This design comes from an exercise in tuning for small area, a short achievable clock period and few clock cycles on the open sky130 flow, not from production work.
RTL that was checked went through simulation tests only; none was proved equivalent to the original.
The series may have gaps, and a smaller design here may also do less where the tests do not look.
Function not checked in runs 3 to 11: the RTL went through the layout flow alone.
Power is estimated from default activity; no workload was simulated.

==> design/flow/design.v <==
module geofence ( clk,reset,X,Y,valid,is_inside);
input clk;
input reset;
input [9:0] X;
input [9:0] Y;
output reg valid;
output reg is_inside;
localparam FIRST = 2'd0, USCAN = 2'd1, WSCAN = 2'd2, MULW = 2'd3;
reg [3:0] cnt;
reg [9:0] px, py;        
reg [21:0] q5;           
reg [29:0] q4;           
reg [21:0] q3, q2, q1, q0;   
reg [15:0] m;            
reg [1:0] st;
reg pass;                
reg two;
reg [3:0] ri;            
reg [2:0] pcnt;          
reg [2:0] wcnt;          
reg have_u, have_w, more;
reg [3:0] bcnt;          
reg signed [10:0] ux, uy, wx, wy;
reg signed [12:0] acc, d;
reg neg;                 
reg done, res;           
function [10:0] sub10;
    input [9:0] a, b;
    reg [10:0] g, p, gn, pn;
    integer l, j;
    begin
        g = {a & ~b, 1'b1};
        p = {~(a ^ b), 1'b0};
        for (l = 1; l < 16; l = l * 2) begin
            for (j = 0; j < 11; j = j + 1) begin
                if (j >= l) begin
                    gn[j] = g[j] | (p[j] & g[j-l]);
                    pn[j] = p[j] & p[j-l];
                end else begin
                    gn[j] = g[j];
                    pn[j] = p[j];
                end
            end
            g = gn;
            p = pn;
        end
        sub10 = {~g[10], ~(a ^ b) ^ g[9:0]};
    end
endfunction
wire signed [10:0] dx = sub10(X, px);
wire signed [10:0] dy = sub10(Y, py);
function neg13;
    input [12:0] a, b;
    reg [11:0] g, p, gn, pn;
    integer l, j;
    begin
        g = a[11:0] & b[11:0];
        p = a[11:0] | b[11:0];
        for (l = 1; l < 12; l = l * 2) begin
            for (j = 0; j < 12; j = j + 1) begin
                if (j >= l) begin
                    gn[j] = g[j] | (p[j] & g[j-l]);
                    pn[j] = p[j] & p[j-l];
                end else begin
                    gn[j] = g[j];
                    pn[j] = p[j];
                end
            end
            g = gn;
            p = pn;
        end
        neg13 = a[12] ^ b[12] ^ g[11];
    end
endfunction
wire signed [10:0] vx = q5[21:11];
wire signed [10:0] vy = q5[10:0];
wire [12:0] x1 = {{2{vx[10]}}, vx};          
wire [12:0] y1 = {{2{vy[10]}}, vy};          
wire [12:0] x2 = {vx[10], vx, 1'b0};         
wire [12:0] y2 = {vy[10], vy, 1'b0};         
wire [7:0] b;
assign b[0] = ~vy[10];                       
assign b[1] = ~neg13(y2, ~x1);               
assign b[2] = ~neg13(y1, ~x1);               
assign b[3] = ~neg13(y1, ~x2);               
assign b[4] = vx[10];                        
assign b[5] = neg13(y1, x2);                 
assign b[6] = neg13(y1, x1);                 
assign b[7] = neg13(y2, x1);                 
function [15:0] onehot;
    input [7:0] c;
    integer n;
    begin
        for (n = 0; n < 7; n = n + 1) begin
            onehot[n] = c[n] & ~c[n+1];
            onehot[n+8] = ~c[n] & c[n+1];
        end
        onehot[7] = c[7] & c[0];
        onehot[15] = ~c[7] & ~c[0];
    end
endfunction
function [3:0] encode;
    input [15:0] h;
    begin
        encode[0] = h[1] | h[3] | h[5] | h[7] | h[9] | h[11] | h[13] | h[15];
        encode[1] = h[2] | h[3] | h[6] | h[7] | h[10] | h[11] | h[14] | h[15];
        encode[2] = h[4] | h[5] | h[6] | h[7] | h[12] | h[13] | h[14] | h[15];
        encode[3] = |h[15:8];
    end
endfunction
wire [15:0] h4 = onehot(q4[29:22]);
wire [15:0] me = m | h4;
genvar k;
wire [15:0] z = ~me;
wire [31:0] zz = {z, z};
wire [15:0] r7, r8;
generate
    for (k = 0; k < 16; k = k + 1) begin : g_run
        assign r7[k] = &zz[k+6:k];
        assign r8[k] = &zz[k+7:k];
    end
endgenerate
wire out = |r8;
wire amb = ~out & (|r7);
wire lo = |r7[7:0];
wire [3:0] s = encode(lo ? {8'd0, r7[7:0]} : r7);
wire in_i = h4[ri];
wire in_j = h4[{~ri[3], ri[2:0]}];
wire signed [10:0] qx = q4[21:11];
wire signed [10:0] qy = q4[10:0];
wire lastbit = (bcnt == 4'd10);
wire mdone = (bcnt == 4'd12);
wire yb = (st == WSCAN) ? qy[0] : wy[0];
wire xb = (st == WSCAN) ? qx[0] : wx[0];
wire signed [12:0] ta = (lastbit ? xb : yb) ? (lastbit ? uy : ux) : 11'sd0;
wire signed [12:0] tb = (lastbit ? yb : xb) ? (lastbit ? ux : uy) : 11'sd0;
wire signed [12:0] sum = acc + d;
wire nonneg = ~neg;
wire slow = (cnt == 4'd9) & ~valid;
always @(posedge clk or posedge reset) begin
    if (reset) begin
        cnt <= 4'd0;
        valid <= 1'b0;
    end else begin
        if (cnt == 4'd8) begin
            cnt <= 4'd9;
            valid <= ~amb;
        end else if (cnt == 4'd9) begin
            if (valid) begin
                cnt <= 4'd0;
                valid <= 1'b0;
            end else if (done)
                valid <= 1'b1;
        end else
            cnt <= cnt + 4'd1;
    end
end
task finish_run;
    input outside;
    begin
        if (outside & two & ~pass) begin
            pass <= 1'b1;
            ri[3] <= ~ri[3];
            st <= FIRST;
            pcnt <= 3'd0;
            have_u <= 1'b0;
            have_w <= 1'b0;
            more <= 1'b0;
            bcnt <= 4'd15;
        end
    end
endtask
always @(posedge clk) begin
    if (cnt == 4'd0) begin
        px <= X;
        py <= Y;
    end
    q5 <= (cnt >= 4'd7) ? q0 : {dx, dy};
    q4 <= {b, q5};
    q3 <= q4[21:0];
    q2 <= q3; q1 <= q2; q0 <= q1;
    if (cnt == 4'd3)
        m <= h4;
    else if ((cnt >= 4'd4) & (cnt <= 4'd8))
        m <= me;
    if (cnt == 4'd8)
        is_inside <= ~out;
    else if (done)
        is_inside <= res;
end
always @(*) begin
    done = 1'b0;
    res = 1'b0;
    if (slow) begin
        case (st)
        FIRST: if ((pcnt == 3'd6) & mdone) begin
                if (nonneg)
                    res = 1'b1;
                if (nonneg | ~more)
                    done = ~(two & ~pass & ~nonneg);
            end
        USCAN: if (pcnt == 3'd6) done = ~(two & ~pass);
        MULW: if (mdone & nonneg) begin
                done = 1'b1;
                res = 1'b1;
            end
        default: ;
        endcase
    end
end
always @(posedge clk) begin
    d <= ta - tb;
    if ((bcnt == 4'd0) | (bcnt >= 4'd11) | (st == WSCAN))
        acc <= 13'sd0;
    else
        acc <= sum >>> 1;
end
always @(posedge clk) begin
    if (~slow) begin
        ri <= s - 4'd1;
        two <= lo & (|r7[15:8]);
        st <= FIRST;
        pass <= 1'b0;
        pcnt <= 3'd0;
        have_u <= 1'b0;
        have_w <= 1'b0;
        more <= 1'b0;
        bcnt <= 4'd15;
    end else begin
        if (bcnt <= 4'd11) begin
            bcnt <= bcnt + 4'd1;
            wx <= wx >>> 1;
            wy <= wy >>> 1;
        end
        if (bcnt == 4'd11)
            neg <= sum[12];
        case (st)
        FIRST: begin
            if (pcnt != 3'd6) begin
                pcnt <= pcnt + 3'd1;
                if (in_i) begin
                    if (~have_u) begin
                        ux <= qx;
                        uy <= qy;
                        have_u <= 1'b1;
                    end else
                        more <= 1'b1;
                end
                if (in_j) begin
                    if (~have_w) begin
                        wx <= qx;
                        wy <= qy;
                        have_w <= 1'b1;
                    end else
                        more <= 1'b1;
                end
            end
            if (have_u & have_w & (bcnt == 4'd15))
                bcnt <= 4'd0;
            if ((pcnt == 3'd6) & mdone) begin
                if (nonneg)
                    finish_run(1'b0);
                else if (~more)
                    finish_run(1'b1);
                else begin
                    st <= USCAN;
                    pcnt <= 3'd0;
                end
            end
        end
        USCAN: begin
            if (pcnt == 3'd6)
                finish_run(1'b1);
            else begin
                pcnt <= pcnt + 3'd1;
                if (in_i) begin
                    ux <= qx;
                    uy <= qy;
                    wcnt <= 3'd0;
                    st <= WSCAN;
                end
            end
        end
        WSCAN: begin
            wcnt <= wcnt + 3'd1;
            if (in_j) begin
                wx <= qx >>> 1;
                wy <= qy >>> 1;
                bcnt <= 4'd1;
                st <= MULW;
            end else if (wcnt == 3'd5)
                st <= USCAN;
        end
        MULW: begin
            if (mdone) begin
                if (nonneg)
                    finish_run(1'b0);
                else
                    st <= (wcnt == 3'd6) ? USCAN : WSCAN;
            end
        end
        endcase
    end
end
endmodule
==> design/flow/run.sh <==
#!/bin/bash
# synth_recipe.tcl (not shown) runs the flow's synth.tcl, then flattens the netlist and writes it again
# the make line also repeats each setting of config.mk as NAME=value (left out here)
make -C /OpenROAD-flow-scripts/flow DESIGN_CONFIG=/design/flow/config.mk WORK_HOME=/design/flow/orfs CLKGATE_MAP_FILE= SYNTH_SCRIPT=/design/flow/synth_recipe.tcl finish
==> design/flow/config.mk <==
export PLATFORM = sky130hd
export DESIGN_NAME = geofence
export DESIGN_NICKNAME = geofence
export VERILOG_FILES = /design/flow/design.v
export SDC_FILE = /design/flow/constraint.sdc
export NUM_CORES = 4
export LEC_CHECK = 0
export CAP_MARGIN = 20
export CORE_MARGIN = 2
export CORE_UTILIZATION = 40
export CTS_BUF_LIST = sky130_fd_sc_hd__clkbuf_8
export CTS_CLUSTER_SIZE = 30
export SETUP_SLACK_MARGIN = 5.0
export SLEW_MARGIN = 20
==> design/flow/constraint.sdc <==
create_clock -name core_clock -period 8.0 [get_ports {clk}]
set_input_delay 1.6000 -clock core_clock [delete_from_list [all_inputs] [get_ports {clk}]]
set_output_delay 1.6000 -clock core_clock [all_outputs]
set_load 0.01 [all_outputs]
==> run_1/io_fan.png <==
(4 px per um)
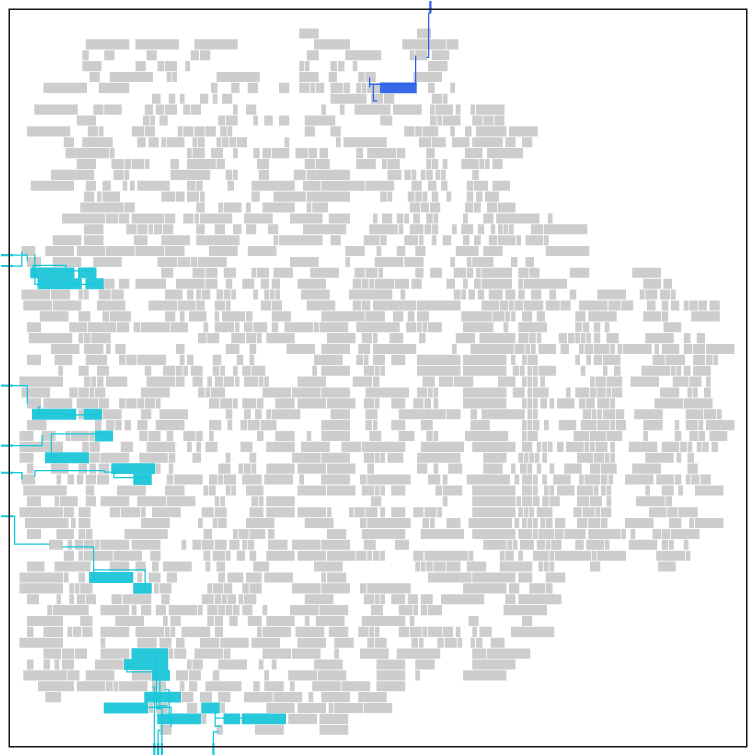
Key: cyan = X [bits 10, direction input, end cells 21, buffers 10, wire 309 um]; blue = valid [bits 1, direction output, end cells 1, buffers 1, wire 38.5 um]

==> run_1/flops_by_reg.png <==
(2 px per um)
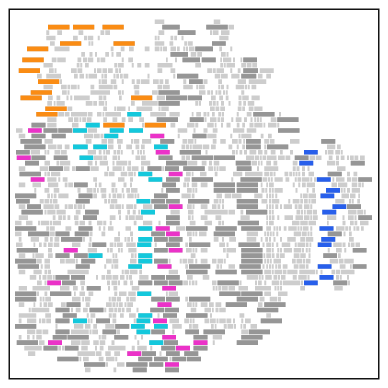
Key: blue = d [placed flops 13, where east]; orange = m [placed flops 16, where north-west]; cyan = q4 [placed flops 29]; magenta = q2 [placed flops 22]
Seq/total area: 41.8%
seq pwr: 2450 uW

==> run_1/sizes.png <==
(2 px per um)
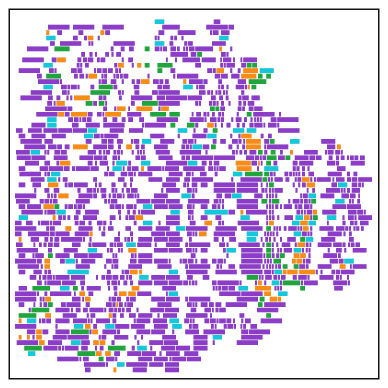
Key: green = _3 and _4 cells [cells 68, share 4.8%, most used buf_4]; purple = _0 and _1 cells [cells 1195, share 84%, most used nand2_1]; cyan = _6 and larger [cells 74, share 5.2%, most used clkbuf_8]; orange = _2 cells [cells 94, share 6.6%, most used clkinv_2]
Area Growth Syn to Fin: 17.8%
Final Cell Area: 15300 um2
Buffers, non-clock: 74
final setup margin: 5010 ps

==> results.sh, run 1 <==
export IMPL_slew_headroom_pct=49.2
export IMPL_placed_cell_area_um2=13600
export IMPL_rsz0062_at_grt="yes"
export IMPL_cts_made_buffers=46
export IMPL_ir_drop_uv=187
export IMPL_startpoint="st[1]"
export IMPL_dp_cells=1701
export IMPL_wl_met2_um=13600
export IMPL_synth_edf_count=90
export IMPL_antenna_found_initial=0
export IMPL_crit_arrival_ps=3510
export IMPL_rr_startpoint="st[1]"
export IMPL_hold_slack_ps=317
export IMPL_layout_drive_gt1_share_pct=16.5
export IMPL_multi_input_area_share_pct=41.8
export IMPL_tap_cells=402
export IMPL_synthTopCellsByArea="dfxtp_1 27%, edfxtp_1 21%, ha_1 6.1%"
export IMPL_yosysWarnings=1
export IMPL_place_ws_ps=3550
export IMPL_n_antenna_cell=0
export IMPL_seq_cell_count=272
export IMPL_top_layer_used="met4"
export IMPL_regArea_um2=6380
export IMPL_slew_viol_final=0
export IMPL_power_switching_uw=2030
export IMPL_grt_pass1_wl_um=49100
export IMPL_intPower_uw=3420
export IMPL_finalCriticalPeriod_ps=2990
export IMPL_fmax_ghz=0.335
export IMPL_reg2reg_depth=14
export IMPL_overflow=0
export IMPL_top_register="q4"
export IMPL_syn_nets=1415
export IMPL_drt_initial_drc_count=657
export IMPL_yosysMostFrequentCell="dfxtp_1"
export IMPL_switching_share_pct=37.2
export IMPL_synth_mux_area_fraction_pct=3.38
export IMPL_dr_total_vias=9971
export IMPL_wl_met3_um=1280
export IMPL_pg_clk_uw=1250
export IMPL_synth_xor_area_share_pct=1.76
export IMPL_nFillCells=2949
export IMPL_rr_endpoint="d[10]"
export IMPL_cts_root_buf="clkbuf_8"
export IMPL_top_usage_layer="met2"
export IMPL_firstDrtPassIters=6
export IMPL_skew_ps=20.3
export IMPL_p_seq_share_pct=45.0
export IMPL_multi_input_cells=903
export IMPL_port_buffers=23
export IMPL_cts_resized=66
export IMPL_drtAntennaViolNets=0
export IMPL_cap_violations=0
export IMPL_critPathBufInv=1
export IMPL_p_leak_uw=0.00626
export IMPL_synth_seq_area_share_pct=49.1
export IMPL_hold_class="flip-flop to flip-flop"
export IMPL_status="timing/DRC/antenna clean"
export IMPL_hold_start="q3[17]"
export IMPL_signal_buffer_area_fraction_pct=4.40
export IMPL_hold_depth=0
export IMPL_clock_buffers=55
export IMPL_path_delay_family="compound AO/OA/AOI/OAI gates"
export IMPL_synth_seq_cells=272
export IMPL_synthDistinctLibCells=81
export IMPL_htree_levels=2
export IMPL_largest_reg_flops=29
export IMPL_wl_um=29600
export IMPL_power_density_nw_per_um2=357
export IMPL_endpoint_kind="flip-flop"
export IMPL_placeableCoreArea_um2=31700
export IMPL_dpl_hpwl_um=19000
export IMPL_fin_util_pct=48.1
export IMPL_hold_viol=0
export IMPL_grt_pass1_vias=9696
export IMPL_crit_required_ps=8520
export IMPL_instances_no_fill=1833
export IMPL_final_nets=1480
export IMPL_yosys_area_top_type="dfxtp_1"
export IMPL_clkPwrFrac_pct=23.0
export IMPL_synth_top_area_share_pct=27.3
export IMPL_clock_latency_ps=580
export IMPL_ios=24
export IMPL_setup_tns_final_ps=0
export IMPL_cts_max_path_buffers=3
export IMPL_start_kind="flip-flop"
export IMPL_synth_commonest_cells="177 x dfxtp_1, 176 x nand2_1, 93 x inv_1, 90 x edfxtp_1, 83 x nor2_1"
export IMPL_multi_input_area_um2=6370
export IMPL_grt_use_met2_pct=28.7
export IMPL_place_gp_congestion=0.879
export IMPL_fp_row_count=65
export IMPL_gr_usage_met3_pct=2.89
export IMPL_synthFlopType="dfxtp_1"
export IMPL_rrSetupSlack_ps=5010
export IMPL_use_met1_pct=24.3
export IMPL_clkSinkCount=272
export IMPL_grt_max_degree=53
export IMPL_slowest_stage="mux4_2"
export IMPL_power_combinational_uw=1740
export IMPL_synth_area_um2=13000
export IMPL_synth_compound_area_share_pct=18.3
export IMPL_max_stage_delay_ps=510
export IMPL_tightest_slew_ps=751
export IMPL_crit_end="d[10]"
export IMPL_finalSetupViolCount=0
export IMPL_cp_depth=14
export IMPL_path_class="flip-flop to flip-flop"
export IMPL_layout_commonest_cell="nand2_1"
export IMPL_start_util_pct=40.9
export IMPL_fp_dieArea_um2=33900
Testbench counts for the RTL of run 1, summed over its fixed seeds: cycles 7,918.
==> run_1/congestion.png <==
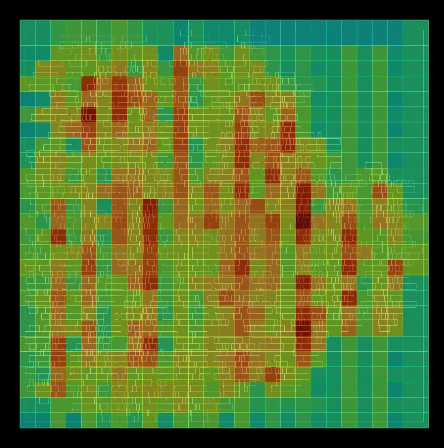

## Run 2: what changed since run 1
--- a/design/flow/config.mk
+++ b/design/flow/config.mk
@@ -9,6 +9,4 @@
 export CORE_MARGIN = 2
 export CORE_UTILIZATION = 40
-export CTS_BUF_LIST = sky130_fd_sc_hd__clkbuf_8
-export CTS_CLUSTER_SIZE = 30
 export SETUP_SLACK_MARGIN = 5.0
 export SLEW_MARGIN = 20
==> run_2/congestion.png <==
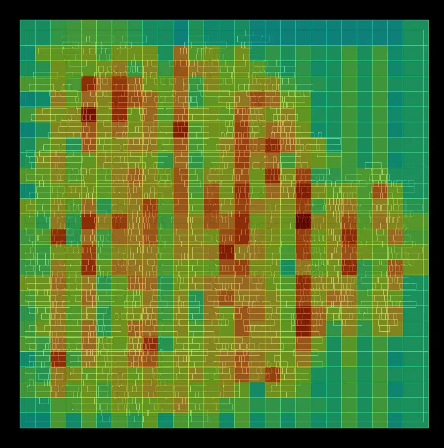
routing usage on met1: 24.4%
grt met3 use: 2.12%
M2 GR Usage: 27.9%

==> run 2 against run 1 <==
  * Still clean on timing, DRC and antenna
  * Cell count is 2.0% lower
  * Clock-buffer cell count decreased by 13
  * Clock power is about 10% higher
==> results.sh, run 2 <==
export IMPL_yosys_area_top_type="dfxtp_1"
export IMPL_ir_drop_uv=243
export IMPL_path_delay_family="compound AO/OA/AOI/OAI gates"
export IMPL_top_layer_used="met4"
export IMPL_reg2reg_depth=15
export IMPL_top_register="q4"
export IMPL_crit_required_ps=8500
export IMPL_grt_pass1_wl_um=48300
export IMPL_rr_startpoint="st[0]"
export IMPL_synth_commonest_cells="177 x dfxtp_1, 176 x nand2_1, 93 x inv_1, 90 x edfxtp_1, 83 x nor2_1"
export IMPL_grt_pass1_vias=9528
export IMPL_synth_area_um2=13000
export IMPL_setup_ws_ps=4960
export IMPL_cp_depth=15
export IMPL_fmax_ghz=0.329
export IMPL_areaGrowthSynthToFinish_pct=18.0
export IMPL_tightest_slew_ps=725
export IMPL_path_class="flip-flop to flip-flop"
export IMPL_rr_endpoint="d[10]"
export IMPL_multi_input_area_share_pct=41.5
export IMPL_cap_violations=0
export IMPL_p_seq_share_pct=43.8
export IMPL_critPathBufInv=2
export IMPL_placeableCoreArea_um2=31700
export IMPL_synth_xor_area_share_pct=1.76
export IMPL_pg_clk_uw=1380
export IMPL_fp_row_count=65
export IMPL_sh_seq_area_pct=41.7
export IMPL_multi_input_area_um2=6360
export IMPL_fp_dieArea_um2=33900
export IMPL_antenna_found_initial=0
export IMPL_instances_no_fill=1797
export IMPL_layout_commonest_cell="nand2_1"
export IMPL_final_nets=1459
export IMPL_place_gp_congestion=0.879
export IMPL_synthDistinctLibCells=81
export IMPL_synth_compound_area_share_pct=18.3
export IMPL_slew_headroom_pct=51.0
export IMPL_wl_met3_um=1110
export IMPL_synthFlopType="dfxtp_1"
export IMPL_power_switching_uw=2000
export IMPL_cts_resized=65
export IMPL_seq_cell_count=272
export IMPL_tap_cells=402
export IMPL_power_uw=5590
export IMPL_synth_mux_area_fraction_pct=3.38
export IMPL_dr_total_vias=9818
export IMPL_setup_tns_final_ps=0
export IMPL_synth_edf_count=90
export IMPL_hold_slack_ps=321
export IMPL_cts_root_buf="clkbuf_16"
export IMPL_placed_cell_area_um2=13600
export IMPL_synth_top_family_by_area="compound AO/OA/AOI/OAI gates"
export IMPL_grt_max_degree=53
export IMPL_cts_max_path_buffers=3
export IMPL_hold_start="q1[0]"
export IMPL_cts_made_buffers=29
export IMPL_power_density_nw_per_um2=365
export IMPL_slowest_stage="mux4_2"
export IMPL_fp_dieW_um=184
export IMPL_ios=24
export IMPL_power_combinational_uw=1760
export IMPL_fin_util_pct=48.2
export IMPL_intPower_uw=3590
export IMPL_dpl_hpwl_um=19000
export IMPL_skew_ps=12.5
export IMPL_syn_nets=1415
export IMPL_drt_initial_drc_count=750
export IMPL_status="timing/DRC/antenna clean"
export IMPL_clock_buffers=42
export IMPL_wl_um=29000
export IMPL_crit_end="d[10]"
export IMPL_finalSetupViolCount=0
export IMPL_yosysMostFrequentCell="dfxtp_1"
export IMPL_drtAntennaViolNets=0
export IMPL_endpoint_kind="flip-flop"
export IMPL_switching_share_pct=35.8
export IMPL_nFillCells=2906
export IMPL_signal_buffer_area_fraction_pct=4.30
export IMPL_crit_arrival_ps=3530
export IMPL_dp_cells=1701
export IMPL_layout_drive_gt1_share_pct=14.6
export IMPL_p_seq_uw=2450
export IMPL_final_area_um2=15300
export IMPL_area_dominant_class="sequential cells"
export IMPL_n_antenna_cell=0
export IMPL_rsz0062_at_grt="yes"
export IMPL_wl_met2_um=13100
export IMPL_largest_reg_flops=29
export IMPL_overflow=0
export IMPL_start_util_pct=40.9
export IMPL_slew_viol_final=0
export IMPL_htree_levels=1
export IMPL_buffers_excl_clock=70
export IMPL_multi_input_cells=903
export IMPL_firstDrtPassIters=5
export IMPL_synth_seq_cells=272
export IMPL_top_usage_layer="met2"
export IMPL_synth_seq_area_share_pct=49.1
export IMPL_p_leak_uw=0.00618
export IMPL_finalCriticalPeriod_ps=3040
export IMPL_regArea_um2=6380
export IMPL_rrSetupSlack_ps=4960
export IMPL_clock_latency_ps=560
export IMPL_clkSinkCount=272
export IMPL_hold_depth=0
export IMPL_max_stage_delay_ps=490
export IMPL_startpoint="st[0]"
export IMPL_grt_usage_pct=17.4
export IMPL_start_kind="flip-flop"
export IMPL_hold_class="flip-flop to flip-flop"
==> run_2/sizes.png <==
(2 px per um)
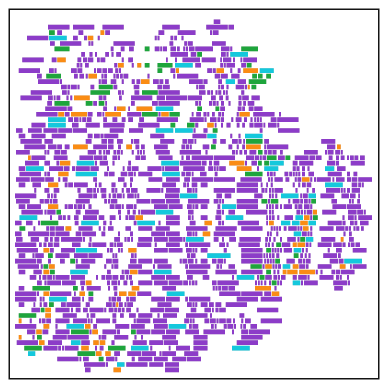
Key: purple = _0 and _1 cells [cells 1192, share 85%, most used nand2_1]; orange = _2 cells [cells 79, share 5.7%, most used o21ai_2]; cyan = _6 and larger [cells 55, share 3.9%, most used clkbuf_16]; green = _3 and _4 cells [cells 69, share 4.9%, most used buf_4]

==> run_2/layout.png <==
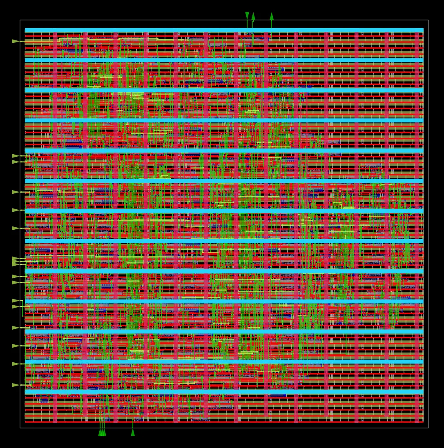

## Run 3: what changed since run 2
--- a/design/flow/design.v
+++ b/design/flow/design.v
@@ -159,5 +159,5 @@
     input outside;
     begin
-        if (outside & two & ~pass) begin
+        if (~outside & two & ~pass) begin
             pass <= 1'b1;
             ri[3] <= ~ri[3];
@@ -195,12 +195,13 @@
         case (st)
         FIRST: if ((pcnt == 3'd6) & mdone) begin
-                if (nonneg)
+                if (nonneg) begin
+                    done = ~(two & ~pass);
                     res = 1'b1;
-                if (nonneg | ~more)
-                    done = ~(two & ~pass & ~nonneg);
+                end else if (~more)
+                    done = 1'b1;
             end
-        USCAN: if (pcnt == 3'd6) done = ~(two & ~pass);
+        USCAN: if (pcnt == 3'd6) done = 1'b1;
         MULW: if (mdone & nonneg) begin
-                done = 1'b1;
+                done = ~(two & ~pass);
                 res = 1'b1;
             end
--- a/design/flow/config.mk
+++ b/design/flow/config.mk
@@ -9,4 +9,6 @@
 export CORE_MARGIN = 2
 export CORE_UTILIZATION = 40
+export CTS_BUF_LIST = sky130_fd_sc_hd__clkbuf_8
+export CTS_CLUSTER_SIZE = 30
 export SETUP_SLACK_MARGIN = 5.0
 export SLEW_MARGIN = 20
==> run_3/layout.png <==
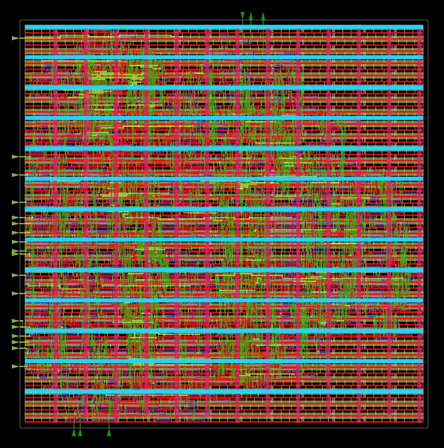
Ports: 24
row count: 65
die width: 183 um

==> run 3 against run 2 <==
  * Still clean on timing, DRC and antenna
  * Via count shrank 0.34%
  * Combinational power is essentially flat
  * Sequential share of layout area is 0.36 points higher
  * Setup slack worse by 170 ps
  * Core utilization about the same
  * Cell area is 0.73% lower
  * Non-clock buffer count grew 4
  * Clock-buffer cell count rose by 13
  * Critical endpoint unchanged
  * Largest power group unchanged
==> results.sh, run 3 <==
export IMPL_status="timing/DRC/antenna clean"
export IMPL_synthDistinctLibCells=75
export IMPL_cts_max_path_buffers=3
export IMPL_regArea_um2=6390
export IMPL_endpoint_kind="flip-flop"
export IMPL_wl_met3_um=1350
export IMPL_rrSetupSlack_ps=4790
export IMPL_p_seq_share_pct=43.9
export IMPL_clkSinkCount=272
export IMPL_p_leak_uw=0.00614
export IMPL_wl_met2_um=13000
export IMPL_antenna_found_initial=0
export IMPL_top_layer_used="met4"
export IMPL_hold_class="flip-flop to flip-flop"
export IMPL_start_util_pct=40.5
export IMPL_switching_share_pct=36.3
export IMPL_wl_um=28800
export IMPL_placeableCoreArea_um2=31500
export IMPL_yosysWarnings=1
export IMPL_top_register="q4"
export IMPL_ys_async_sr_fraction_pct=1.84
export IMPL_cts_made_buffers=47
export IMPL_synth_seq_cells=272
export IMPL_overflow=0
export IMPL_drtAntennaViolNets=0
export IMPL_placed_cell_area_um2=13400
export IMPL_signal_buffer_area_fraction_pct=4.40
export IMPL_finalCriticalPeriod_ps=3210
export IMPL_slew_headroom_pct=38.8
export IMPL_synth_top_area_share_pct=27.8
export IMPL_tightest_slew_ps=913
export IMPL_pg_clk_uw=1400
export IMPL_power_uw=5660
export IMPL_slowest_stage="mux4_2"
export IMPL_max_stage_delay_ps=500
export IMPL_multi_input_area_share_pct=40.8
export IMPL_cap_violations=0
export IMPL_synthFlopType="dfxtp_1"
export IMPL_final_nets=1488
export IMPL_comb_power_share_pct=31.5
export IMPL_seq_cell_count=272
export IMPL_rr_endpoint="d[10]"
export IMPL_htree_levels=2
export IMPL_clock_latency_ps=590
export IMPL_clock_buffers=55
export IMPL_grt_use_met2_pct=27.7
export IMPL_crit_end="d[10]"
export IMPL_hold_start="q2[6]"
export IMPL_fp_dieArea_um2=33300
export IMPL_synth_compound_area_share_pct=17.0
export IMPL_grt_pass1_wl_um=46900
export IMPL_nFillCells=2831
export IMPL_largest_reg_flops=29
export IMPL_use_met1_pct=23.6
export IMPL_dp_cells=1711
export IMPL_synth_mux_area_fraction_pct=3.56
export IMPL_drt_initial_drc_count=564
export IMPL_hold_depth=0
export IMPL_syn_nets=1420
export IMPL_power_switching_uw=2060
export IMPL_yosys_area_top_type="dfxtp_1"
export IMPL_final_area_um2=15200
export IMPL_yosysMostFrequentCell="nand2_1"
export IMPL_areaGrowthSynthToFinish_pct=19.1
export IMPL_top_usage_layer="met2"
export IMPL_gr_usage_met3_pct=3.09
export IMPL_rr_startpoint="st[0]"
export IMPL_firstDrtPassIters=5
export IMPL_cts_root_buf="clkbuf_8"
export IMPL_reg2reg_depth=16
export IMPL_synth_edf_count=90
export IMPL_multi_input_cells=920
export IMPL_rsz0062_at_grt="yes"
export IMPL_path_class="flip-flop to flip-flop"
export IMPL_cp_depth=16
export IMPL_power_density_nw_per_um2=373
export IMPL_path_delay_family="compound AO/OA/AOI/OAI gates"
export IMPL_dr_total_vias=9785
export IMPL_finalSetupViolCount=0
export IMPL_ir_drop_uv=203
export IMPL_port_buffers=23
export IMPL_grt_max_degree=45
export IMPL_fmax_ghz=0.312
export IMPL_synthTopCellsByArea="dfxtp_1 28%, edfxtp_1 21%, nand2_1 6.2%"
export IMPL_startpoint="st[0]"
export IMPL_power_combinational_uw=1780
export IMPL_place_gp_congestion=0.885
export IMPL_fin_util_pct=48.3
export IMPL_dpl_hpwl_um=18800
export IMPL_p_seq_uw=2480
export IMPL_clkPwrFrac_pct=24.7
export IMPL_tap_cells=402
export IMPL_sh_seq_area_pct=42.1
export IMPL_intPower_uw=3600
export IMPL_layout_drive_gt1_share_pct=16.0
export IMPL_grt_pass1_vias=9408
export IMPL_crit_arrival_ps=3670
export IMPL_grt_usage_pct=17.2
export IMPL_min_to="q1[6]"
export IMPL_synth_area_um2=12800
export IMPL_instances_no_fill=1844
export IMPL_multi_input_area_um2=6200
export IMPL_synth_commonest_cells="211 x nand2_1, 177 x dfxtp_1, 95 x o21ai_0, 90 x edfxtp_1, 84 x nor2_1"
export IMPL_hold_slack_ps=313
export IMPL_buffers_excl_clock=74
export IMPL_layout_commonest_cell="nand2_1"
export IMPL_synth_xor_area_share_pct=2.27
==> run_3/placement_by_type.png <==
(2 px per um)
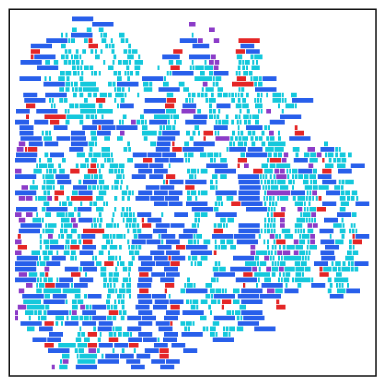
Key: red = clock drivers and dummy loads [cells 88, share of their area 7.2%]; cyan = combinational and other logic [cells 1008, share of their area 45%]; purple = other buffers and delay cells [cells 74, share of their area 4.5%]; blue = flops [cells 272, share of their area 44%]

==> run_3/sizes.png <==
(2 px per um)
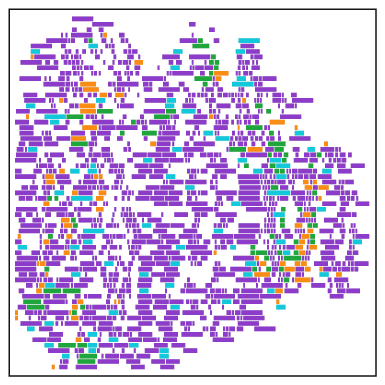

## Run 4: what changed since run 3
--- a/design/flow/design.v
+++ b/design/flow/design.v
@@ -22,5 +22,5 @@
 reg [3:0] bcnt;          
 reg signed [10:0] ux, uy, wx, wy;
-reg signed [12:0] acc, d;
+reg signed [12:0] acc;
 reg neg;                 
 reg done, res;           
@@ -130,10 +130,8 @@
 wire signed [10:0] qy = q4[10:0];
 wire lastbit = (bcnt == 4'd10);
-wire mdone = (bcnt == 4'd12);
-wire yb = (st == WSCAN) ? qy[0] : wy[0];
-wire xb = (st == WSCAN) ? qx[0] : wx[0];
-wire signed [12:0] ta = (lastbit ? xb : yb) ? (lastbit ? uy : ux) : 11'sd0;
-wire signed [12:0] tb = (lastbit ? yb : xb) ? (lastbit ? ux : uy) : 11'sd0;
-wire signed [12:0] sum = acc + d;
+wire mdone = (bcnt == 4'd11);
+wire signed [12:0] ta = (lastbit ? wx[0] : wy[0]) ? (lastbit ? uy : ux) : 11'sd0;
+wire signed [12:0] tb = (lastbit ? wy[0] : wx[0]) ? (lastbit ? ux : uy) : 11'sd0;
+wire signed [12:0] sum = acc + ta - tb;
 wire nonneg = ~neg;
 wire slow = (cnt == 4'd9) & ~valid;
@@ -159,5 +157,5 @@
     input outside;
     begin
-        if (~outside & two & ~pass) begin
+        if (outside & two & ~pass) begin
             pass <= 1'b1;
             ri[3] <= ~ri[3];
@@ -195,13 +193,12 @@
         case (st)
         FIRST: if ((pcnt == 3'd6) & mdone) begin
-                if (nonneg) begin
-                    done = ~(two & ~pass);
+                if (nonneg)
                     res = 1'b1;
-                end else if (~more)
-                    done = 1'b1;
+                if (nonneg | ~more)
+                    done = ~(two & ~pass & ~nonneg);
             end
-        USCAN: if (pcnt == 3'd6) done = 1'b1;
+        USCAN: if (pcnt == 3'd6) done = ~(two & ~pass);
         MULW: if (mdone & nonneg) begin
-                done = ~(two & ~pass);
+                done = 1'b1;
                 res = 1'b1;
             end
@@ -211,6 +208,5 @@
 end
 always @(posedge clk) begin
-    d <= ta - tb;
-    if ((bcnt == 4'd0) | (bcnt >= 4'd11) | (st == WSCAN))
+    if ((bcnt >= 4'd10) | (st == WSCAN))
         acc <= 13'sd0;
     else
@@ -229,10 +225,10 @@
         bcnt <= 4'd15;
     end else begin
-        if (bcnt <= 4'd11) begin
+        if (bcnt <= 4'd10) begin
             bcnt <= bcnt + 4'd1;
             wx <= wx >>> 1;
             wy <= wy >>> 1;
         end
-        if (bcnt == 4'd11)
+        if (bcnt == 4'd10)
             neg <= sum[12];
         case (st)
@@ -286,7 +282,7 @@
             wcnt <= wcnt + 3'd1;
             if (in_j) begin
-                wx <= qx >>> 1;
-                wy <= qy >>> 1;
-                bcnt <= 4'd1;
+                wx <= qx;
+                wy <= qy;
+                bcnt <= 4'd0;
                 st <= MULW;
             end else if (wcnt == 3'd5)
==> run_4/sizes.png <==
(3 px per um)
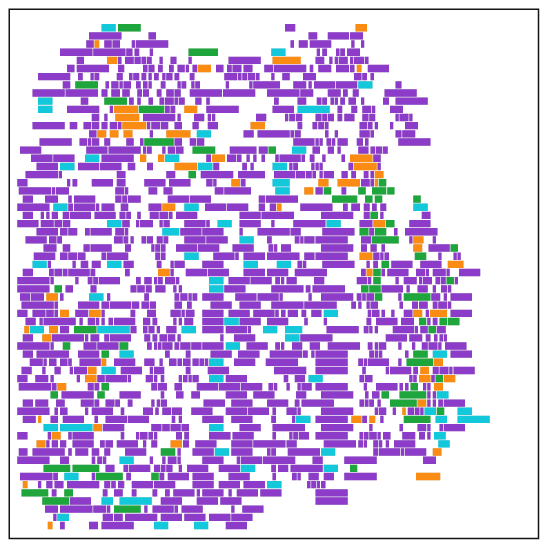
Key: purple = _0 and _1 cells [cells 1056, share 84%, most used dfxtp_1]; orange = _2 cells [cells 66, share 5.3%, most used o21ai_2]; green = _3 and _4 cells [cells 64, share 5.1%, most used buf_4]; cyan = _6 and larger [cells 69, share 5.5%, most used clkbuf_8]

==> run 4 against run 3 <==
  * Via count decreased by 13%
  * Sequential power decreased by 4%
  * Largest cell class unchanged
  * Critical endpoint is now acc[8]
  * Largest power group unchanged
  * Wire length decreased by 13%
  * Still clean
==> results.sh, run 4 <==
export IMPL_path_cells="inv_2, ha_4, nand2b_4, nor2_4, mux2i_1, buf_4, a21o_1, fa_1, inv_1, ha_1, and3b_1, o21ai_2, a21boi_2, o21ai_2, a21oi_2, o41ai_2, buf_4, xor2_1, nor2_1"
export IMPL_endpoint_kind="flip-flop"
export IMPL_yosysMostFrequentCell="dfxtp_1"
export IMPL_place_gp_congestion=0.918
export IMPL_power_density_nw_per_um2=376
export IMPL_setup_tns_final_ps=0
export IMPL_synthFlopType="dfxtp_1"
export IMPL_startpoint="bcnt[0]"
export IMPL_cts_max_path_buffers=3
export IMPL_p_leak_uw=0.00558
export IMPL_areaGrowthSynthToFinish_pct=19.1
export IMPL_instances_no_fill=1639
export IMPL_top_register="q4"
export IMPL_hold_slack_ps=313
export IMPL_slew_viol_final=0
export IMPL_finalCriticalPeriod_ps=3550
export IMPL_finalCritPeriodShare_pct=44.4
export IMPL_cts_setup_buffers=29
export IMPL_dpl_hpwl_um=16500
export IMPL_buffers_excl_clock=58
export IMPL_maxPowerGroup="sequential cells"
export IMPL_drc=0
export IMPL_start_util_pct=40.9
export IMPL_comb_power_share_pct=29.5
export IMPL_clock_area_share_pct=7.39
export IMPL_regArea_um2=6120
export IMPL_clk_pin_slew_ps=60
export IMPL_p_seq_share_pct=45.0
export IMPL_htree_levels=2
export IMPL_firstDrtPassIters=5
export IMPL_nFillCells=2664
export IMPL_overflow=0
export IMPL_yosys_area_top_type="dfxtp_1"
export IMPL_placeableCoreArea_um2=28900
export IMPL_synth_seq_area_share_pct=51.7
export IMPL_sh_seq_area_pct=43.5
export IMPL_synth_top_family_by_area="compound AO/OA/AOI/OAI gates"
export IMPL_hold_start="q1[7]"
export IMPL_setup_ws_ps=4450
export IMPL_seq_cell_count=259
export IMPL_min_to="q0[7]"
export IMPL_grt_pass1_vias=8184
export IMPL_ys_async_sr_fraction_pct=1.93
export IMPL_dr_total_vias=8491
export IMPL_avgSynthCellArea_um2=10.2
export IMPL_placed_cell_area_um2=12500
export IMPL_tightest_slew_ps=949
export IMPL_rrSetupSlack_ps=4450
export IMPL_power_switching_uw=1880
export IMPL_area_dominant_class="sequential cells"
export IMPL_p_seq_uw=2380
export IMPL_switching_share_pct=35.6
export IMPL_cap_violations=0
export IMPL_crit_end="acc[8]"
export IMPL_cts_tree="yes"
export IMPL_port_buffers=23
export IMPL_grt_use_met2_pct=25.0
export IMPL_layout_commonest_cell="dfxtp_1"
export IMPL_fp_dieW_um=176
export IMPL_reg2reg_depth=19
export IMPL_cts_made_buffers=44
export IMPL_grt_max_degree=46
export IMPL_wl_met3_um=1060
export IMPL_place_ws_ps=3990
export IMPL_hold_viol=0
export IMPL_die_y_um=176
export IMPL_rr_endpoint="acc[8]"
export IMPL_final_nets=1305
export IMPL_via_per_inst=5.18
export IMPL_wl_met2_um=11000
export IMPL_yosysWarnings=1
export IMPL_fmax_ghz=0.282
export IMPL_crit_required_ps=8420
export IMPL_cp_depth=19
export IMPL_rsz0062_at_grt="yes"
export IMPL_synth_seq_cells=259
export IMPL_clock_buffers=54
export IMPL_synthDistinctLibCells=75
export IMPL_synth_fa_ha_area_share_pct=8.74
export IMPL_slew_headroom_pct=36.7
export IMPL_gr_usage_met3_pct=2.88
export IMPL_clkPwrFrac_pct=25.5
export IMPL_pg_clk_uw=1350
export IMPL_path_class="flip-flop to flip-flop"
export IMPL_wl_um=25000
export IMPL_ir_drop_uv=236
export IMPL_power_uw=5290
export IMPL_grt_pass1_wl_um=41300
export IMPL_multi_input_cells=757
export IMPL_hold_class="flip-flop to flip-flop"
export IMPL_rr_startpoint="bcnt[0]"
export IMPL_antenna_found_initial=0
export IMPL_slowest_stage="fa_1"
export IMPL_final_area_um2=14100
export IMPL_finalSetupViolCount=0
export IMPL_synth_area_um2=11800
export IMPL_cts_resized=37
export IMPL_cts_root_buf="clkbuf_8"
export IMPL_dp_cells=1525
export IMPL_synth_commonest_cells="164 x dfxtp_1, 114 x nand2_1, 99 x inv_1, 90 x edfxtp_1, 81 x o21ai_0"
export IMPL_crit_arrival_ps=3970
export IMPL_synth_xor_area_share_pct=2.30
export IMPL_top_usage_layer="met2"
export IMPL_ios=24
export IMPL_synth_top_area_share_pct=27.8
export IMPL_inverters=99
export IMPL_fp_dieArea_um2=30900
export IMPL_fin_util_pct=48.7
export IMPL_start_kind="flip-flop"
export IMPL_drtAntennaViolNets=0
export IMPL_largest_reg_flops=29
export IMPL_hold_depth=0
export IMPL_layout_common_cells="159 x dfxtp_1, 113 x nand2_1, 103 x inv_1"
export IMPL_synth_compound_area_share_pct=15.1
export IMPL_fp_row_count=62
export IMPL_skew_ps=43.4
export IMPL_status="timing/DRC/antenna clean"
export IMPL_tap_cells=384
export IMPL_path_delay_family="compound AO/OA/AOI/OAI gates"
export IMPL_multi_input_area_um2=5560
export IMPL_critPathBufInv=4
export IMPL_power_combinational_uw=1560
export IMPL_drt_initial_drc_count=645
export IMPL_max_stage_delay_ps=530
export IMPL_syn_nets=1249
export IMPL_n_antenna_cell=0
export IMPL_synthTopCellsByArea="dfxtp_1 28%, edfxtp_1 23%, ha_1 5.5%"
export IMPL_signal_buffer_area_fraction_pct=3.54
export IMPL_wl_met1_um=12500
export IMPL_crit_fanout=4
export IMPL_use_met1_pct=23.3
export IMPL_layout_drive_gt1_share_pct=15.9
export IMPL_clkSinkCount=259
export IMPL_wl_per_cell_um=15.3
export IMPL_grt_usage_pct=16.3
export IMPL_synth_mux_area_fraction_pct=3.31
export IMPL_top_layer_used="met4"
export IMPL_multi_input_area_share_pct=39.5
export IMPL_clock_latency_ps=570
export IMPL_synth_edf_count=90
export IMPL_intPower_uw=3410
==> run_4/flops_by_reg.png <==
(3 px per um)
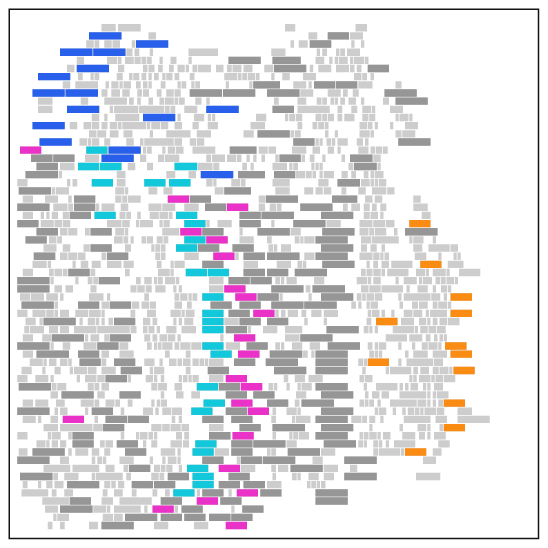
Key: orange = acc [placed flops 12]; blue = m [placed flops 16, where north-west]; magenta = q2 [placed flops 22]; cyan = q4 [placed flops 29]

==> run_4/congestion.png <==
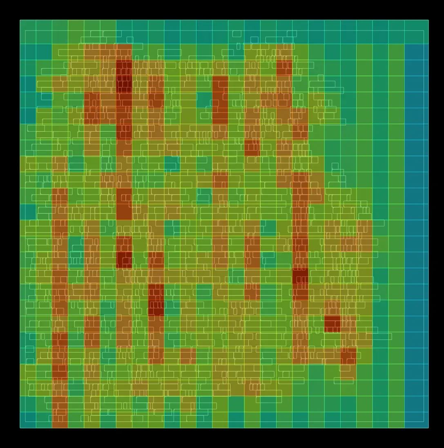

## Run 5: what changed since run 4
--- a/design/flow/design.v
+++ b/design/flow/design.v
@@ -6,5 +6,5 @@
 output reg valid;
 output reg is_inside;
-localparam FIRST = 2'd0, USCAN = 2'd1, WSCAN = 2'd2, MULW = 2'd3;
+localparam PREP = 3'd0, FIRST = 3'd1, USCAN = 3'd2, WSCAN = 3'd3, MULW = 3'd4;
 reg [3:0] cnt;
 reg [9:0] px, py;        
@@ -13,5 +13,5 @@
 reg [21:0] q3, q2, q1, q0;   
 reg [15:0] m;            
-reg [1:0] st;
+reg [2:0] st;
 reg pass;                
 reg two;
@@ -110,5 +110,6 @@
 endfunction
 wire [15:0] h4 = onehot(q4[29:22]);
-wire [15:0] me = m | h4;
+wire [15:0] h5 = onehot(b);
+wire [15:0] me = m | (h5 & {16{cnt == 4'd7}});
 genvar k;
 wire [15:0] z = ~me;
@@ -135,5 +136,5 @@
 wire signed [12:0] sum = acc + ta - tb;
 wire nonneg = ~neg;
-wire slow = (cnt == 4'd9) & ~valid;
+wire slow = (cnt == 4'd8) & ~valid;
 always @(posedge clk or posedge reset) begin
     if (reset) begin
@@ -141,8 +142,8 @@
         valid <= 1'b0;
     end else begin
-        if (cnt == 4'd8) begin
-            cnt <= 4'd9;
+        if (cnt == 4'd7) begin
+            cnt <= 4'd8;
             valid <= ~amb;
-        end else if (cnt == 4'd9) begin
+        end else if (cnt == 4'd8) begin
             if (valid) begin
                 cnt <= 4'd0;
@@ -178,9 +179,9 @@
     q3 <= q4[21:0];
     q2 <= q3; q1 <= q2; q0 <= q1;
-    if (cnt == 4'd3)
-        m <= h4;
-    else if ((cnt >= 4'd4) & (cnt <= 4'd8))
-        m <= me;
-    if (cnt == 4'd8)
+    if (cnt == 4'd2)
+        m <= h5;
+    else if ((cnt >= 4'd3) & (cnt <= 4'd7))
+        m <= m | h5;
+    if (cnt == 4'd7)
         is_inside <= ~out;
     else if (done)
@@ -215,7 +216,5 @@
 always @(posedge clk) begin
     if (~slow) begin
-        ri <= s - 4'd1;
-        two <= lo & (|r7[15:8]);
-        st <= FIRST;
+        st <= PREP;
         pass <= 1'b0;
         pcnt <= 3'd0;
@@ -233,4 +232,9 @@
             neg <= sum[12];
         case (st)
+        PREP: begin
+            ri <= s - 4'd1;
+            two <= lo & (|r7[15:8]);
+            st <= FIRST;
+        end
         FIRST: begin
             if (pcnt != 3'd6) begin
==> run_5/congestion.png <==
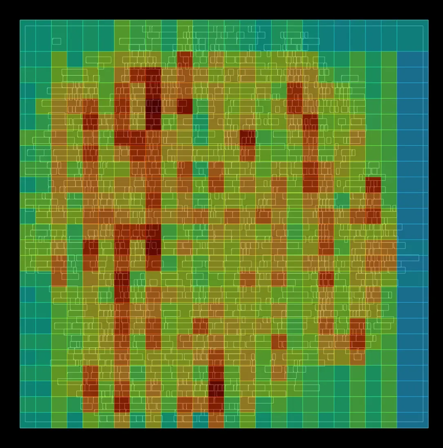
M2 GR Usage: 29.8%
grt met3 use: 2.83%
routing usage on met1: 25.0%
drt wl/cell: 16.7 um
GRT busiest layer: met2

==> run 5 against run 4 <==
  * Sequential cell count up 1
  * Via count up 17%
  * Non-clock buffer count up 104
  * Synthesized cell count up 9.7%
  * Hold slack better by 3.3 ps
  * Clock-buffer cell count down 7
  * Power up 19%
  * Sequential power about the same
  * Clock skew down 7.6 ps
  * Cell area up 13%
  * Synthesized area up 4.1%
  * Largest cell class is now multi-input combinational cells
==> results.sh, run 5 <==
export IMPL_hold_class="flip-flop to flip-flop"
export IMPL_rr_endpoint="ri[3]"
export IMPL_layout_common_cells="154 x nand2_1, 139 x dfxtp_1, 107 x inv_1"
export IMPL_synthTopCellsByArea="dfxtp_1 27%, edfxtp_1 22%, ha_1 5.2%"
export IMPL_status="timing/DRC/antenna clean"
export IMPL_intPower_uw=3840
export IMPL_finalCriticalPeriod_ps=3900
export IMPL_port_buffers=23
export IMPL_signal_buffer_area_fraction_pct=9.11
export IMPL_sh_seq_area_pct=38.9
export IMPL_wl_met2_um=14700
export IMPL_finalCritPeriodShare_pct=48.7
export IMPL_cap_violations=0
export IMPL_yosysWarnings=1
export IMPL_power_uw=6310
export IMPL_clk_pin_slew_ps=60
export IMPL_synth_edf_count=90
export IMPL_synth_commonest_cells="165 x dfxtp_1, 158 x nand2_1, 102 x o21ai_0, 95 x inv_1, 90 x edfxtp_1"
export IMPL_yosys_area_top_type="dfxtp_1"
export IMPL_crit_arrival_ps=4200
export IMPL_buffers_excl_clock=162
export IMPL_dp_cells=1641
export IMPL_p_seq_share_pct=37.7
export IMPL_synthFlopType="dfxtp_1"
export IMPL_power_density_nw_per_um2=396
export IMPL_instances_no_fill=1862
export IMPL_dpl_hpwl_um=19200
export IMPL_final_area_um2=15900
export IMPL_via_per_inst=5.34
export IMPL_regArea_um2=6210
export IMPL_place_gp_congestion=0.898
export IMPL_clkSinkCount=260
export IMPL_slew_headroom_pct=33.9
export IMPL_ir_drop_uv=219
export IMPL_fmax_ghz=0.257
export IMPL_pg_clk_uw=1220
export IMPL_start_kind="flip-flop"
export IMPL_final_nets=1516
export IMPL_multi_input_area_um2=6470
export IMPL_crit_required_ps=8300
export IMPL_synth_area_um2=12300
export IMPL_layout_commonest_cell="nand2_1"
export IMPL_largest_reg_flops=29
export IMPL_top_layer_used="met4"
export IMPL_drc=0
export IMPL_cts_max_path_buffers=3
export IMPL_power_combinational_uw=2710
export IMPL_overflow=0
export IMPL_crit_end="ri[3]"
export IMPL_area_dominant_class="multi-input combinational cells"
export IMPL_crit_fanout=6
export IMPL_clock_area_share_pct=5.67
export IMPL_start_util_pct=40.4
export IMPL_clock_buffers=47
export IMPL_p_leak_uw=0.00643
export IMPL_min_to="q2[7]"
export IMPL_startpoint="q5[12]"
export IMPL_synth_top_family_by_area="compound AO/OA/AOI/OAI gates"
export IMPL_max_stage_delay_ps=410
export IMPL_nFillCells=2657
export IMPL_grt_usage_pct=18.5
export IMPL_syn_nets=1361
export IMPL_clock_latency_ps=570
export IMPL_switching_share_pct=39.1
export IMPL_cts_setup_buffers=102
export IMPL_slowest_stage="a222oi_1"
export IMPL_synth_mux_area_fraction_pct=2.24
export IMPL_layout_drive_gt1_share_pct=27.0
export IMPL_path_delay_family="compound AO/OA/AOI/OAI gates"
export IMPL_maxPowerGroup="combinational cells"
export IMPL_fp_dieArea_um2=32200
export IMPL_synth_top_area_share_pct=26.8
export IMPL_dr_total_vias=9936
export IMPL_firstDrtPassIters=5
export IMPL_critPathBufInv=2
export IMPL_seq_cell_count=260
export IMPL_wl_um=31100
export IMPL_hold_depth=0
export IMPL_areaGrowthSynthToFinish_pct=29.6
export IMPL_yosysMostFrequentCell="dfxtp_1"
export IMPL_cts_root_buf="clkbuf_8"
export IMPL_setup_ws_ps=4100
export IMPL_top_register="q4"
export IMPL_finalSetupViolCount=0
export IMPL_synth_xor_area_share_pct=1.91
export IMPL_avgSynthCellArea_um2=9.64
export IMPL_drt_initial_drc_count=951
export IMPL_synth_seq_cells=260
export IMPL_slew_viol_final=0
export IMPL_path_class="flip-flop to flip-flop"
export IMPL_tap_cells=396
export IMPL_reg2reg_depth=14
export IMPL_grt_pass1_vias=9545
export IMPL_multi_input_cells=862
export IMPL_fp_dieW_um=179
export IMPL_multi_input_area_share_pct=40.6
export IMPL_hold_slack_ps=316
export IMPL_synth_seq_area_share_pct=49.8
export IMPL_hold_start="q3[7]"
export IMPL_rr_startpoint="q5[12]"
export IMPL_placeableCoreArea_um2=30400
export IMPL_grt_pass1_wl_um=47500
export IMPL_endpoint_kind="flip-flop"
export IMPL_hold_viol=0
export IMPL_cts_made_buffers=44
export IMPL_die_y_um=179
export IMPL_inverters=101
export IMPL_synth_compound_area_share_pct=18.4
export IMPL_skew_ps=35.8
export IMPL_rrSetupSlack_ps=4100
export IMPL_synth_fa_ha_area_share_pct=7.38
export IMPL_synthDistinctLibCells=86
export IMPL_wl_met3_um=1270
export IMPL_antenna_found_initial=0
export IMPL_cts_resized=143
export IMPL_place_ws_ps=3100
export IMPL_setup_tns_final_ps=0
export IMPL_ys_async_sr_fraction_pct=1.92
export IMPL_grt_max_degree=45
export IMPL_n_antenna_cell=1
export IMPL_path_cells="or3b_1, a222oi_1, nor3_2, o211ai_4, buf_6, a211oi_1, a311oi_2, buf_4, nand3_1, a21oi_1, o211a_1, o211ai_1, a211o_1, a41o_1"
export IMPL_fp_row_count=64
export IMPL_clkPwrFrac_pct=19.3
export IMPL_power_switching_uw=2470
export IMPL_fin_util_pct=52.4
==> run_5/flops_by_reg.png <==
(3 px per um)
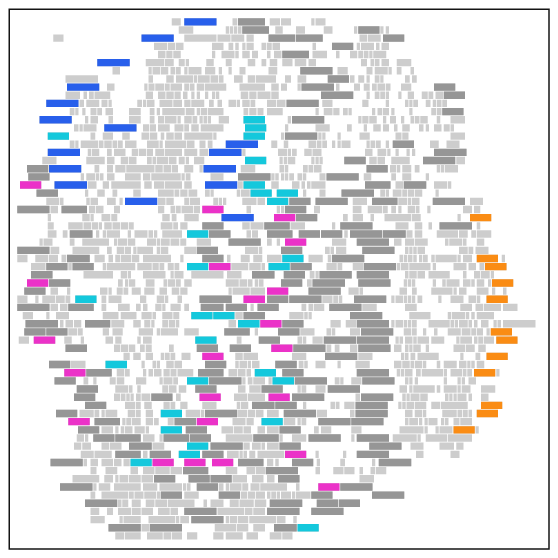
Key: cyan = q4 [placed flops 29]; orange = acc [placed flops 12]; magenta = q2 [placed flops 22]; blue = m [placed flops 16, where north-west]
Another 181 sequential cells are not coloured.

==> run_5/layout.png <==
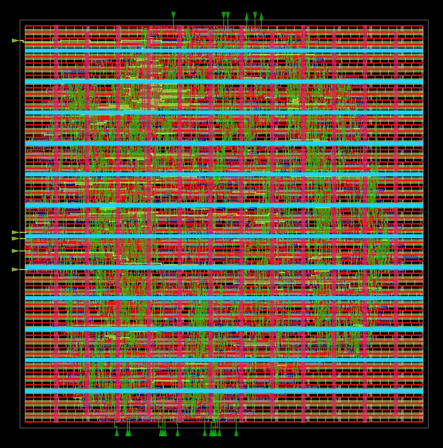

## Run 6: what changed since run 5
--- a/design/flow/design.v
+++ b/design/flow/design.v
@@ -22,5 +22,5 @@
 reg [3:0] bcnt;          
 reg signed [10:0] ux, uy, wx, wy;
-reg signed [12:0] acc;
+reg signed [12:0] acc, d;
 reg neg;                 
 reg done, res;           
@@ -131,8 +131,10 @@
 wire signed [10:0] qy = q4[10:0];
 wire lastbit = (bcnt == 4'd10);
-wire mdone = (bcnt == 4'd11);
-wire signed [12:0] ta = (lastbit ? wx[0] : wy[0]) ? (lastbit ? uy : ux) : 11'sd0;
-wire signed [12:0] tb = (lastbit ? wy[0] : wx[0]) ? (lastbit ? ux : uy) : 11'sd0;
-wire signed [12:0] sum = acc + ta - tb;
+wire mdone = (bcnt == 4'd12);
+wire yb = (st == WSCAN) ? qy[0] : wy[0];
+wire xb = (st == WSCAN) ? qx[0] : wx[0];
+wire signed [12:0] ta = (lastbit ? xb : yb) ? (lastbit ? uy : ux) : 11'sd0;
+wire signed [12:0] tb = (lastbit ? yb : xb) ? (lastbit ? ux : uy) : 11'sd0;
+wire signed [12:0] sum = acc + d;
 wire nonneg = ~neg;
 wire slow = (cnt == 4'd8) & ~valid;
@@ -209,5 +211,6 @@
 end
 always @(posedge clk) begin
-    if ((bcnt >= 4'd10) | (st == WSCAN))
+    d <= ta - tb;
+    if ((bcnt == 4'd0) | (bcnt >= 4'd11) | (st == WSCAN))
         acc <= 13'sd0;
     else
@@ -224,10 +227,10 @@
         bcnt <= 4'd15;
     end else begin
-        if (bcnt <= 4'd10) begin
+        if (bcnt <= 4'd11) begin
             bcnt <= bcnt + 4'd1;
             wx <= wx >>> 1;
             wy <= wy >>> 1;
         end
-        if (bcnt == 4'd10)
+        if (bcnt == 4'd11)
             neg <= sum[12];
         case (st)
@@ -286,7 +289,7 @@
             wcnt <= wcnt + 3'd1;
             if (in_j) begin
-                wx <= qx;
-                wy <= qy;
-                bcnt <= 4'd0;
+                wx <= qx >>> 1;
+                wy <= qy >>> 1;
+                bcnt <= 4'd1;
                 st <= MULW;
             end else if (wcnt == 3'd5)
==> run_6/layout.png <==
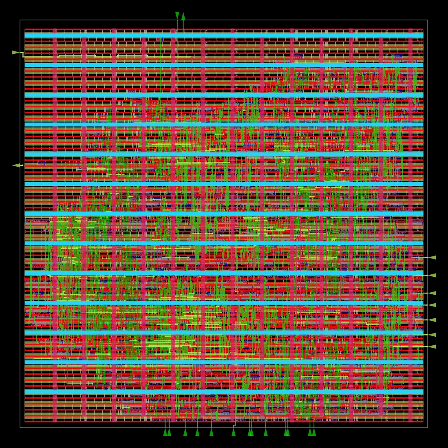
DIE HEIGHT: 187 um
die area: 34800 um2
final cell count without fillers: 1977
die width: 187 um

==> run_6/congestion.png <==
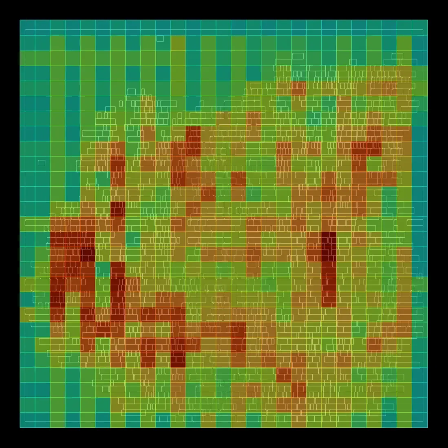
final design utilization: 51.6%
routing usage on met1: 24.9%
grt met3 use: 3.18%

==> run 6 against run 5 <==
  * Clock power about the same
  * Core utilization shrank 0.81 points
  * Clock skew decreased by 0.96 ps
  * Synthesized cell count is 7.4% higher
  * Critical path depth increased by 1
  * Non-clock buffer count down 8
  * Register-to-register slack better by 220 ps
  * Sequential cell count rose by 13
  * Hold slack got worse by 3.3 ps
  * Critical endpoint unchanged
  * Largest power group unchanged
==> results.sh, run 6 <==
export IMPL_dp_cells=1771
export IMPL_wl_um=33500
export IMPL_synth_fa_ha_area_share_pct=6.33
export IMPL_min_to="q2[9]"
export IMPL_crit_fanout=11
export IMPL_cts_setup_buffers=90
export IMPL_drc=0
export IMPL_p_seq_uw=2520
export IMPL_hold_start="q3[9]"
export IMPL_synth_seq_area_share_pct=47.9
export IMPL_inverters=84
export IMPL_placed_cell_area_um2=14000
export IMPL_finalCritPeriodShare_pct=46.0
export IMPL_final_nets=1585
export IMPL_grt_pass1_vias=10700
export IMPL_port_buffers=23
export IMPL_wl_met2_um=15700
export IMPL_synthFlopType="dfxtp_1"
export IMPL_fp_row_count=66
export IMPL_yosys_area_top_type="dfxtp_1"
export IMPL_start_kind="flip-flop"
export IMPL_clock_buffers=60
export IMPL_rr_endpoint="ri[3]"
export IMPL_cts_made_buffers=45
export IMPL_top_layer_used="met4"
export IMPL_largest_reg_flops=29
export IMPL_tap_cells=442
export IMPL_grt_usage_pct=19.2
export IMPL_cts_resized=193
export IMPL_finalCriticalPeriod_ps=3680
export IMPL_power_switching_uw=2750
export IMPL_cts_tree="yes"
export IMPL_yosysWarnings=1
export IMPL_hold_slack_ps=313
export IMPL_avgSynthCellArea_um2=9.73
export IMPL_multi_input_area_share_pct=42.7
export IMPL_start_util_pct=40.8
export IMPL_synthTopCellsByArea="dfxtp_1 27%, edfxtp_1 20%, ha_1 5.7%"
export IMPL_crit_arrival_ps=3990
export IMPL_slew_headroom_pct=38.1
export IMPL_cap_violations=0
export IMPL_syn_inst=1370
export IMPL_clk_pin_slew_ps=60
export IMPL_intPower_uw=4130
export IMPL_hold_class="flip-flop to flip-flop"
export IMPL_clock_area_share_pct=5.56
export IMPL_max_stage_delay_ps=460
export IMPL_power_density_nw_per_um2=408
export IMPL_status="timing/DRC/antenna clean"
export IMPL_comb_power_share_pct=45.5
export IMPL_placeableCoreArea_um2=32700
export IMPL_grt_use_met2_pct=31.5
export IMPL_grt_pass1_wl_um=54800
export IMPL_synth_mux_area_fraction_pct=4.19
export IMPL_layout_drive_gt1_share_pct=27.5
export IMPL_cts_max_path_buffers=3
export IMPL_synth_top_family_by_area="compound AO/OA/AOI/OAI gates"
export IMPL_dr_total_vias=10800
export IMPL_synth_xor_area_share_pct=2.37
export IMPL_buffers_excl_clock=154
export IMPL_antenna_found_initial=0
export IMPL_clkPwrFrac_pct=17.9
export IMPL_place_ws_ps=3730
export IMPL_layout_commonest_cell="dfxtp_1"
export IMPL_seq_cell_count=273
export IMPL_setup_ws_ps=4320
export IMPL_multi_input_cells=942
export IMPL_hold_viol=0
export IMPL_area_dominant_class="multi-input combinational cells"
export IMPL_synth_compound_area_share_pct=19.2
export IMPL_place_gp_congestion=0.865
export IMPL_wl_met3_um=1850
export IMPL_htree_levels=2
export IMPL_dpl_hpwl_um=21100
export IMPL_synth_edf_count=90
export IMPL_top_register="q4"
export IMPL_path_cells="inv_1, o22ai_1, nor3_1, o21a_1, o211a_4, inv_2, a31o_1, buf_4, buf_4, nor2_1, o211ai_1, buf_4, a311oi_4, and3_1, a221oi_2"
export IMPL_clock_latency_ps=580
export IMPL_fmax_ghz=0.272
export IMPL_ios=24
export IMPL_grt_max_degree=45
export IMPL_maxPowerGroup="combinational cells"
export IMPL_drtAntennaViolNets=0
export IMPL_endpoint_kind="flip-flop"
export IMPL_rr_startpoint="q5[5]"
export IMPL_final_area_um2=16900
export IMPL_wl_per_cell_um=16.9
export IMPL_tightest_slew_ps=927
export IMPL_synth_top_area_share_pct=26.7
export IMPL_power_combinational_uw=3130
export IMPL_crit_end="ri[3]"
export IMPL_regArea_um2=6470
export IMPL_synth_seq_cells=273
export IMPL_crit_required_ps=8310
export IMPL_startpoint="q5[5]"
export IMPL_clkSinkCount=273
export IMPL_areaGrowthSynthToFinish_pct=26.6
export IMPL_critPathBufInv=5
export IMPL_hold_depth=0
export IMPL_rrSetupSlack_ps=4320
export IMPL_ys_async_sr_fraction_pct=1.83
export IMPL_cp_common_cell="buf_4"
export IMPL_slowest_stage="nor3_1"
export IMPL_yosysMostFrequentCell="dfxtp_1"
export IMPL_overflow=0
export IMPL_syn_nets=1455
export IMPL_signal_buffer_area_fraction_pct=8.00
export IMPL_multi_input_area_um2=7210
export IMPL_switching_share_pct=39.9
export IMPL_firstDrtPassIters=6
export IMPL_layout_common_cells="150 x dfxtp_1, 145 x nand2_1, 110 x nor2_1"
export IMPL_drt_initial_drc_count=862
export IMPL_synthDistinctLibCells=98
export IMPL_via_per_inst=5.44
export IMPL_cp_depth=15
export IMPL_rsz0062_at_grt="yes"
export IMPL_synth_area_um2=13300
export IMPL_setup_tns_final_ps=0
export IMPL_path_delay_family="compound AO/OA/AOI/OAI gates"
export IMPL_synth_commonest_cells="178 x dfxtp_1, 153 x nand2_1, 118 x nor2_1, 90 x edfxtp_1, 82 x o21ai_0"
export IMPL_nFillCells=2924
export IMPL_skew_ps=34.9
==> run_6/io_fan.png <==
(4 px per um)
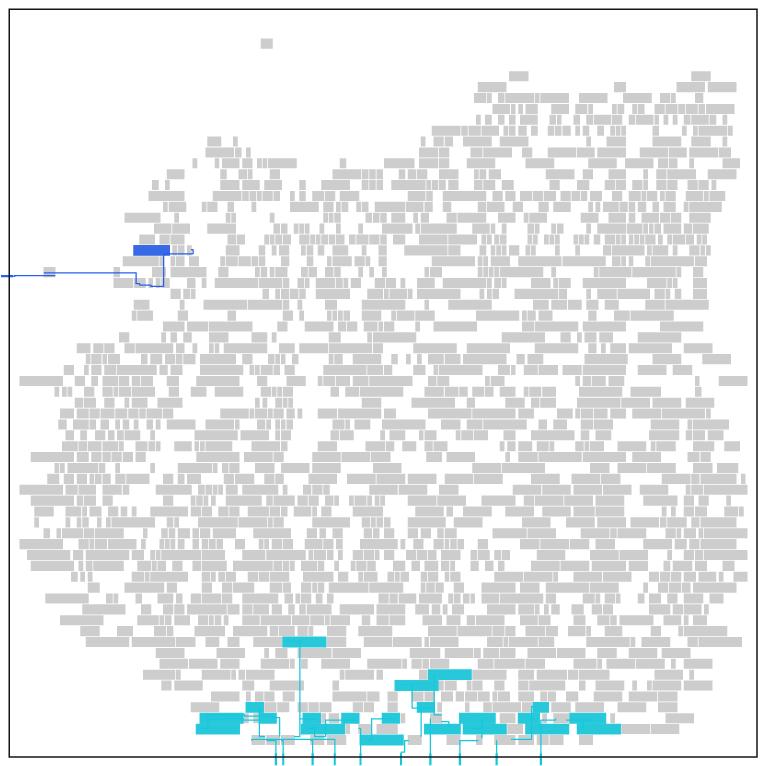

## Run 7: what changed since run 6
--- a/design/flow/design.v
+++ b/design/flow/design.v
@@ -16,5 +16,5 @@
 reg pass;                
 reg two;
-reg [3:0] ri;            
+reg [15:0] gi;           
 reg [2:0] pcnt;          
 reg [2:0] wcnt;          
@@ -100,18 +100,8 @@
     end
 endfunction
-function [3:0] encode;
-    input [15:0] h;
-    begin
-        encode[0] = h[1] | h[3] | h[5] | h[7] | h[9] | h[11] | h[13] | h[15];
-        encode[1] = h[2] | h[3] | h[6] | h[7] | h[10] | h[11] | h[14] | h[15];
-        encode[2] = h[4] | h[5] | h[6] | h[7] | h[12] | h[13] | h[14] | h[15];
-        encode[3] = |h[15:8];
-    end
-endfunction
 wire [15:0] h4 = onehot(q4[29:22]);
 wire [15:0] h5 = onehot(b);
-wire [15:0] me = m | (h5 & {16{cnt == 4'd7}});
 genvar k;
-wire [15:0] z = ~me;
+wire [15:0] z = ~m;
 wire [31:0] zz = {z, z};
 wire [15:0] r7, r8;
@@ -122,10 +112,19 @@
     end
 endgenerate
-wire out = |r8;
-wire amb = ~out & (|r7);
+wire [31:0] r8r = {r8, r8};
+wire [31:0] r7r = {r7, r7};
+wire [15:0] outv, ambv;
+generate
+    for (k = 0; k < 16; k = k + 1) begin : g_dec
+        assign outv[k] = |r8r[k+8:k+1];
+        assign ambv[k] = ~outv[k] & (|r7r[k+9:k+1]);
+    end
+endgenerate
+wire out = |(h5 & outv);
+wire amb = |(h5 & ambv);
 wire lo = |r7[7:0];
-wire [3:0] s = encode(lo ? {8'd0, r7[7:0]} : r7);
-wire in_i = h4[ri];
-wire in_j = h4[{~ri[3], ri[2:0]}];
+wire [15:0] rs = lo ? {8'd0, r7[7:0]} : r7;
+wire in_i = |(h4 & gi);
+wire in_j = |(h4 & {gi[7:0], gi[15:8]});
 wire signed [10:0] qx = q4[21:11];
 wire signed [10:0] qy = q4[10:0];
@@ -162,5 +161,5 @@
         if (outside & two & ~pass) begin
             pass <= 1'b1;
-            ri[3] <= ~ri[3];
+            gi <= {gi[7:0], gi[15:8]};
             st <= FIRST;
             pcnt <= 3'd0;
@@ -236,5 +235,5 @@
         case (st)
         PREP: begin
-            ri <= s - 4'd1;
+            gi <= {rs[0], rs[15:1]};
             two <= lo & (|r7[15:8]);
             st <= FIRST;
==> run_7/io_fan.png <==
(4 px per um)
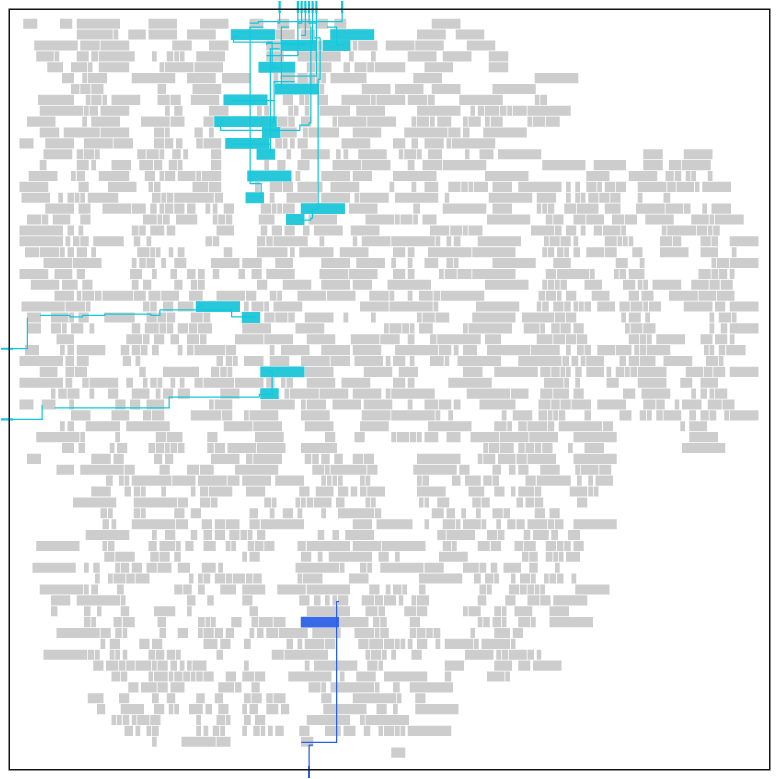
Key: cyan = X [bits 10, direction input, end cells 21, buffers 10, wire 528 um]; blue = valid [bits 1, direction output, end cells 1, buffers 1, wire 51.1 um]

==> run 7 against run 6 <==
  * Still clean on timing, DRC and antenna
  * Setup slack better by 540 ps
  * Core utilization is 4.0 points lower
  * Non-clock buffer count is 69 lower
  * Global-route usage is 0.14 points lower
  * Power is 1.2% lower
  * Sequential cell count is 12 higher
  * Critical path depth is 8 lower
  * Clock-buffer cell count stayed put
  * Die area is 3.4% higher
  * Clock power is 11% higher
  * Highest routed layer unchanged
==> results.sh, run 7 <==
export IMPL_setup_tns_final_ps=0
export IMPL_cts_made_buffers=48
export IMPL_multi_input_area_um2=6810
export IMPL_multi_input_cells=984
export IMPL_critPathBufInv=0
export IMPL_wl_met2_um=16000
export IMPL_wl_met3_um=1850
export IMPL_cts_setup_buffers=47
export IMPL_cts_root_buf="clkbuf_8"
export IMPL_layout_commonest_cell="dfxtp_1"
export IMPL_hold_slack_ps=319
export IMPL_fmax_ghz=0.319
export IMPL_clock_area_share_pct=6.39
export IMPL_cp_common_cell="nor4_1"
export IMPL_dr_total_vias=11100
export IMPL_regArea_um2=6790
export IMPL_max_stage_delay_ps=670
export IMPL_setup_ws_ps=4870
export IMPL_finalCritPeriodShare_pct=39.2
export IMPL_finalCriticalPeriod_ps=3130
export IMPL_power_combinational_uw=2690
export IMPL_synth_top_family_by_area="compound AO/OA/AOI/OAI gates"
export IMPL_slowest_stage="nor4_1"
export IMPL_layout_common_cells="160 x dfxtp_1, 149 x nand2_1, 111 x nor2_1"
export IMPL_synth_area_um2=13800
export IMPL_clock_latency_ps=590
export IMPL_hold_viol=0
export IMPL_synthFlopType="dfxtp_1"
export IMPL_drtAntennaViolNets=0
export IMPL_cts_resized=81
export IMPL_syn_nets=1532
export IMPL_overflow=0
export IMPL_gr_usage_met3_pct=3.03
export IMPL_maxPowerGroup="sequential cells"
export IMPL_use_met1_pct=26.2
export IMPL_top_layer_used="met4"
export IMPL_yosysMostFrequentCell="dfxtp_1"
export IMPL_grt_use_met2_pct=29.9
export IMPL_seq_cell_count=285
export IMPL_grt_pass1_wl_um=55000
export IMPL_tightest_slew_ps=1130
export IMPL_comb_power_share_pct=39.6
export IMPL_synth_mux_area_fraction_pct=2.19
export IMPL_n_antenna_cell=0
export IMPL_crit_arrival_ps=3590
export IMPL_placeableCoreArea_um2=34300
export IMPL_intPower_uw=4050
export IMPL_fp_row_count=68
export IMPL_pg_clk_uw=1370
export IMPL_place_ws_ps=3890
export IMPL_inverters=105
export IMPL_path_delay_family="simple AND/OR/NAND/NOR gates"
export IMPL_power_density_nw_per_um2=416
export IMPL_status="timing/DRC/antenna clean"
export IMPL_p_leak_uw=0.00656
export IMPL_nFillCells=3187
export IMPL_synth_seq_area_share_pct=48.9
export IMPL_power_switching_uw=2740
export IMPL_hold_class="flip-flop to flip-flop"
export IMPL_p_seq_uw=2730
export IMPL_port_buffers=23
export IMPL_skew_ps=28.1
export IMPL_synthTopCellsByArea="dfxtp_1 26%, edfxtp_1 22%, ha_1 5.5%"
export IMPL_sh_seq_area_pct=41.6
export IMPL_path_class="flip-flop to flip-flop"
export IMPL_largest_reg_flops=29
export IMPL_layout_drive_gt1_share_pct=17.6
export IMPL_buffers_excl_clock=85
export IMPL_grt_pass1_vias=10500
export IMPL_start_util_pct=40.2
export IMPL_fp_dieArea_um2=36000
export IMPL_firstDrtPassIters=6
export IMPL_slew_viol_final=0
export IMPL_cts_tree="yes"
export IMPL_min_to="q0[5]"
export IMPL_start_kind="flip-flop"
export IMPL_drt_initial_drc_count=818
export IMPL_syn_inst=1447
export IMPL_areaGrowthSynthToFinish_pct=18.3
export IMPL_cap_violations=0
export IMPL_synth_edf_count=102
export IMPL_rr_startpoint="m[5]"
export IMPL_drc=0
export IMPL_crit_fanout=7
export IMPL_clk_pin_slew_ps=60
export IMPL_endpoint_kind="flip-flop"
export IMPL_synth_seq_cells=285
export IMPL_antenna_found_initial=0
export IMPL_top_usage_layer="met2"
export IMPL_synth_fa_ha_area_share_pct=6.12
export IMPL_tap_cells=455
export IMPL_crit_required_ps=8450
export IMPL_rr_endpoint="valid"
export IMPL_instances_no_fill=2003
export IMPL_synthDistinctLibCells=89
export IMPL_place_gp_congestion=0.913
export IMPL_area_dominant_class="multi-input combinational cells"
export IMPL_hold_start="q1[5]"
export IMPL_placed_cell_area_um2=14500
export IMPL_hold_depth=0
export IMPL_reg2reg_depth=7
export IMPL_top_register="q4"
export IMPL_yosys_area_top_type="dfxtp_1"
export IMPL_htree_levels=2
export IMPL_clock_buffers=60
export IMPL_yosysWarnings=1
export IMPL_crit_end="valid"
export IMPL_synth_commonest_cells="178 x dfxtp_1, 153 x nand2_1, 115 x nor2_1, 102 x edfxtp_1, 95 x inv_1"
export IMPL_wl_met1_um=15900
export IMPL_final_area_um2=16300
export IMPL_cp_depth=7
export IMPL_grt_max_degree=45
export IMPL_multi_input_area_share_pct=41.7
export IMPL_clkPwrFrac_pct=20.2
export IMPL_startpoint="m[5]"
export IMPL_dp_cells=1859
export IMPL_ios=24
export IMPL_slew_headroom_pct=24.7
export IMPL_via_per_inst=5.54
export IMPL_grt_usage_pct=19.0
export IMPL_fp_dieW_um=190
export IMPL_finalSetupViolCount=0
==> run_7/sizes.png <==
(2 px per um)
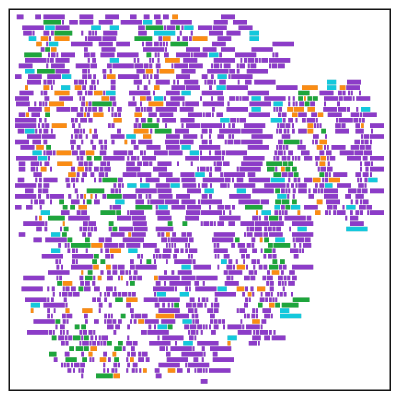
Key: orange = _2 cells [cells 101, share 6.5%]; cyan = _6 and larger [cells 69, share 4.5%, most used clkbuf_8]; green = _3 and _4 cells [cells 103, share 6.7%, most used buf_4]; purple = _0 and _1 cells [cells 1275, share 82%, most used dfxtp_1]

==> run_7/placement_by_type.png <==
(2 px per um)
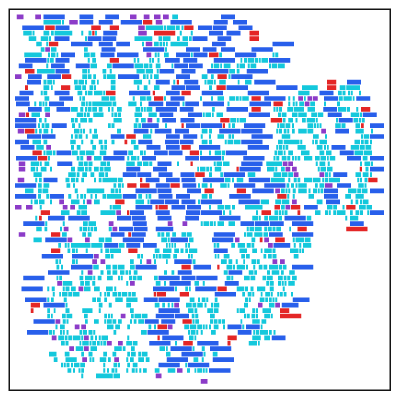

## Run 8: what changed since run 7
--- a/design/flow/config.mk
+++ b/design/flow/config.mk
@@ -9,6 +9,7 @@
 export CORE_MARGIN = 2
 export CORE_UTILIZATION = 40
-export CTS_BUF_LIST = sky130_fd_sc_hd__clkbuf_8
-export CTS_CLUSTER_SIZE = 30
+export CTS_BUF_LIST = sky130_fd_sc_hd__clkbuf_16
+export CTS_CLUSTER_DIAMETER = 80
+export CTS_CLUSTER_SIZE = 24
 export SETUP_SLACK_MARGIN = 5.0
 export SLEW_MARGIN = 20
==> run_8/placement_by_type.png <==
(2 px per um)
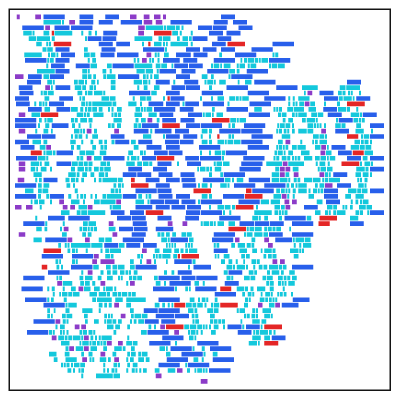
Key: blue = flops [cells 285, share of their area 44%]; red = clock drivers and dummy loads [cells 36, share of their area 4.4%]; purple = other buffers and delay cells [cells 94, share of their area 4.9%]; cyan = combinational and other logic [cells 1090, share of their area 47%]
Final Cell Area: 16100 um2
row count: 68
Seq/total area: 42.2%
final design utilization: 47.1%

==> run_8/congestion.png <==
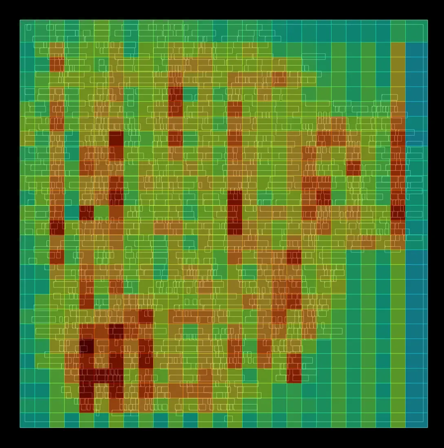
GR Util All Layers: 18.5%
grt met3 use: 1.99%
routing usage on met1: 26.3%

==> run 8 against run 7 <==
  * Wire length down 0.24%
  * Power down 3.1%
  * Synthesized area unchanged
  * Combinational power up 3%
  * Critical endpoint unchanged
  * Sequential cell count unchanged
  * First-iteration DRC count up 1.8%
  * Clock skew up 1.7 ps
  * Core utilization down 0.51 points
  * Synthesized cell count unchanged
  * Clock power down 21%
  * Sequential share of layout area up 0.54 points
==> results.sh, run 8 <==
export IMPL_fp_dieArea_um2=36000
export IMPL_pg_clk_uw=1080
export IMPL_synth_seq_cells=285
export IMPL_clkSinkCount=285
export IMPL_cts_root_buf="clkbuf_16"
export IMPL_top_register="q4"
export IMPL_regArea_um2=6810
export IMPL_rrSetupSlack_ps=4850
export IMPL_antenna_found_initial=0
export IMPL_syn_nets=1532
export IMPL_buffers_excl_clock=94
export IMPL_path_class="flip-flop to flip-flop"
export IMPL_synthTopCellsByArea="dfxtp_1 26%, edfxtp_1 22%, ha_1 5.5%"
export IMPL_finalCritPeriodShare_pct=39.4
export IMPL_status="timing/DRC/antenna clean"
export IMPL_layout_commonest_cell="dfxtp_1"
export IMPL_clock_latency_ps=530
export IMPL_intPower_uw=3840
export IMPL_p_seq_share_pct=41.4
export IMPL_skew_ps=29.9
export IMPL_synth_seq_area_share_pct=48.9
export IMPL_clock_buffers=21
export IMPL_layout_drive_gt1_share_pct=17.1
export IMPL_clkPwrFrac_pct=16.4
export IMPL_drt_initial_drc_count=833
export IMPL_yosysMostFrequentCell="dfxtp_1"
export IMPL_power_density_nw_per_um2=408
export IMPL_cap_violations=0
export IMPL_reg2reg_depth=6
export IMPL_port_buffers=23
export IMPL_switching_share_pct=41.7
export IMPL_startpoint="m[0]"
export IMPL_comb_power_share_pct=42.3
export IMPL_multi_input_area_um2=6910
export IMPL_crit_fanout=8
export IMPL_rsz0062_at_grt="yes"
export IMPL_htree_levels=1
export IMPL_drc=0
export IMPL_synth_edf_count=102
export IMPL_grt_pass1_wl_um=54000
export IMPL_crit_arrival_ps=3560
export IMPL_min_to="q2[20]"
export IMPL_tap_cells=455
export IMPL_cts_resized=85
export IMPL_synth_top_area_share_pct=25.8
export IMPL_cts_max_path_buffers=3
export IMPL_cp_common_cell="or4_4"
export IMPL_setup_tns_final_ps=0
export IMPL_yosysWarnings=1
export IMPL_layout_common_cells="157 x dfxtp_1, 148 x nand2_1, 109 x nor2_1"
export IMPL_power_switching_uw=2740
export IMPL_p_seq_uw=2720
export IMPL_areaGrowthSynthToFinish_pct=17.0
export IMPL_instances_no_fill=1960
export IMPL_fp_dieW_um=190
export IMPL_area_dominant_class="multi-input combinational cells"
export IMPL_crit_required_ps=8410
export IMPL_cts_tree="yes"
export IMPL_via_per_inst=5.62
export IMPL_path_cells="or4_4, a2111oi_1, nor4_1, a2111oi_0, or4_4, o32ai_4"
export IMPL_maxPowerGroup="combinational cells"
export IMPL_grt_use_met2_pct=29.4
export IMPL_dr_total_vias=11000
export IMPL_synth_xor_area_share_pct=1.70
export IMPL_place_ws_ps=3890
export IMPL_drtAntennaViolNets=0
export IMPL_n_antenna_cell=0
==> run_8/layout.png <==
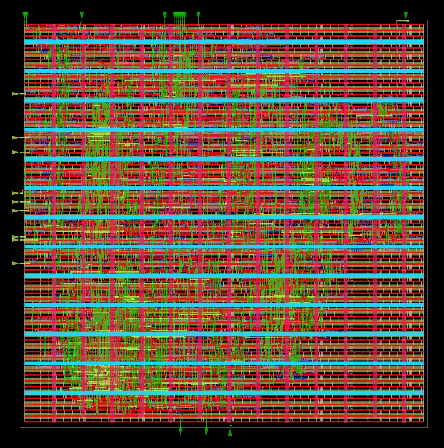

## Run 9: what changed since run 8
--- a/design/flow/design.v
+++ b/design/flow/design.v
@@ -129,11 +129,10 @@
 wire signed [10:0] qx = q4[21:11];
 wire signed [10:0] qy = q4[10:0];
-wire lastbit = (bcnt == 4'd10);
 wire mdone = (bcnt == 4'd12);
 wire yb = (st == WSCAN) ? qy[0] : wy[0];
 wire xb = (st == WSCAN) ? qx[0] : wx[0];
-wire signed [12:0] ta = (lastbit ? xb : yb) ? (lastbit ? uy : ux) : 11'sd0;
-wire signed [12:0] tb = (lastbit ? yb : xb) ? (lastbit ? ux : uy) : 11'sd0;
-wire signed [12:0] sum = acc + d;
+wire signed [12:0] ta = yb ? ux : 11'sd0;
+wire signed [12:0] tb = xb ? uy : 11'sd0;
+wire signed [12:0] sum = (bcnt == 4'd11) ? (acc - d) : (acc + d);
 wire nonneg = ~neg;
 wire slow = (cnt == 4'd8) & ~valid;
==> run_9/layout.png <==
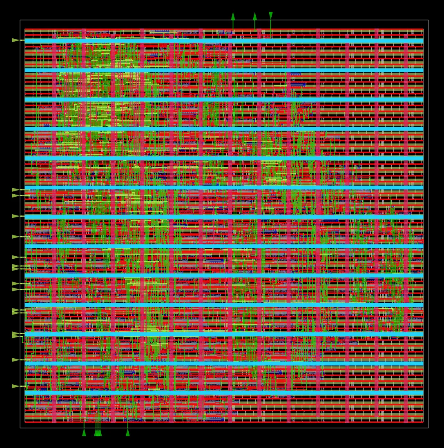
DIE HEIGHT: 189 um
die width: 189 um
die area: 35800 um2

==> run 9 against run 8 <==
  * Still clean on timing, DRC and antenna
  * Core utilization grew 1.3 points
  * Sequential cell count is 1 lower
  * Via count is 0.51% higher
  * Critical path depth is 3 higher
  * Hold slack better by 7.6 ps
  * Sequential share of layout area shrank 0.36 points
  * Clock power fell by 7%
  * Fmax rose by 4.7%
  * Clock skew fell by 6.0 ps
  * Clock-buffer cell count decreased by 2
  * Register-to-register slack improved by 140 ps
  * Critical path type unchanged
  * Largest power group unchanged
==> results.sh, run 9 <==
export IMPL_finalSetupViolCount=0
export IMPL_hold_start="q2[7]"
export IMPL_nFillCells=3066
export IMPL_dpl_hpwl_um=23000
export IMPL_firstDrtPassIters=6
export IMPL_largest_reg_flops=29
export IMPL_critPathBufInv=1
export IMPL_layout_common_cells="150 x dfxtp_1, 136 x nand2_1, 102 x edfxtp_1"
export IMPL_clkPwrFrac_pct=14.9
export IMPL_hold_viol=0
export IMPL_dp_cells=1837
export IMPL_finalCriticalPeriod_ps=3010
export IMPL_htree_levels=1
export IMPL_start_kind="flip-flop"
export IMPL_pg_clk_uw=1000
export IMPL_cp_depth=9
export IMPL_layout_drive_gt1_share_pct=18.7
export IMPL_fmax_ghz=0.333
export IMPL_p_seq_share_pct=40.7
export IMPL_synth_top_family_by_area="compound AO/OA/AOI/OAI gates"
export IMPL_layout_commonest_cell="dfxtp_1"
export IMPL_antenna_found_initial=0
export IMPL_path_cells="inv_1, maj3_1, a21oi_4, a2111oi_4, nor3_4, xnor2_4, nand2_1, o311ai_0, o31ai_2"
export IMPL_power_uw=6690
export IMPL_hold_depth=0
export IMPL_placed_cell_area_um2=14400
export IMPL_slew_viol_final=0
export IMPL_gr_usage_met3_pct=2.04
export IMPL_ios=24
export IMPL_clock_latency_ps=520
export IMPL_synth_xor_area_share_pct=2.22
export IMPL_cts_tree="yes"
export IMPL_regArea_um2=6800
export IMPL_power_switching_uw=2810
export IMPL_power_combinational_uw=2970
export IMPL_drc=0
export IMPL_synth_seq_cells=284
export IMPL_cts_max_path_buffers=3
export IMPL_use_met1_pct=26.6
export IMPL_clock_buffers=19
export IMPL_slowest_stage="o311ai_0"
export IMPL_crit_fanout=11
export IMPL_hold_slack_ps=328
export IMPL_startpoint="q5[20]"
export IMPL_yosysMostFrequentCell="dfxtp_1"
export IMPL_slew_headroom_pct=34.3
export IMPL_hold_class="flip-flop to flip-flop"
export IMPL_p_seq_uw=2730
export IMPL_max_stage_delay_ps=570
export IMPL_multi_input_area_um2=6970
export IMPL_endpoint_kind="flip-flop"
export IMPL_syn_nets=1515
export IMPL_status="timing/DRC/antenna clean"
export IMPL_crit_required_ps=8380
export IMPL_final_nets=1582
export IMPL_signal_buffer_area_fraction_pct=5.76
export IMPL_path_delay_family="compound AO/OA/AOI/OAI gates"
export IMPL_clk_pin_slew_ps=90
export IMPL_multi_input_cells=973
export IMPL_ir_drop_uv=263
export IMPL_cts_root_buf="clkbuf_16"
export IMPL_grt_max_degree=45
export IMPL_ys_async_sr_fraction_pct=1.76
export IMPL_tightest_slew_ps=985
export IMPL_skew_ps=23.9
export IMPL_yosys_area_top_type="dfxtp_1"
export IMPL_rr_startpoint="q5[20]"
export IMPL_maxPowerGroup="combinational cells"
export IMPL_path_class="flip-flop to flip-flop"
export IMPL_synthTopCellsByArea="dfxtp_1 26%, edfxtp_1 22%, ha_1 5.6%"
export IMPL_cts_made_buffers=19
export IMPL_synth_commonest_cells="177 x dfxtp_1, 138 x nand2_1, 102 x edfxtp_1, 96 x o21ai_0, 95 x inv_1"
export IMPL_wl_um=34200
export IMPL_p_leak_uw=0.00647
export IMPL_crit_end="valid"
export IMPL_final_area_um2=16300
export IMPL_synth_seq_area_share_pct=49.1
export IMPL_grt_pass1_vias=10400
export IMPL_top_layer_used="met4"
export IMPL_synth_compound_area_share_pct=19.3
export IMPL_intPower_uw=3880
export IMPL_drt_initial_drc_count=876
export IMPL_top_usage_layer="met2"
export IMPL_via_per_inst=5.65
export IMPL_inverters=102
export IMPL_clock_area_share_pct=3.71
export IMPL_avgSynthCellArea_um2=9.60
export IMPL_power_density_nw_per_um2=411
export IMPL_wl_met2_um=15000
export IMPL_min_to="q1[7]"
export IMPL_synth_fa_ha_area_share_pct=6.37
export IMPL_grt_use_met2_pct=29.3
export IMPL_instances_no_fill=1958
export IMPL_synthFlopType="dfxtp_1"
export IMPL_seq_cell_count=284
export IMPL_top_register="q4"
export IMPL_grt_usage_pct=18.5
export IMPL_drtAntennaViolNets=0
export IMPL_fin_util_pct=48.4
export IMPL_rsz0062_at_grt="yes"
export IMPL_rrSetupSlack_ps=4990
export IMPL_synth_edf_count=102
export IMPL_area_dominant_class="multi-input combinational cells"
export IMPL_wl_met1_um=16100
export IMPL_clkSinkCount=284
export IMPL_setup_ws_ps=4990
export IMPL_buffers_excl_clock=117
export IMPL_grt_pass1_wl_um=54400
==> run_9/placement_by_type.png <==
(2 px per um)
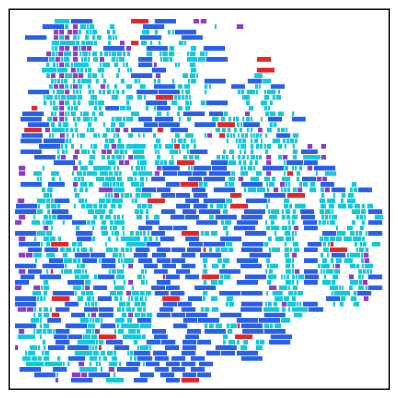
Key: blue = flops [cells 284, share of their area 43%]; red = clock drivers and dummy loads [cells 34, share of their area 3.8%]; cyan = combinational and other logic [cells 1075, share of their area 47%]; purple = other buffers and delay cells [cells 117, share of their area 6.0%]
row count: 67
Core Footprint: 33600 um2
Seq/total area: 41.8%

==> run_9/congestion.png <==
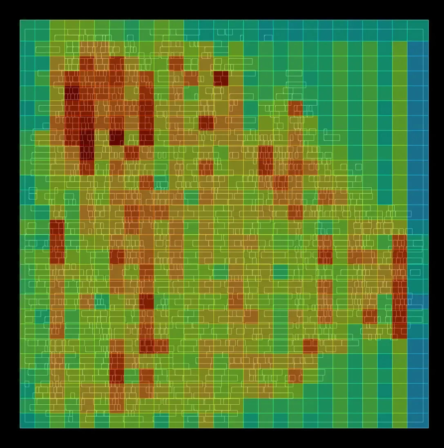

## Run 10: what changed since run 9
--- a/design/flow/config.mk
+++ b/design/flow/config.mk
@@ -9,7 +9,6 @@
 export CORE_MARGIN = 2
 export CORE_UTILIZATION = 40
-export CTS_BUF_LIST = sky130_fd_sc_hd__clkbuf_16
-export CTS_CLUSTER_DIAMETER = 80
-export CTS_CLUSTER_SIZE = 24
+export CTS_BUF_LIST = sky130_fd_sc_hd__clkbuf_8
+export CTS_CLUSTER_SIZE = 30
 export SETUP_SLACK_MARGIN = 5.0
 export SLEW_MARGIN = 20
==> run_10/congestion.png <==
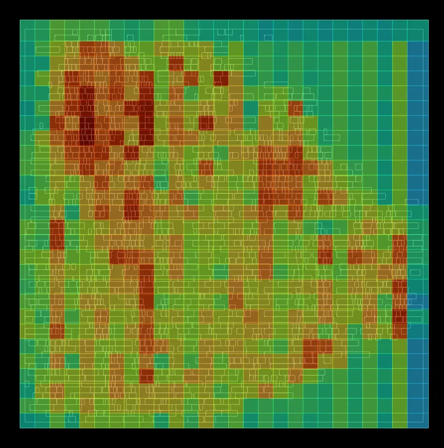
drt wl/cell: 17.5 um
M2 GR Usage: 30.4%
GR Util All Layers: 19.3%
grt met3 use: 3.26%

==> run_10/sizes.png <==
(2 px per um)
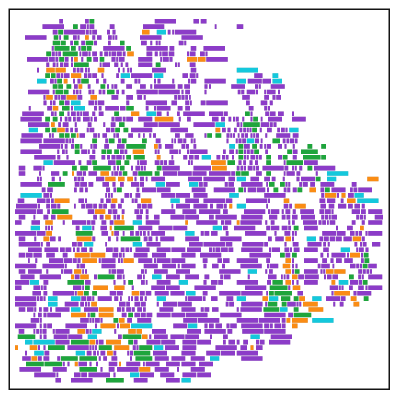
Key: green = _3 and _4 cells [cells 157, share 10%, most used buf_4]; orange = _2 cells [cells 112, share 7.1%, most used dfxtp_2]; purple = _0 and _1 cells [cells 1238, share 79%, most used dfxtp_1]; cyan = _6 and larger [cells 67, share 4.3%, most used clkbuf_8]
final setup margin: 4980 ps
Buffers, non-clock: 125

==> run 10 against run 9 <==
  * Sequential power is essentially flat
  * Register-to-register slack worse by 20 ps
  * Combinational power is essentially flat
  * Sequential cell count stayed put
  * Via count is 0.91% higher
  * Clock power grew 48%
  * Cell area rose by 3.5%
  * Fmax down 0.57%
  * Wire length grew 3.1%
  * Global-route usage grew 0.88 points
  * Largest cell class unchanged
  * Largest power group unchanged
  * Highest routed layer unchanged
==> results.sh, run 10 <==
export IMPL_rr_endpoint="valid"
export IMPL_p_leak_uw=0.00683
export IMPL_syn_nets=1515
export IMPL_placed_cell_area_um2=14400
export IMPL_dpl_hpwl_um=23000
export IMPL_multi_input_area_share_pct=41.5
export IMPL_min_to="q2[10]"
export IMPL_synth_seq_cells=284
export IMPL_clock_latency_ps=620
export IMPL_crit_arrival_ps=3510
export IMPL_synth_mux_area_fraction_pct=2.07
export IMPL_final_nets=1620
export IMPL_top_register="q4"
export IMPL_regArea_um2=6800
export IMPL_finalCriticalPeriod_ps=3020
export IMPL_status="timing/DRC/antenna clean"
export IMPL_pg_clk_uw=1480
export IMPL_clock_buffers=54
export IMPL_fin_util_pct=50.1
export IMPL_synth_xor_area_share_pct=2.22
export IMPL_hold_start="q3[10]"
export IMPL_avgSynthCellArea_um2=9.60
export IMPL_multi_input_cells=973
export IMPL_grt_pass1_wl_um=56200
export IMPL_start_util_pct=40.8
export IMPL_drtAntennaViolNets=0
export IMPL_power_switching_uw=2900
export IMPL_antenna_found_initial=0
export IMPL_synth_top_family_by_area="compound AO/OA/AOI/OAI gates"
export IMPL_rrSetupSlack_ps=4980
export IMPL_path_delay_family="simple AND/OR/NAND/NOR gates"
export IMPL_reg2reg_depth=10
export IMPL_start_kind="flip-flop"
export IMPL_cp_depth=10
export IMPL_multi_input_area_um2=6980
export IMPL_slew_viol_final=0
export IMPL_yosysMostFrequentCell="dfxtp_1"
export IMPL_signal_buffer_area_fraction_pct=5.91
export IMPL_clk_pin_slew_ps=70
export IMPL_tap_cells=448
export IMPL_synth_top_area_share_pct=25.8
export IMPL_syn_inst=1430
export IMPL_intPower_uw=4300
export IMPL_fp_row_count=67
export IMPL_power_combinational_uw=3000
export IMPL_clkSinkCount=284
export IMPL_p_seq_uw=2720
export IMPL_slowest_stage="or4_4"
export IMPL_cts_resized=79
export IMPL_nFillCells=3046
export IMPL_hold_viol=0
export IMPL_critPathBufInv=1
export IMPL_power_density_nw_per_um2=428
export IMPL_clkPwrFrac_pct=20.6
export IMPL_maxPowerGroup="combinational cells"
export IMPL_endpoint_kind="flip-flop"
export IMPL_finalSetupViolCount=0
export IMPL_layout_common_cells="148 x dfxtp_1, 135 x nand2_1, 108 x inv_1"
export IMPL_port_buffers=23
export IMPL_path_cells="buf_4, nor4_4, nand3_2, a21boi_2, nand2_1, a311o_1, mux2i_1, a211o_1, or4_4, o31ai_2"
export IMPL_use_met1_pct=26.7
export IMPL_wl_met3_um=2100
export IMPL_finalCritPeriodShare_pct=37.8
export IMPL_p_seq_share_pct=37.8
export IMPL_seq_cell_count=284
export IMPL_wl_um=35300
export IMPL_hold_slack_ps=289
export IMPL_wl_met1_um=16300
export IMPL_via_per_inst=5.52
export IMPL_ios=24
export IMPL_wl_met2_um=15900
export IMPL_inverters=102
export IMPL_area_dominant_class="multi-input combinational cells"
export IMPL_sh_seq_area_pct=40.4
export IMPL_instances_no_fill=2022
export IMPL_path_class="flip-flop to flip-flop"
export IMPL_drt_initial_drc_count=830
export IMPL_hold_class="flip-flop to flip-flop"
export IMPL_crit_required_ps=8480
export IMPL_top_layer_used="met4"
export IMPL_top_usage_layer="met2"
export IMPL_yosys_area_top_type="dfxtp_1"
export IMPL_max_stage_delay_ps=530
export IMPL_cts_made_buffers=49
==> run_10/placement_by_type.png <==
(2 px per um)
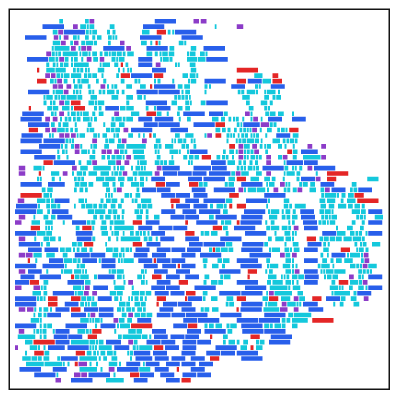

## Run 11: what changed since run 10
--- a/design/flow/design.v
+++ b/design/flow/design.v
@@ -158,5 +158,5 @@
     input outside;
     begin
-        if (outside & two & ~pass) begin
+        if (~outside & two & ~pass) begin
             pass <= 1'b1;
             gi <= {gi[7:0], gi[15:8]};
@@ -194,12 +194,13 @@
         case (st)
         FIRST: if ((pcnt == 3'd6) & mdone) begin
-                if (nonneg)
+                if (nonneg) begin
+                    done = ~(two & ~pass);
                     res = 1'b1;
-                if (nonneg | ~more)
-                    done = ~(two & ~pass & ~nonneg);
+                end else if (~more)
+                    done = 1'b1;
             end
-        USCAN: if (pcnt == 3'd6) done = ~(two & ~pass);
+        USCAN: if (pcnt == 3'd6) done = 1'b1;
         MULW: if (mdone & nonneg) begin
-                done = 1'b1;
+                done = ~(two & ~pass);
                 res = 1'b1;
             end
--- a/design/flow/config.mk
+++ b/design/flow/config.mk
@@ -9,6 +9,7 @@
 export CORE_MARGIN = 2
 export CORE_UTILIZATION = 40
-export CTS_BUF_LIST = sky130_fd_sc_hd__clkbuf_8
-export CTS_CLUSTER_SIZE = 30
+export CTS_BUF_LIST = sky130_fd_sc_hd__clkbuf_16
+export CTS_CLUSTER_DIAMETER = 80
+export CTS_CLUSTER_SIZE = 24
 export SETUP_SLACK_MARGIN = 5.0
 export SLEW_MARGIN = 20
==> run_11/placement_by_type.png <==
(2 px per um)
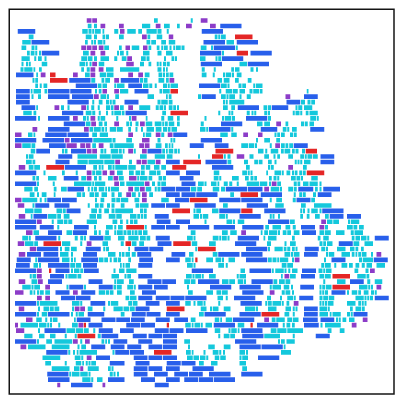
Key: cyan = combinational and other logic [cells 1117, share of their area 47%]; purple = other buffers and delay cells [cells 135, share of their area 6.6%]; red = clock drivers and dummy loads [cells 33, share of their area 3.9%]; blue = flops [cells 284, share of their area 42%]
Final Cell Area: 16700 um2
row count: 68
final design utilization: 48.3%
Seq/total area: 40.5%

==> run_11/layout.png <==
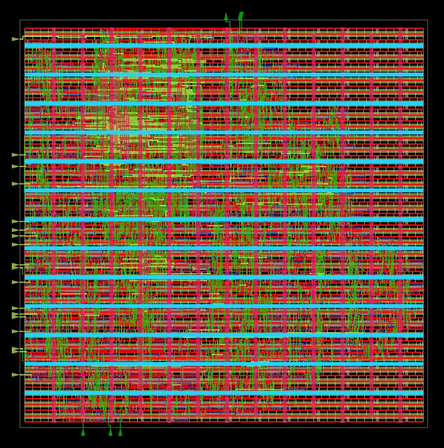
die area: 36700 um2
die width: 192 um
final cell count without fillers: 2024

==> run 11 against run 10 <==
  * Wire length up 5.1%
  * Critical path type unchanged
  * Combinational power up 17%
  * Global-route usage up 0.45 points
  * Register-to-register slack better by 50 ps
  * Non-clock buffer count up 10
  * Cell area down 0.61%
  * Core utilization down 1.8 points
  * Critical endpoint is now is_inside
==> results.sh, run 11 <==
export IMPL_tightest_slew_ps=822
export IMPL_synth_edf_count=102
export IMPL_grt_pass1_wl_um=58300
export IMPL_synth_compound_area_share_pct=21.4
export IMPL_startpoint="q5[10]"
export IMPL_placeableCoreArea_um2=34600
export IMPL_htree_levels=1
export IMPL_path_cells="clkinvlp_4, ha_4, buf_6, or4_4, o211ai_1, nor2_4, a32oi_2, o2111ai_1, or4b_1, o21ai_1"
export IMPL_dp_cells=1889
export IMPL_fmax_ghz=0.336
export IMPL_layout_common_cells="153 x dfxtp_1, 136 x nand2_1, 108 x nor2_1"
export IMPL_p_leak_uw=0.00659
export IMPL_wl_met1_um=17200
export IMPL_areaGrowthSynthToFinish_pct=19.0
export IMPL_skew_ps=13.9
export IMPL_synth_fa_ha_area_share_pct=5.98
export IMPL_rsz0062_at_grt="yes"
export IMPL_multi_input_area_um2=7260
export IMPL_start_kind="flip-flop"
export IMPL_power_uw=7300
export IMPL_top_usage_layer="met2"
export IMPL_gr_usage_met3_pct=2.91
export IMPL_layout_drive_gt1_share_pct=19.4
export IMPL_switching_share_pct=42.5
export IMPL_yosysMostFrequentCell="dfxtp_1"
export IMPL_cts_setup_buffers=53
export IMPL_seq_cell_count=284
export IMPL_use_met1_pct=28.4
export IMPL_avgSynthCellArea_um2=9.52
export IMPL_cts_resized=92
export IMPL_dpl_hpwl_um=25000
export IMPL_regArea_um2=6790
export IMPL_path_class="flip-flop to flip-flop"
export IMPL_cts_root_buf="clkbuf_16"
export IMPL_slew_viol_final=0
export IMPL_clock_latency_ps=510
export IMPL_crit_end="is_inside"
export IMPL_crit_arrival_ps=3350
export IMPL_nFillCells=3209
export IMPL_p_seq_share_pct=37.9
export IMPL_cts_made_buffers=19
export IMPL_slowest_stage="or4b_1"
export IMPL_finalSetupViolCount=0
export IMPL_reg2reg_depth=10
export IMPL_min_to="q2[9]"
export IMPL_place_gp_congestion=0.985
export IMPL_synth_mux_area_fraction_pct=2.11
export IMPL_finalCriticalPeriod_ps=2970
export IMPL_signal_buffer_area_fraction_pct=6.41
export IMPL_top_layer_used="met4"
export IMPL_antenna_found_initial=0
export IMPL_synthDistinctLibCells=84
export IMPL_start_util_pct=40.6
export IMPL_ys_async_sr_fraction_pct=1.76
export IMPL_firstDrtPassIters=6
export IMPL_synthTopCellsByArea="dfxtp_1 25%, edfxtp_1 22%, ha_1 5.2%"
export IMPL_synth_top_area_share_pct=25.2
export IMPL_placed_cell_area_um2=14700
export IMPL_synth_area_um2=14100
export IMPL_clkPwrFrac_pct=14.0
export IMPL_crit_fanout=8
export IMPL_n_antenna_cell=0
export IMPL_via_per_inst=5.71
export IMPL_path_delay_family="simple AND/OR/NAND/NOR gates"
export IMPL_wl_um=37100
export IMPL_synthFlopType="dfxtp_1"
export IMPL_synth_top_family_by_area="compound AO/OA/AOI/OAI gates"
export IMPL_syn_inst=1479
export IMPL_yosysWarnings=1
export IMPL_final_nets=1640
export IMPL_synth_seq_cells=284
export IMPL_comb_power_share_pct=48.1
export IMPL_max_stage_delay_ps=530
export IMPL_multi_input_area_share_pct=43.4
export IMPL_hold_viol=0
export IMPL_power_combinational_uw=3510
export IMPL_layout_commonest_cell="dfxtp_1"
export IMPL_cap_violations=0
export IMPL_power_switching_uw=3100
export IMPL_grt_use_met2_pct=30.8
export IMPL_setup_ws_ps=5030
export IMPL_hold_slack_ps=317
export IMPL_overflow=0
export IMPL_wl_met2_um=16700
export IMPL_rrSetupSlack_ps=5030
export IMPL_setup_tns_final_ps=0
export IMPL_area_dominant_class="multi-input combinational cells"
export IMPL_pg_clk_uw=1020
export IMPL_finalCritPeriodShare_pct=37.2
export IMPL_dr_total_vias=11600
export IMPL_tap_cells=455
export IMPL_synth_commonest_cells="177 x dfxtp_1, 140 x nand2_1, 112 x nor2_1, 102 x edfxtp_1, 102 x inv_1"
export IMPL_drc=0
export IMPL_ir_drop_uv=277
export IMPL_cp_depth=10
export IMPL_drt_initial_drc_count=1020
export IMPL_multi_input_cells=1013
export IMPL_grt_pass1_vias=10900
export IMPL_place_ws_ps=3920
export IMPL_cts_tree="yes"
export IMPL_drtAntennaViolNets=0
export IMPL_crit_required_ps=8380
export IMPL_clk_pin_slew_ps=90
export IMPL_ios=24
export IMPL_synth_seq_area_share_pct=47.8
export IMPL_slew_headroom_pct=44.7
export IMPL_largest_reg_flops=29
export IMPL_rr_endpoint="is_inside"
export IMPL_wl_met3_um=2200
export IMPL_hold_class="flip-flop to flip-flop"
export IMPL_status="timing/DRC/antenna clean"
export IMPL_maxPowerGroup="combinational cells"
export IMPL_grt_usage_pct=19.8
export IMPL_synth_xor_area_share_pct=2.18
export IMPL_clock_area_share_pct=3.78
export IMPL_p_seq_uw=2760
export IMPL_intPower_uw=4200
export IMPL_inverters=104
export IMPL_wl_per_cell_um=18.3
export IMPL_syn_nets=1562
export IMPL_power_density_nw_per_um2=436
export IMPL_grt_max_degree=62
export IMPL_hold_start="q3[9]"
export IMPL_port_buffers=23
export IMPL_critPathBufInv=2
export IMPL_yosys_area_top_type="dfxtp_1"
export IMPL_cts_max_path_buffers=3
export IMPL_clock_buffers=20
export IMPL_hold_depth=0
export IMPL_top_register="q4"
export IMPL_clkSinkCount=284
export IMPL_endpoint_kind="flip-flop"
==> run_11/congestion.png <==
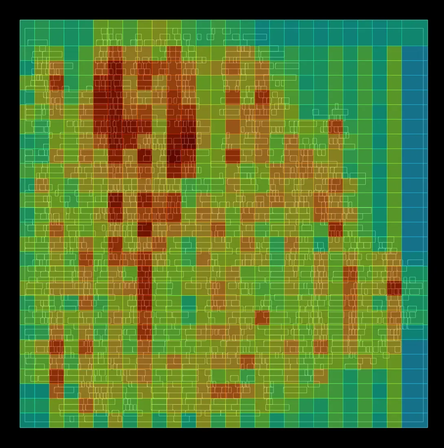

==> run 12: a larger rewrite; changed files in full <==
==> design/flow/design.v <==
module geofence ( clk,reset,X,Y,valid,is_inside);
input clk;
input reset;
input [9:0] X;
input [9:0] Y;
output reg valid;
output reg is_inside;
reg [3:0] cnt;
reg [9:0] px, py;        
reg [21:0] q5;           
reg [29:0] q4;           
reg [21:0] q3, q2, q1, q0;   
reg [15:0] m;            
reg prep;                
reg pass;                
reg two;
reg [15:0] gi;           
reg [2:0] pcnt;          
reg [2:0] rp;            
reg [2:0] cu, cw;        
reg [2:0] pu, pw;        
reg have_u, have_w;
reg [3:0] bcnt;          
reg signed [10:0] ux, uy, wx, wy;
reg signed [12:0] acc, d;
reg neg;                 
reg done, res;           
function [10:0] sub10;
    input [9:0] a, b;
    reg [10:0] g, p, gn, pn;
    integer l, j;
    begin
        g = {a & ~b, 1'b1};
        p = {~(a ^ b), 1'b0};
        for (l = 1; l < 16; l = l * 2) begin
            for (j = 0; j < 11; j = j + 1) begin
                if (j >= l) begin
                    gn[j] = g[j] | (p[j] & g[j-l]);
                    pn[j] = p[j] & p[j-l];
                end else begin
                    gn[j] = g[j];
                    pn[j] = p[j];
                end
            end
            g = gn;
            p = pn;
        end
        sub10 = {~g[10], ~(a ^ b) ^ g[9:0]};
    end
endfunction
wire signed [10:0] dx = sub10(X, px);
wire signed [10:0] dy = sub10(Y, py);
function neg13;
    input [12:0] a, b;
    reg [11:0] g, p, gn, pn;
    integer l, j;
    begin
        g = a[11:0] & b[11:0];
        p = a[11:0] | b[11:0];
        for (l = 1; l < 12; l = l * 2) begin
            for (j = 0; j < 12; j = j + 1) begin
                if (j >= l) begin
                    gn[j] = g[j] | (p[j] & g[j-l]);
                    pn[j] = p[j] & p[j-l];
                end else begin
                    gn[j] = g[j];
                    pn[j] = p[j];
                end
            end
            g = gn;
            p = pn;
        end
        neg13 = a[12] ^ b[12] ^ g[11];
    end
endfunction
wire signed [10:0] vx = q5[21:11];
wire signed [10:0] vy = q5[10:0];
wire [12:0] x1 = {{2{vx[10]}}, vx};          
wire [12:0] y1 = {{2{vy[10]}}, vy};          
wire [12:0] x2 = {vx[10], vx, 1'b0};         
wire [12:0] y2 = {vy[10], vy, 1'b0};         
wire [7:0] b;
assign b[0] = ~vy[10];                       
assign b[1] = ~neg13(y2, ~x1);               
assign b[2] = ~neg13(y1, ~x1);               
assign b[3] = ~neg13(y1, ~x2);               
assign b[4] = vx[10];                        
assign b[5] = neg13(y1, x2);                 
assign b[6] = neg13(y1, x1);                 
assign b[7] = neg13(y2, x1);                 
function [15:0] onehot;
    input [7:0] c;
    integer n;
    begin
        for (n = 0; n < 7; n = n + 1) begin
            onehot[n] = c[n] & ~c[n+1];
            onehot[n+8] = ~c[n] & c[n+1];
        end
        onehot[7] = c[7] & c[0];
        onehot[15] = ~c[7] & ~c[0];
    end
endfunction
wire [15:0] h4 = onehot(q4[29:22]);
wire [15:0] h5 = onehot(b);
genvar k;
wire [15:0] z = ~m;
wire [31:0] zz = {z, z};
wire [15:0] r7, r8;
generate
    for (k = 0; k < 16; k = k + 1) begin : g_run
        assign r7[k] = &zz[k+6:k];
        assign r8[k] = &zz[k+7:k];
    end
endgenerate
wire [31:0] r8r = {r8, r8};
wire [31:0] r7r = {r7, r7};
wire [15:0] outv, ambv;
generate
    for (k = 0; k < 16; k = k + 1) begin : g_dec
        assign outv[k] = |r8r[k+8:k+1];
        assign ambv[k] = ~outv[k] & (|r7r[k+9:k+1]);
    end
endgenerate
wire out = |(h5 & outv);
wire amb = |(h5 & ambv);
wire lo = |r7[7:0];
wire [15:0] rs = lo ? {8'd0, r7[7:0]} : r7;
wire in_i = |(h4 & gi);
wire in_j = |(h4 & {gi[7:0], gi[15:8]});
wire signed [10:0] qx = q4[21:11];
wire signed [10:0] qy = q4[10:0];
wire mdone = (bcnt == 4'd12);
wire signed [12:0] ta = wy[0] ? ux : 11'sd0;
wire signed [12:0] tb = wx[0] ? uy : 11'sd0;
wire signed [12:0] sum = (bcnt == 4'd11) ? (acc - d) : (acc + d);
wire nonneg = ~neg;
wire slow = (cnt == 4'd8) & ~valid;
always @(posedge clk or posedge reset) begin
    if (reset) begin
        cnt <= 4'd0;
        valid <= 1'b0;
    end else begin
        if (cnt == 4'd7) begin
            cnt <= 4'd8;
            valid <= ~amb;
        end else if (cnt == 4'd8) begin
            if (valid) begin
                cnt <= 4'd0;
                valid <= 1'b0;
            end else if (done)
                valid <= 1'b1;
        end else
            cnt <= cnt + 4'd1;
    end
end
always @(posedge clk) begin
    if (cnt == 4'd0) begin
        px <= X;
        py <= Y;
    end
    q5 <= (cnt >= 4'd7) ? q0 : {dx, dy};
    q4 <= {b, q5};
    q3 <= q4[21:0];
    q2 <= q3; q1 <= q2; q0 <= q1;
    if (cnt == 4'd2)
        m <= h5;
    else if ((cnt >= 4'd3) & (cnt <= 4'd7))
        m <= m | h5;
    if (cnt == 4'd7)
        is_inside <= ~out;
    else if (done)
        is_inside <= res;
end
wire pend = ~prep & (pcnt == 3'd6) & mdone;
wire lastpair = (pu == cu - 3'd1) & (pw == cw - 3'd1);
always @(*) begin
    done = 1'b0;
    res = 1'b0;
    if (slow & pend) begin
        if (nonneg) begin
            done = ~(two & ~pass);
            res = 1'b1;
        end else
            done = lastpair;
    end
end
always @(posedge clk) begin
    d <= ta - tb;
    if ((bcnt == 4'd0) | (bcnt >= 4'd11))
        acc <= 13'sd0;
    else
        acc <= sum >>> 1;
end
always @(posedge clk) begin
    if (~slow) begin
        prep <= 1'b1;
        pass <= 1'b0;
        pcnt <= 3'd0;
        cu <= 3'd0;
        cw <= 3'd0;
        pu <= 3'd0;
        pw <= 3'd0;
        have_u <= 1'b0;
        have_w <= 1'b0;
        bcnt <= 4'd15;
    end else begin
        if (bcnt <= 4'd11) begin
            bcnt <= bcnt + 4'd1;
            wx <= wx >>> 1;
            wy <= wy >>> 1;
        end
        if (bcnt == 4'd11)
            neg <= sum[12];
        rp <= (rp == 3'd5) ? 3'd0 : rp + 3'd1;
        if (prep) begin
            rp <= 3'd0;
            gi <= {rs[0], rs[15:1]};
            two <= lo & (|r7[15:8]);
            prep <= 1'b0;
        end else begin
            if ((pcnt == 3'd7) & (rp == 3'd5))
                pcnt <= 3'd0;
            if (pcnt < 3'd6) begin
                pcnt <= pcnt + 3'd1;
                if (in_i) begin
                    if (cu == pu) begin
                        ux <= qx;
                        uy <= qy;
                        have_u <= 1'b1;
                    end
                    cu <= cu + 3'd1;
                end
                if (in_j) begin
                    if (cw == pw) begin
                        wx <= qx;
                        wy <= qy;
                        have_w <= 1'b1;
                    end
                    cw <= cw + 3'd1;
                end
            end
            if (have_u & have_w & (bcnt == 4'd15))
                bcnt <= 4'd0;
            if (pend) begin
                if (nonneg) begin
                    pass <= 1'b1;
                    gi <= {gi[7:0], gi[15:8]};
                    pu <= 3'd0;
                    pw <= 3'd0;
                end else if (pw == cw - 3'd1) begin
                    pu <= pu + 3'd1;
                    pw <= 3'd0;
                end else
                    pw <= pw + 3'd1;
                pcnt <= 3'd7;
                cu <= 3'd0;
                cw <= 3'd0;
                have_u <= 1'b0;
                have_w <= 1'b0;
                bcnt <= 4'd15;
            end
        end
    end
end
endmodule
==> run_12/congestion.png <==
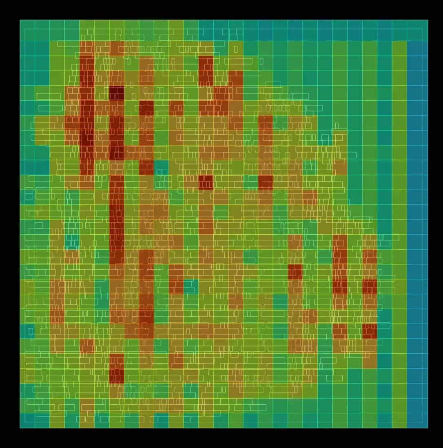
routing usage on met1: 24.2%
M2 GR Usage: 27.5%
GR Util All Layers: 17.0%
drt wl/cell: 16.2 um

==> run 12 against run 11 <==
  * Synthesized area down 2.6%
  * Power decreased by 20%
  * Core utilization shrank 2.0 points
  * Die area down 2.5%
  * Cell count shrank 7.0%
  * Largest power group is now sequential cells
  * Sequential power is 4% lower
  * Cell area shrank 6.9%
  * Non-clock buffer count decreased by 56
  * Global-route usage fell by 2.8 points
  * Clock-buffer cell count unchanged
==> results.sh, run 12 <==
export IMPL_status="timing/DRC/antenna clean"
export IMPL_tightest_slew_ps=962
export IMPL_fin_util_pct=46.4
export IMPL_finalCritPeriodShare_pct=37.3
export IMPL_place_ws_ps=4170
export IMPL_dp_cells=1800
export IMPL_power_uw=5830
export IMPL_drt_initial_drc_count=733
export IMPL_synth_compound_area_share_pct=17.4
export IMPL_start_util_pct=40.8
export IMPL_wl_met2_um=14000
export IMPL_overflow=0
export IMPL_synth_fa_ha_area_share_pct=6.75
export IMPL_synth_edf_count=102
export IMPL_synth_top_family_by_area="compound AO/OA/AOI/OAI gates"
export IMPL_htree_levels=1
export IMPL_intPower_uw=3520
export IMPL_wl_met1_um=14600
export IMPL_setup_tns_final_ps=0
export IMPL_ir_drop_uv=238
export IMPL_pg_clk_uw=1020
export IMPL_rrSetupSlack_ps=5110
export IMPL_p_seq_share_pct=45.7
export IMPL_synth_seq_area_share_pct=50.4
export IMPL_top_usage_layer="met2"
export IMPL_final_nets=1510
export IMPL_clock_latency_ps=520
export IMPL_synth_top_area_share_pct=27.2
export IMPL_slew_viol_final=0
export IMPL_grt_pass1_vias=9500
export IMPL_finalCriticalPeriod_ps=2980
export IMPL_antenna_found_initial=0
export IMPL_slew_headroom_pct=35.4
export IMPL_final_area_um2=15600
export IMPL_sh_seq_area_pct=44.4
export IMPL_syn_inst=1385
export IMPL_synth_xor_area_share_pct=3.01
export IMPL_fmax_ghz=0.335
export IMPL_hold_slack_ps=304
export IMPL_fp_row_count=67
export IMPL_grt_pass1_wl_um=49500
export IMPL_clkPwrFrac_pct=17.4
export IMPL_synthDistinctLibCells=93
export IMPL_cts_max_path_buffers=3
export IMPL_avgSynthCellArea_um2=9.90
export IMPL_p_seq_uw=2660
export IMPL_cts_resized=35
export IMPL_hold_depth=0
export IMPL_clkSinkCount=293
export IMPL_crit_end="q5[20]"
export IMPL_top_register="q4"
export IMPL_signal_buffer_area_fraction_pct=4.10
export IMPL_setup_ws_ps=5020
export IMPL_die_y_um=189
export IMPL_hold_class="flip-flop to flip-flop"
export IMPL_finalSetupViolCount=0
export IMPL_skew_ps=22.3
export IMPL_wl_um=30400
export IMPL_firstDrtPassIters=5
export IMPL_n_antenna_cell=0
export IMPL_yosysMostFrequentCell="dfxtp_1"
export IMPL_synth_seq_cells=293
export IMPL_power_combinational_uw=2150
export IMPL_layout_commonest_cell="dfxtp_1"
export IMPL_syn_nets=1474
export IMPL_max_stage_delay_ps=310
export IMPL_drc=0
export IMPL_synth_commonest_cells="186 x dfxtp_1, 133 x nand2_1, 118 x nor2_1, 102 x edfxtp_1, 101 x inv_1"
export IMPL_synth_area_um2=13700
export IMPL_clock_area_share_pct=4.07
export IMPL_seq_cell_count=293
export IMPL_cts_setup_buffers=21
export IMPL_placed_cell_area_um2=14300
export IMPL_fp_dieW_um=189
export IMPL_maxPowerGroup="sequential cells"
export IMPL_port_buffers=23
export IMPL_rr_startpoint="m[10]"
export IMPL_yosys_area_top_type="dfxtp_1"
export IMPL_dpl_hpwl_um=21400
export IMPL_buffers_excl_clock=79
export IMPL_ios=24
export IMPL_dr_total_vias=10100
Testbench counts for the RTL of run 12, summed over its fixed seeds: cycles 7,195.
==> run_12/sizes.png <==
(2 px per um)
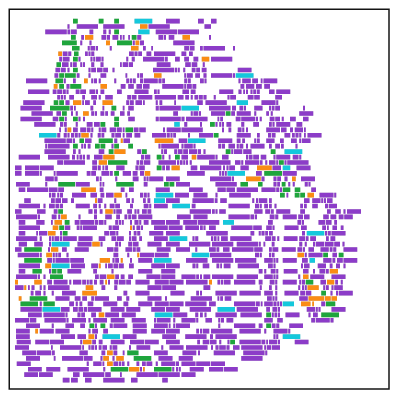
Key: green = _3 and _4 cells [cells 90, share 6.3%, most used buf_4]; purple = _0 and _1 cells [cells 1241, share 87%, most used dfxtp_1]; cyan = _6 and larger [cells 28, share 2.0%, most used clkbuf_16]; orange = _2 cells [cells 75, share 5.2%, most used inv_2]


==> layout pictures side by side <==
Cells coloured by class.
Plate I
(2 px per um)
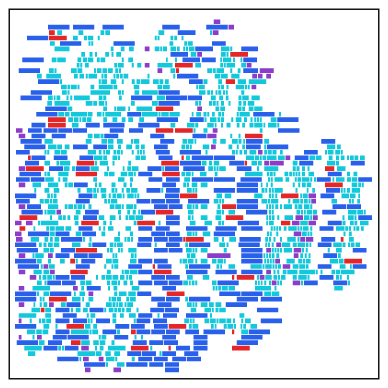
Plate II
(3 px per um)
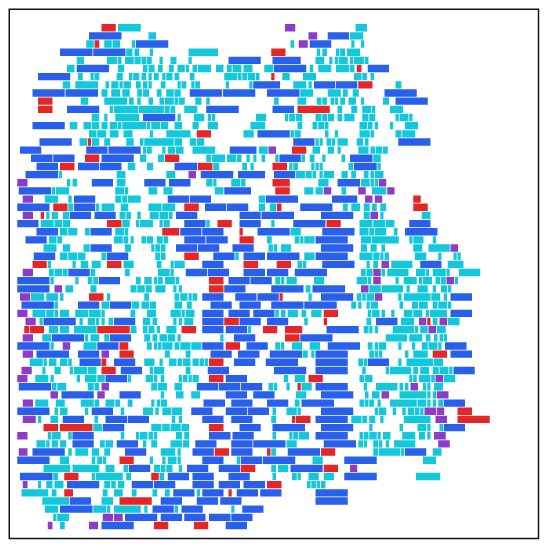
Plate III
(2 px per um)
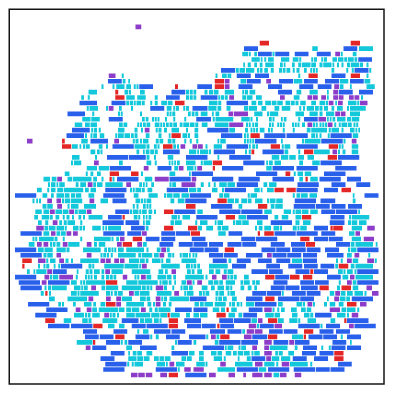
Run 6 is Plate III.
Run 4 is Plate II.
Run 2 is Plate I.

Key to Plate I:
Key: cyan = combinational and other logic [cells 999, share of their area 46%]; blue = flops [cells 272, share of their area 43%]; red = clock drivers and dummy loads [cells 54, share of their area 6.9%]; purple = other buffers and delay cells [cells 70, share of their area 4.4%]


==> gallery <==
Wires at chosen ports, followed through buffers.
(a)
(4 px per um)
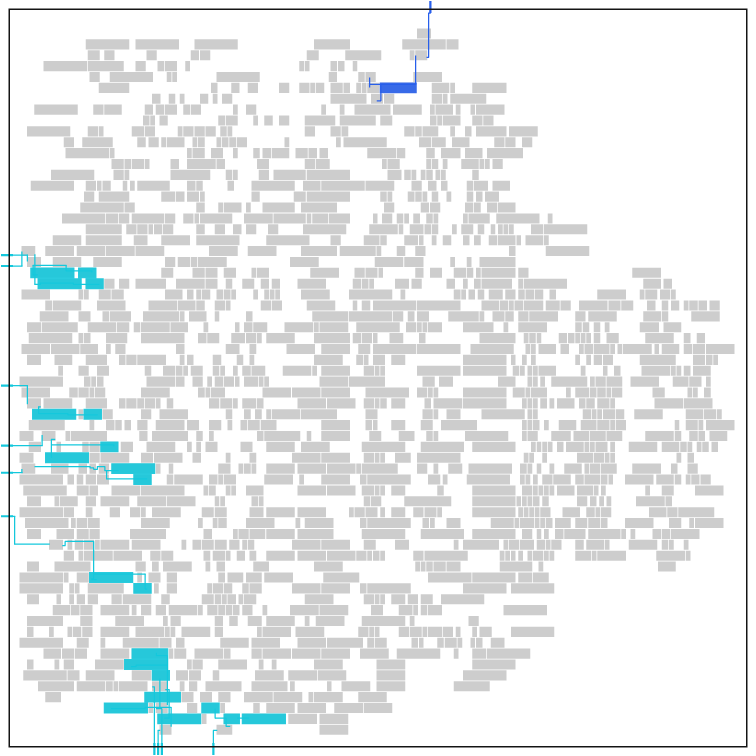
(b)
(4 px per um)
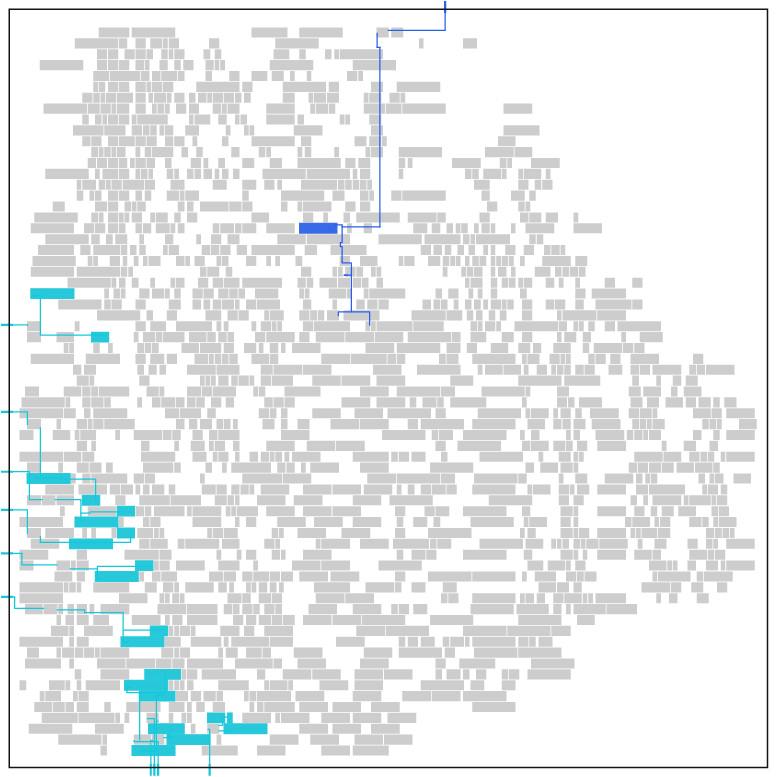
(c)
(4 px per um)
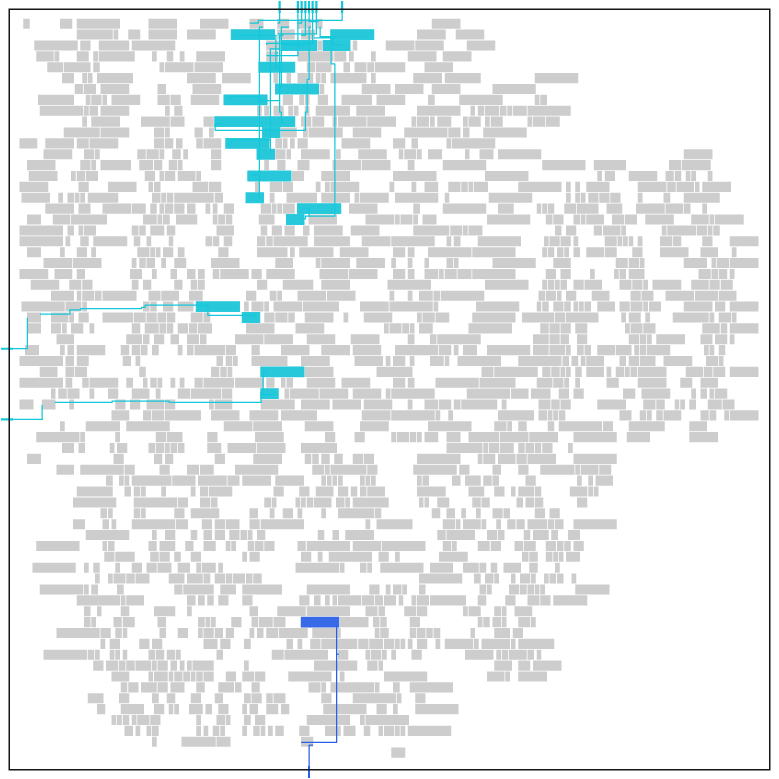
(d)
(3 px per um)
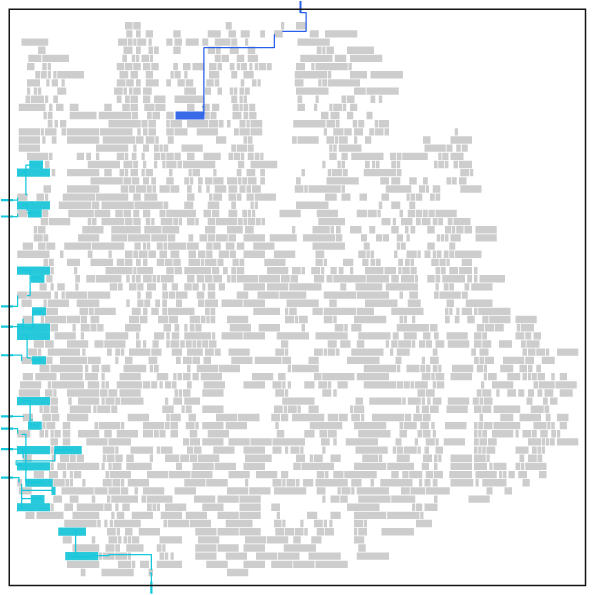
| picture | from |
|---|---|
| (c) | run 8 |
| (b) | run 9 |
| (d) | run 11 |
| (a) | run 2 |

Key to (d):
Key: blue = valid [bits 1, direction output, end cells 1, buffers 1, wire 67.5 um]; cyan = X [bits 10, direction input, end cells 21, buffers 10, wire 243 um]

-- static timing again, ports no longer ideal --
The results above use ideal ports. As a check the final layouts listed here were re-extracted and re-timed, cells and wires unchanged.
Step 1: set_driving_cell puts a clkbuf_16 on clk and a buf_2 on each other input, an assumption about the parent block.
Step 2 also shifts input and output timing later by t, the mid clock arrival at the registers, as if the neighbouring blocks saw the same clock.
Slacks: no drivers / after step 1 / after step 2; pairs: no drivers / after step 1.
| run | shift t [ns] | setup WS [ns] | hold WS [ns] | slew at the worst register clock pin (ns) |
|---|---|---|---|---|
| run 1 | 0.615 | 5.011 / 5.011 / 4.492 | 0.317 / 0.317 / 0.317 | 0.07 / 0.07 |
| run 2 | 0.605 | 4.965 / 4.965 / 4.506 | 0.321 / 0.321 / 0.321 | 0.06 / 0.06 |
| run 3 | 0.623 | 4.793 / 4.793 / 4.469 | 0.313 / 0.313 / 0.313 | 0.07 / 0.07 |
| run 4 | 0.597 | 4.449 / 4.449 / 4.449 | 0.313 / 0.313 / 0.313 | 0.07 / 0.07 |
| run 5 | 0.600 | 4.103 / 4.103 / 4.103 | 0.316 / 0.316 / 0.316 | 0.07 / 0.07 |
| run 6 | 0.611 | 4.322 / 4.322 / 4.238 | 0.313 / 0.313 / 0.313 | 0.07 / 0.07 |
| run 7 | 0.619 | 4.867 / 4.867 / 4.462 | 0.319 / 0.319 / 0.319 | 0.07 / 0.07 |
| run 8 | 0.572 | 4.851 / 4.851 / 4.498 | 0.320 / 0.320 / 0.320 | 0.10 / 0.10 |
| run 9 | 0.561 | 4.993 / 4.993 / 4.559 | 0.328 / 0.328 / 0.328 | 0.09 / 0.09 |
| run 10 | 0.641 | 4.975 / 4.975 / 4.479 | 0.289 / 0.289 / 0.289 | 0.07 / 0.07 |
| run 11 | 0.554 | 5.027 / 5.027 / 4.540 | 0.317 / 0.317 / 0.317 | 0.10 / 0.10 |
| run 12 | 0.565 | 5.019 / 5.053 / 4.488 | 0.304 / 0.304 / 0.304 | 0.10 / 0.10 |
After both steps setup and hold are still met in every run listed. For run 12, which loses most, drivers alone change the setup slack by +0.034 ns; drivers and shift together by -0.531 ns.
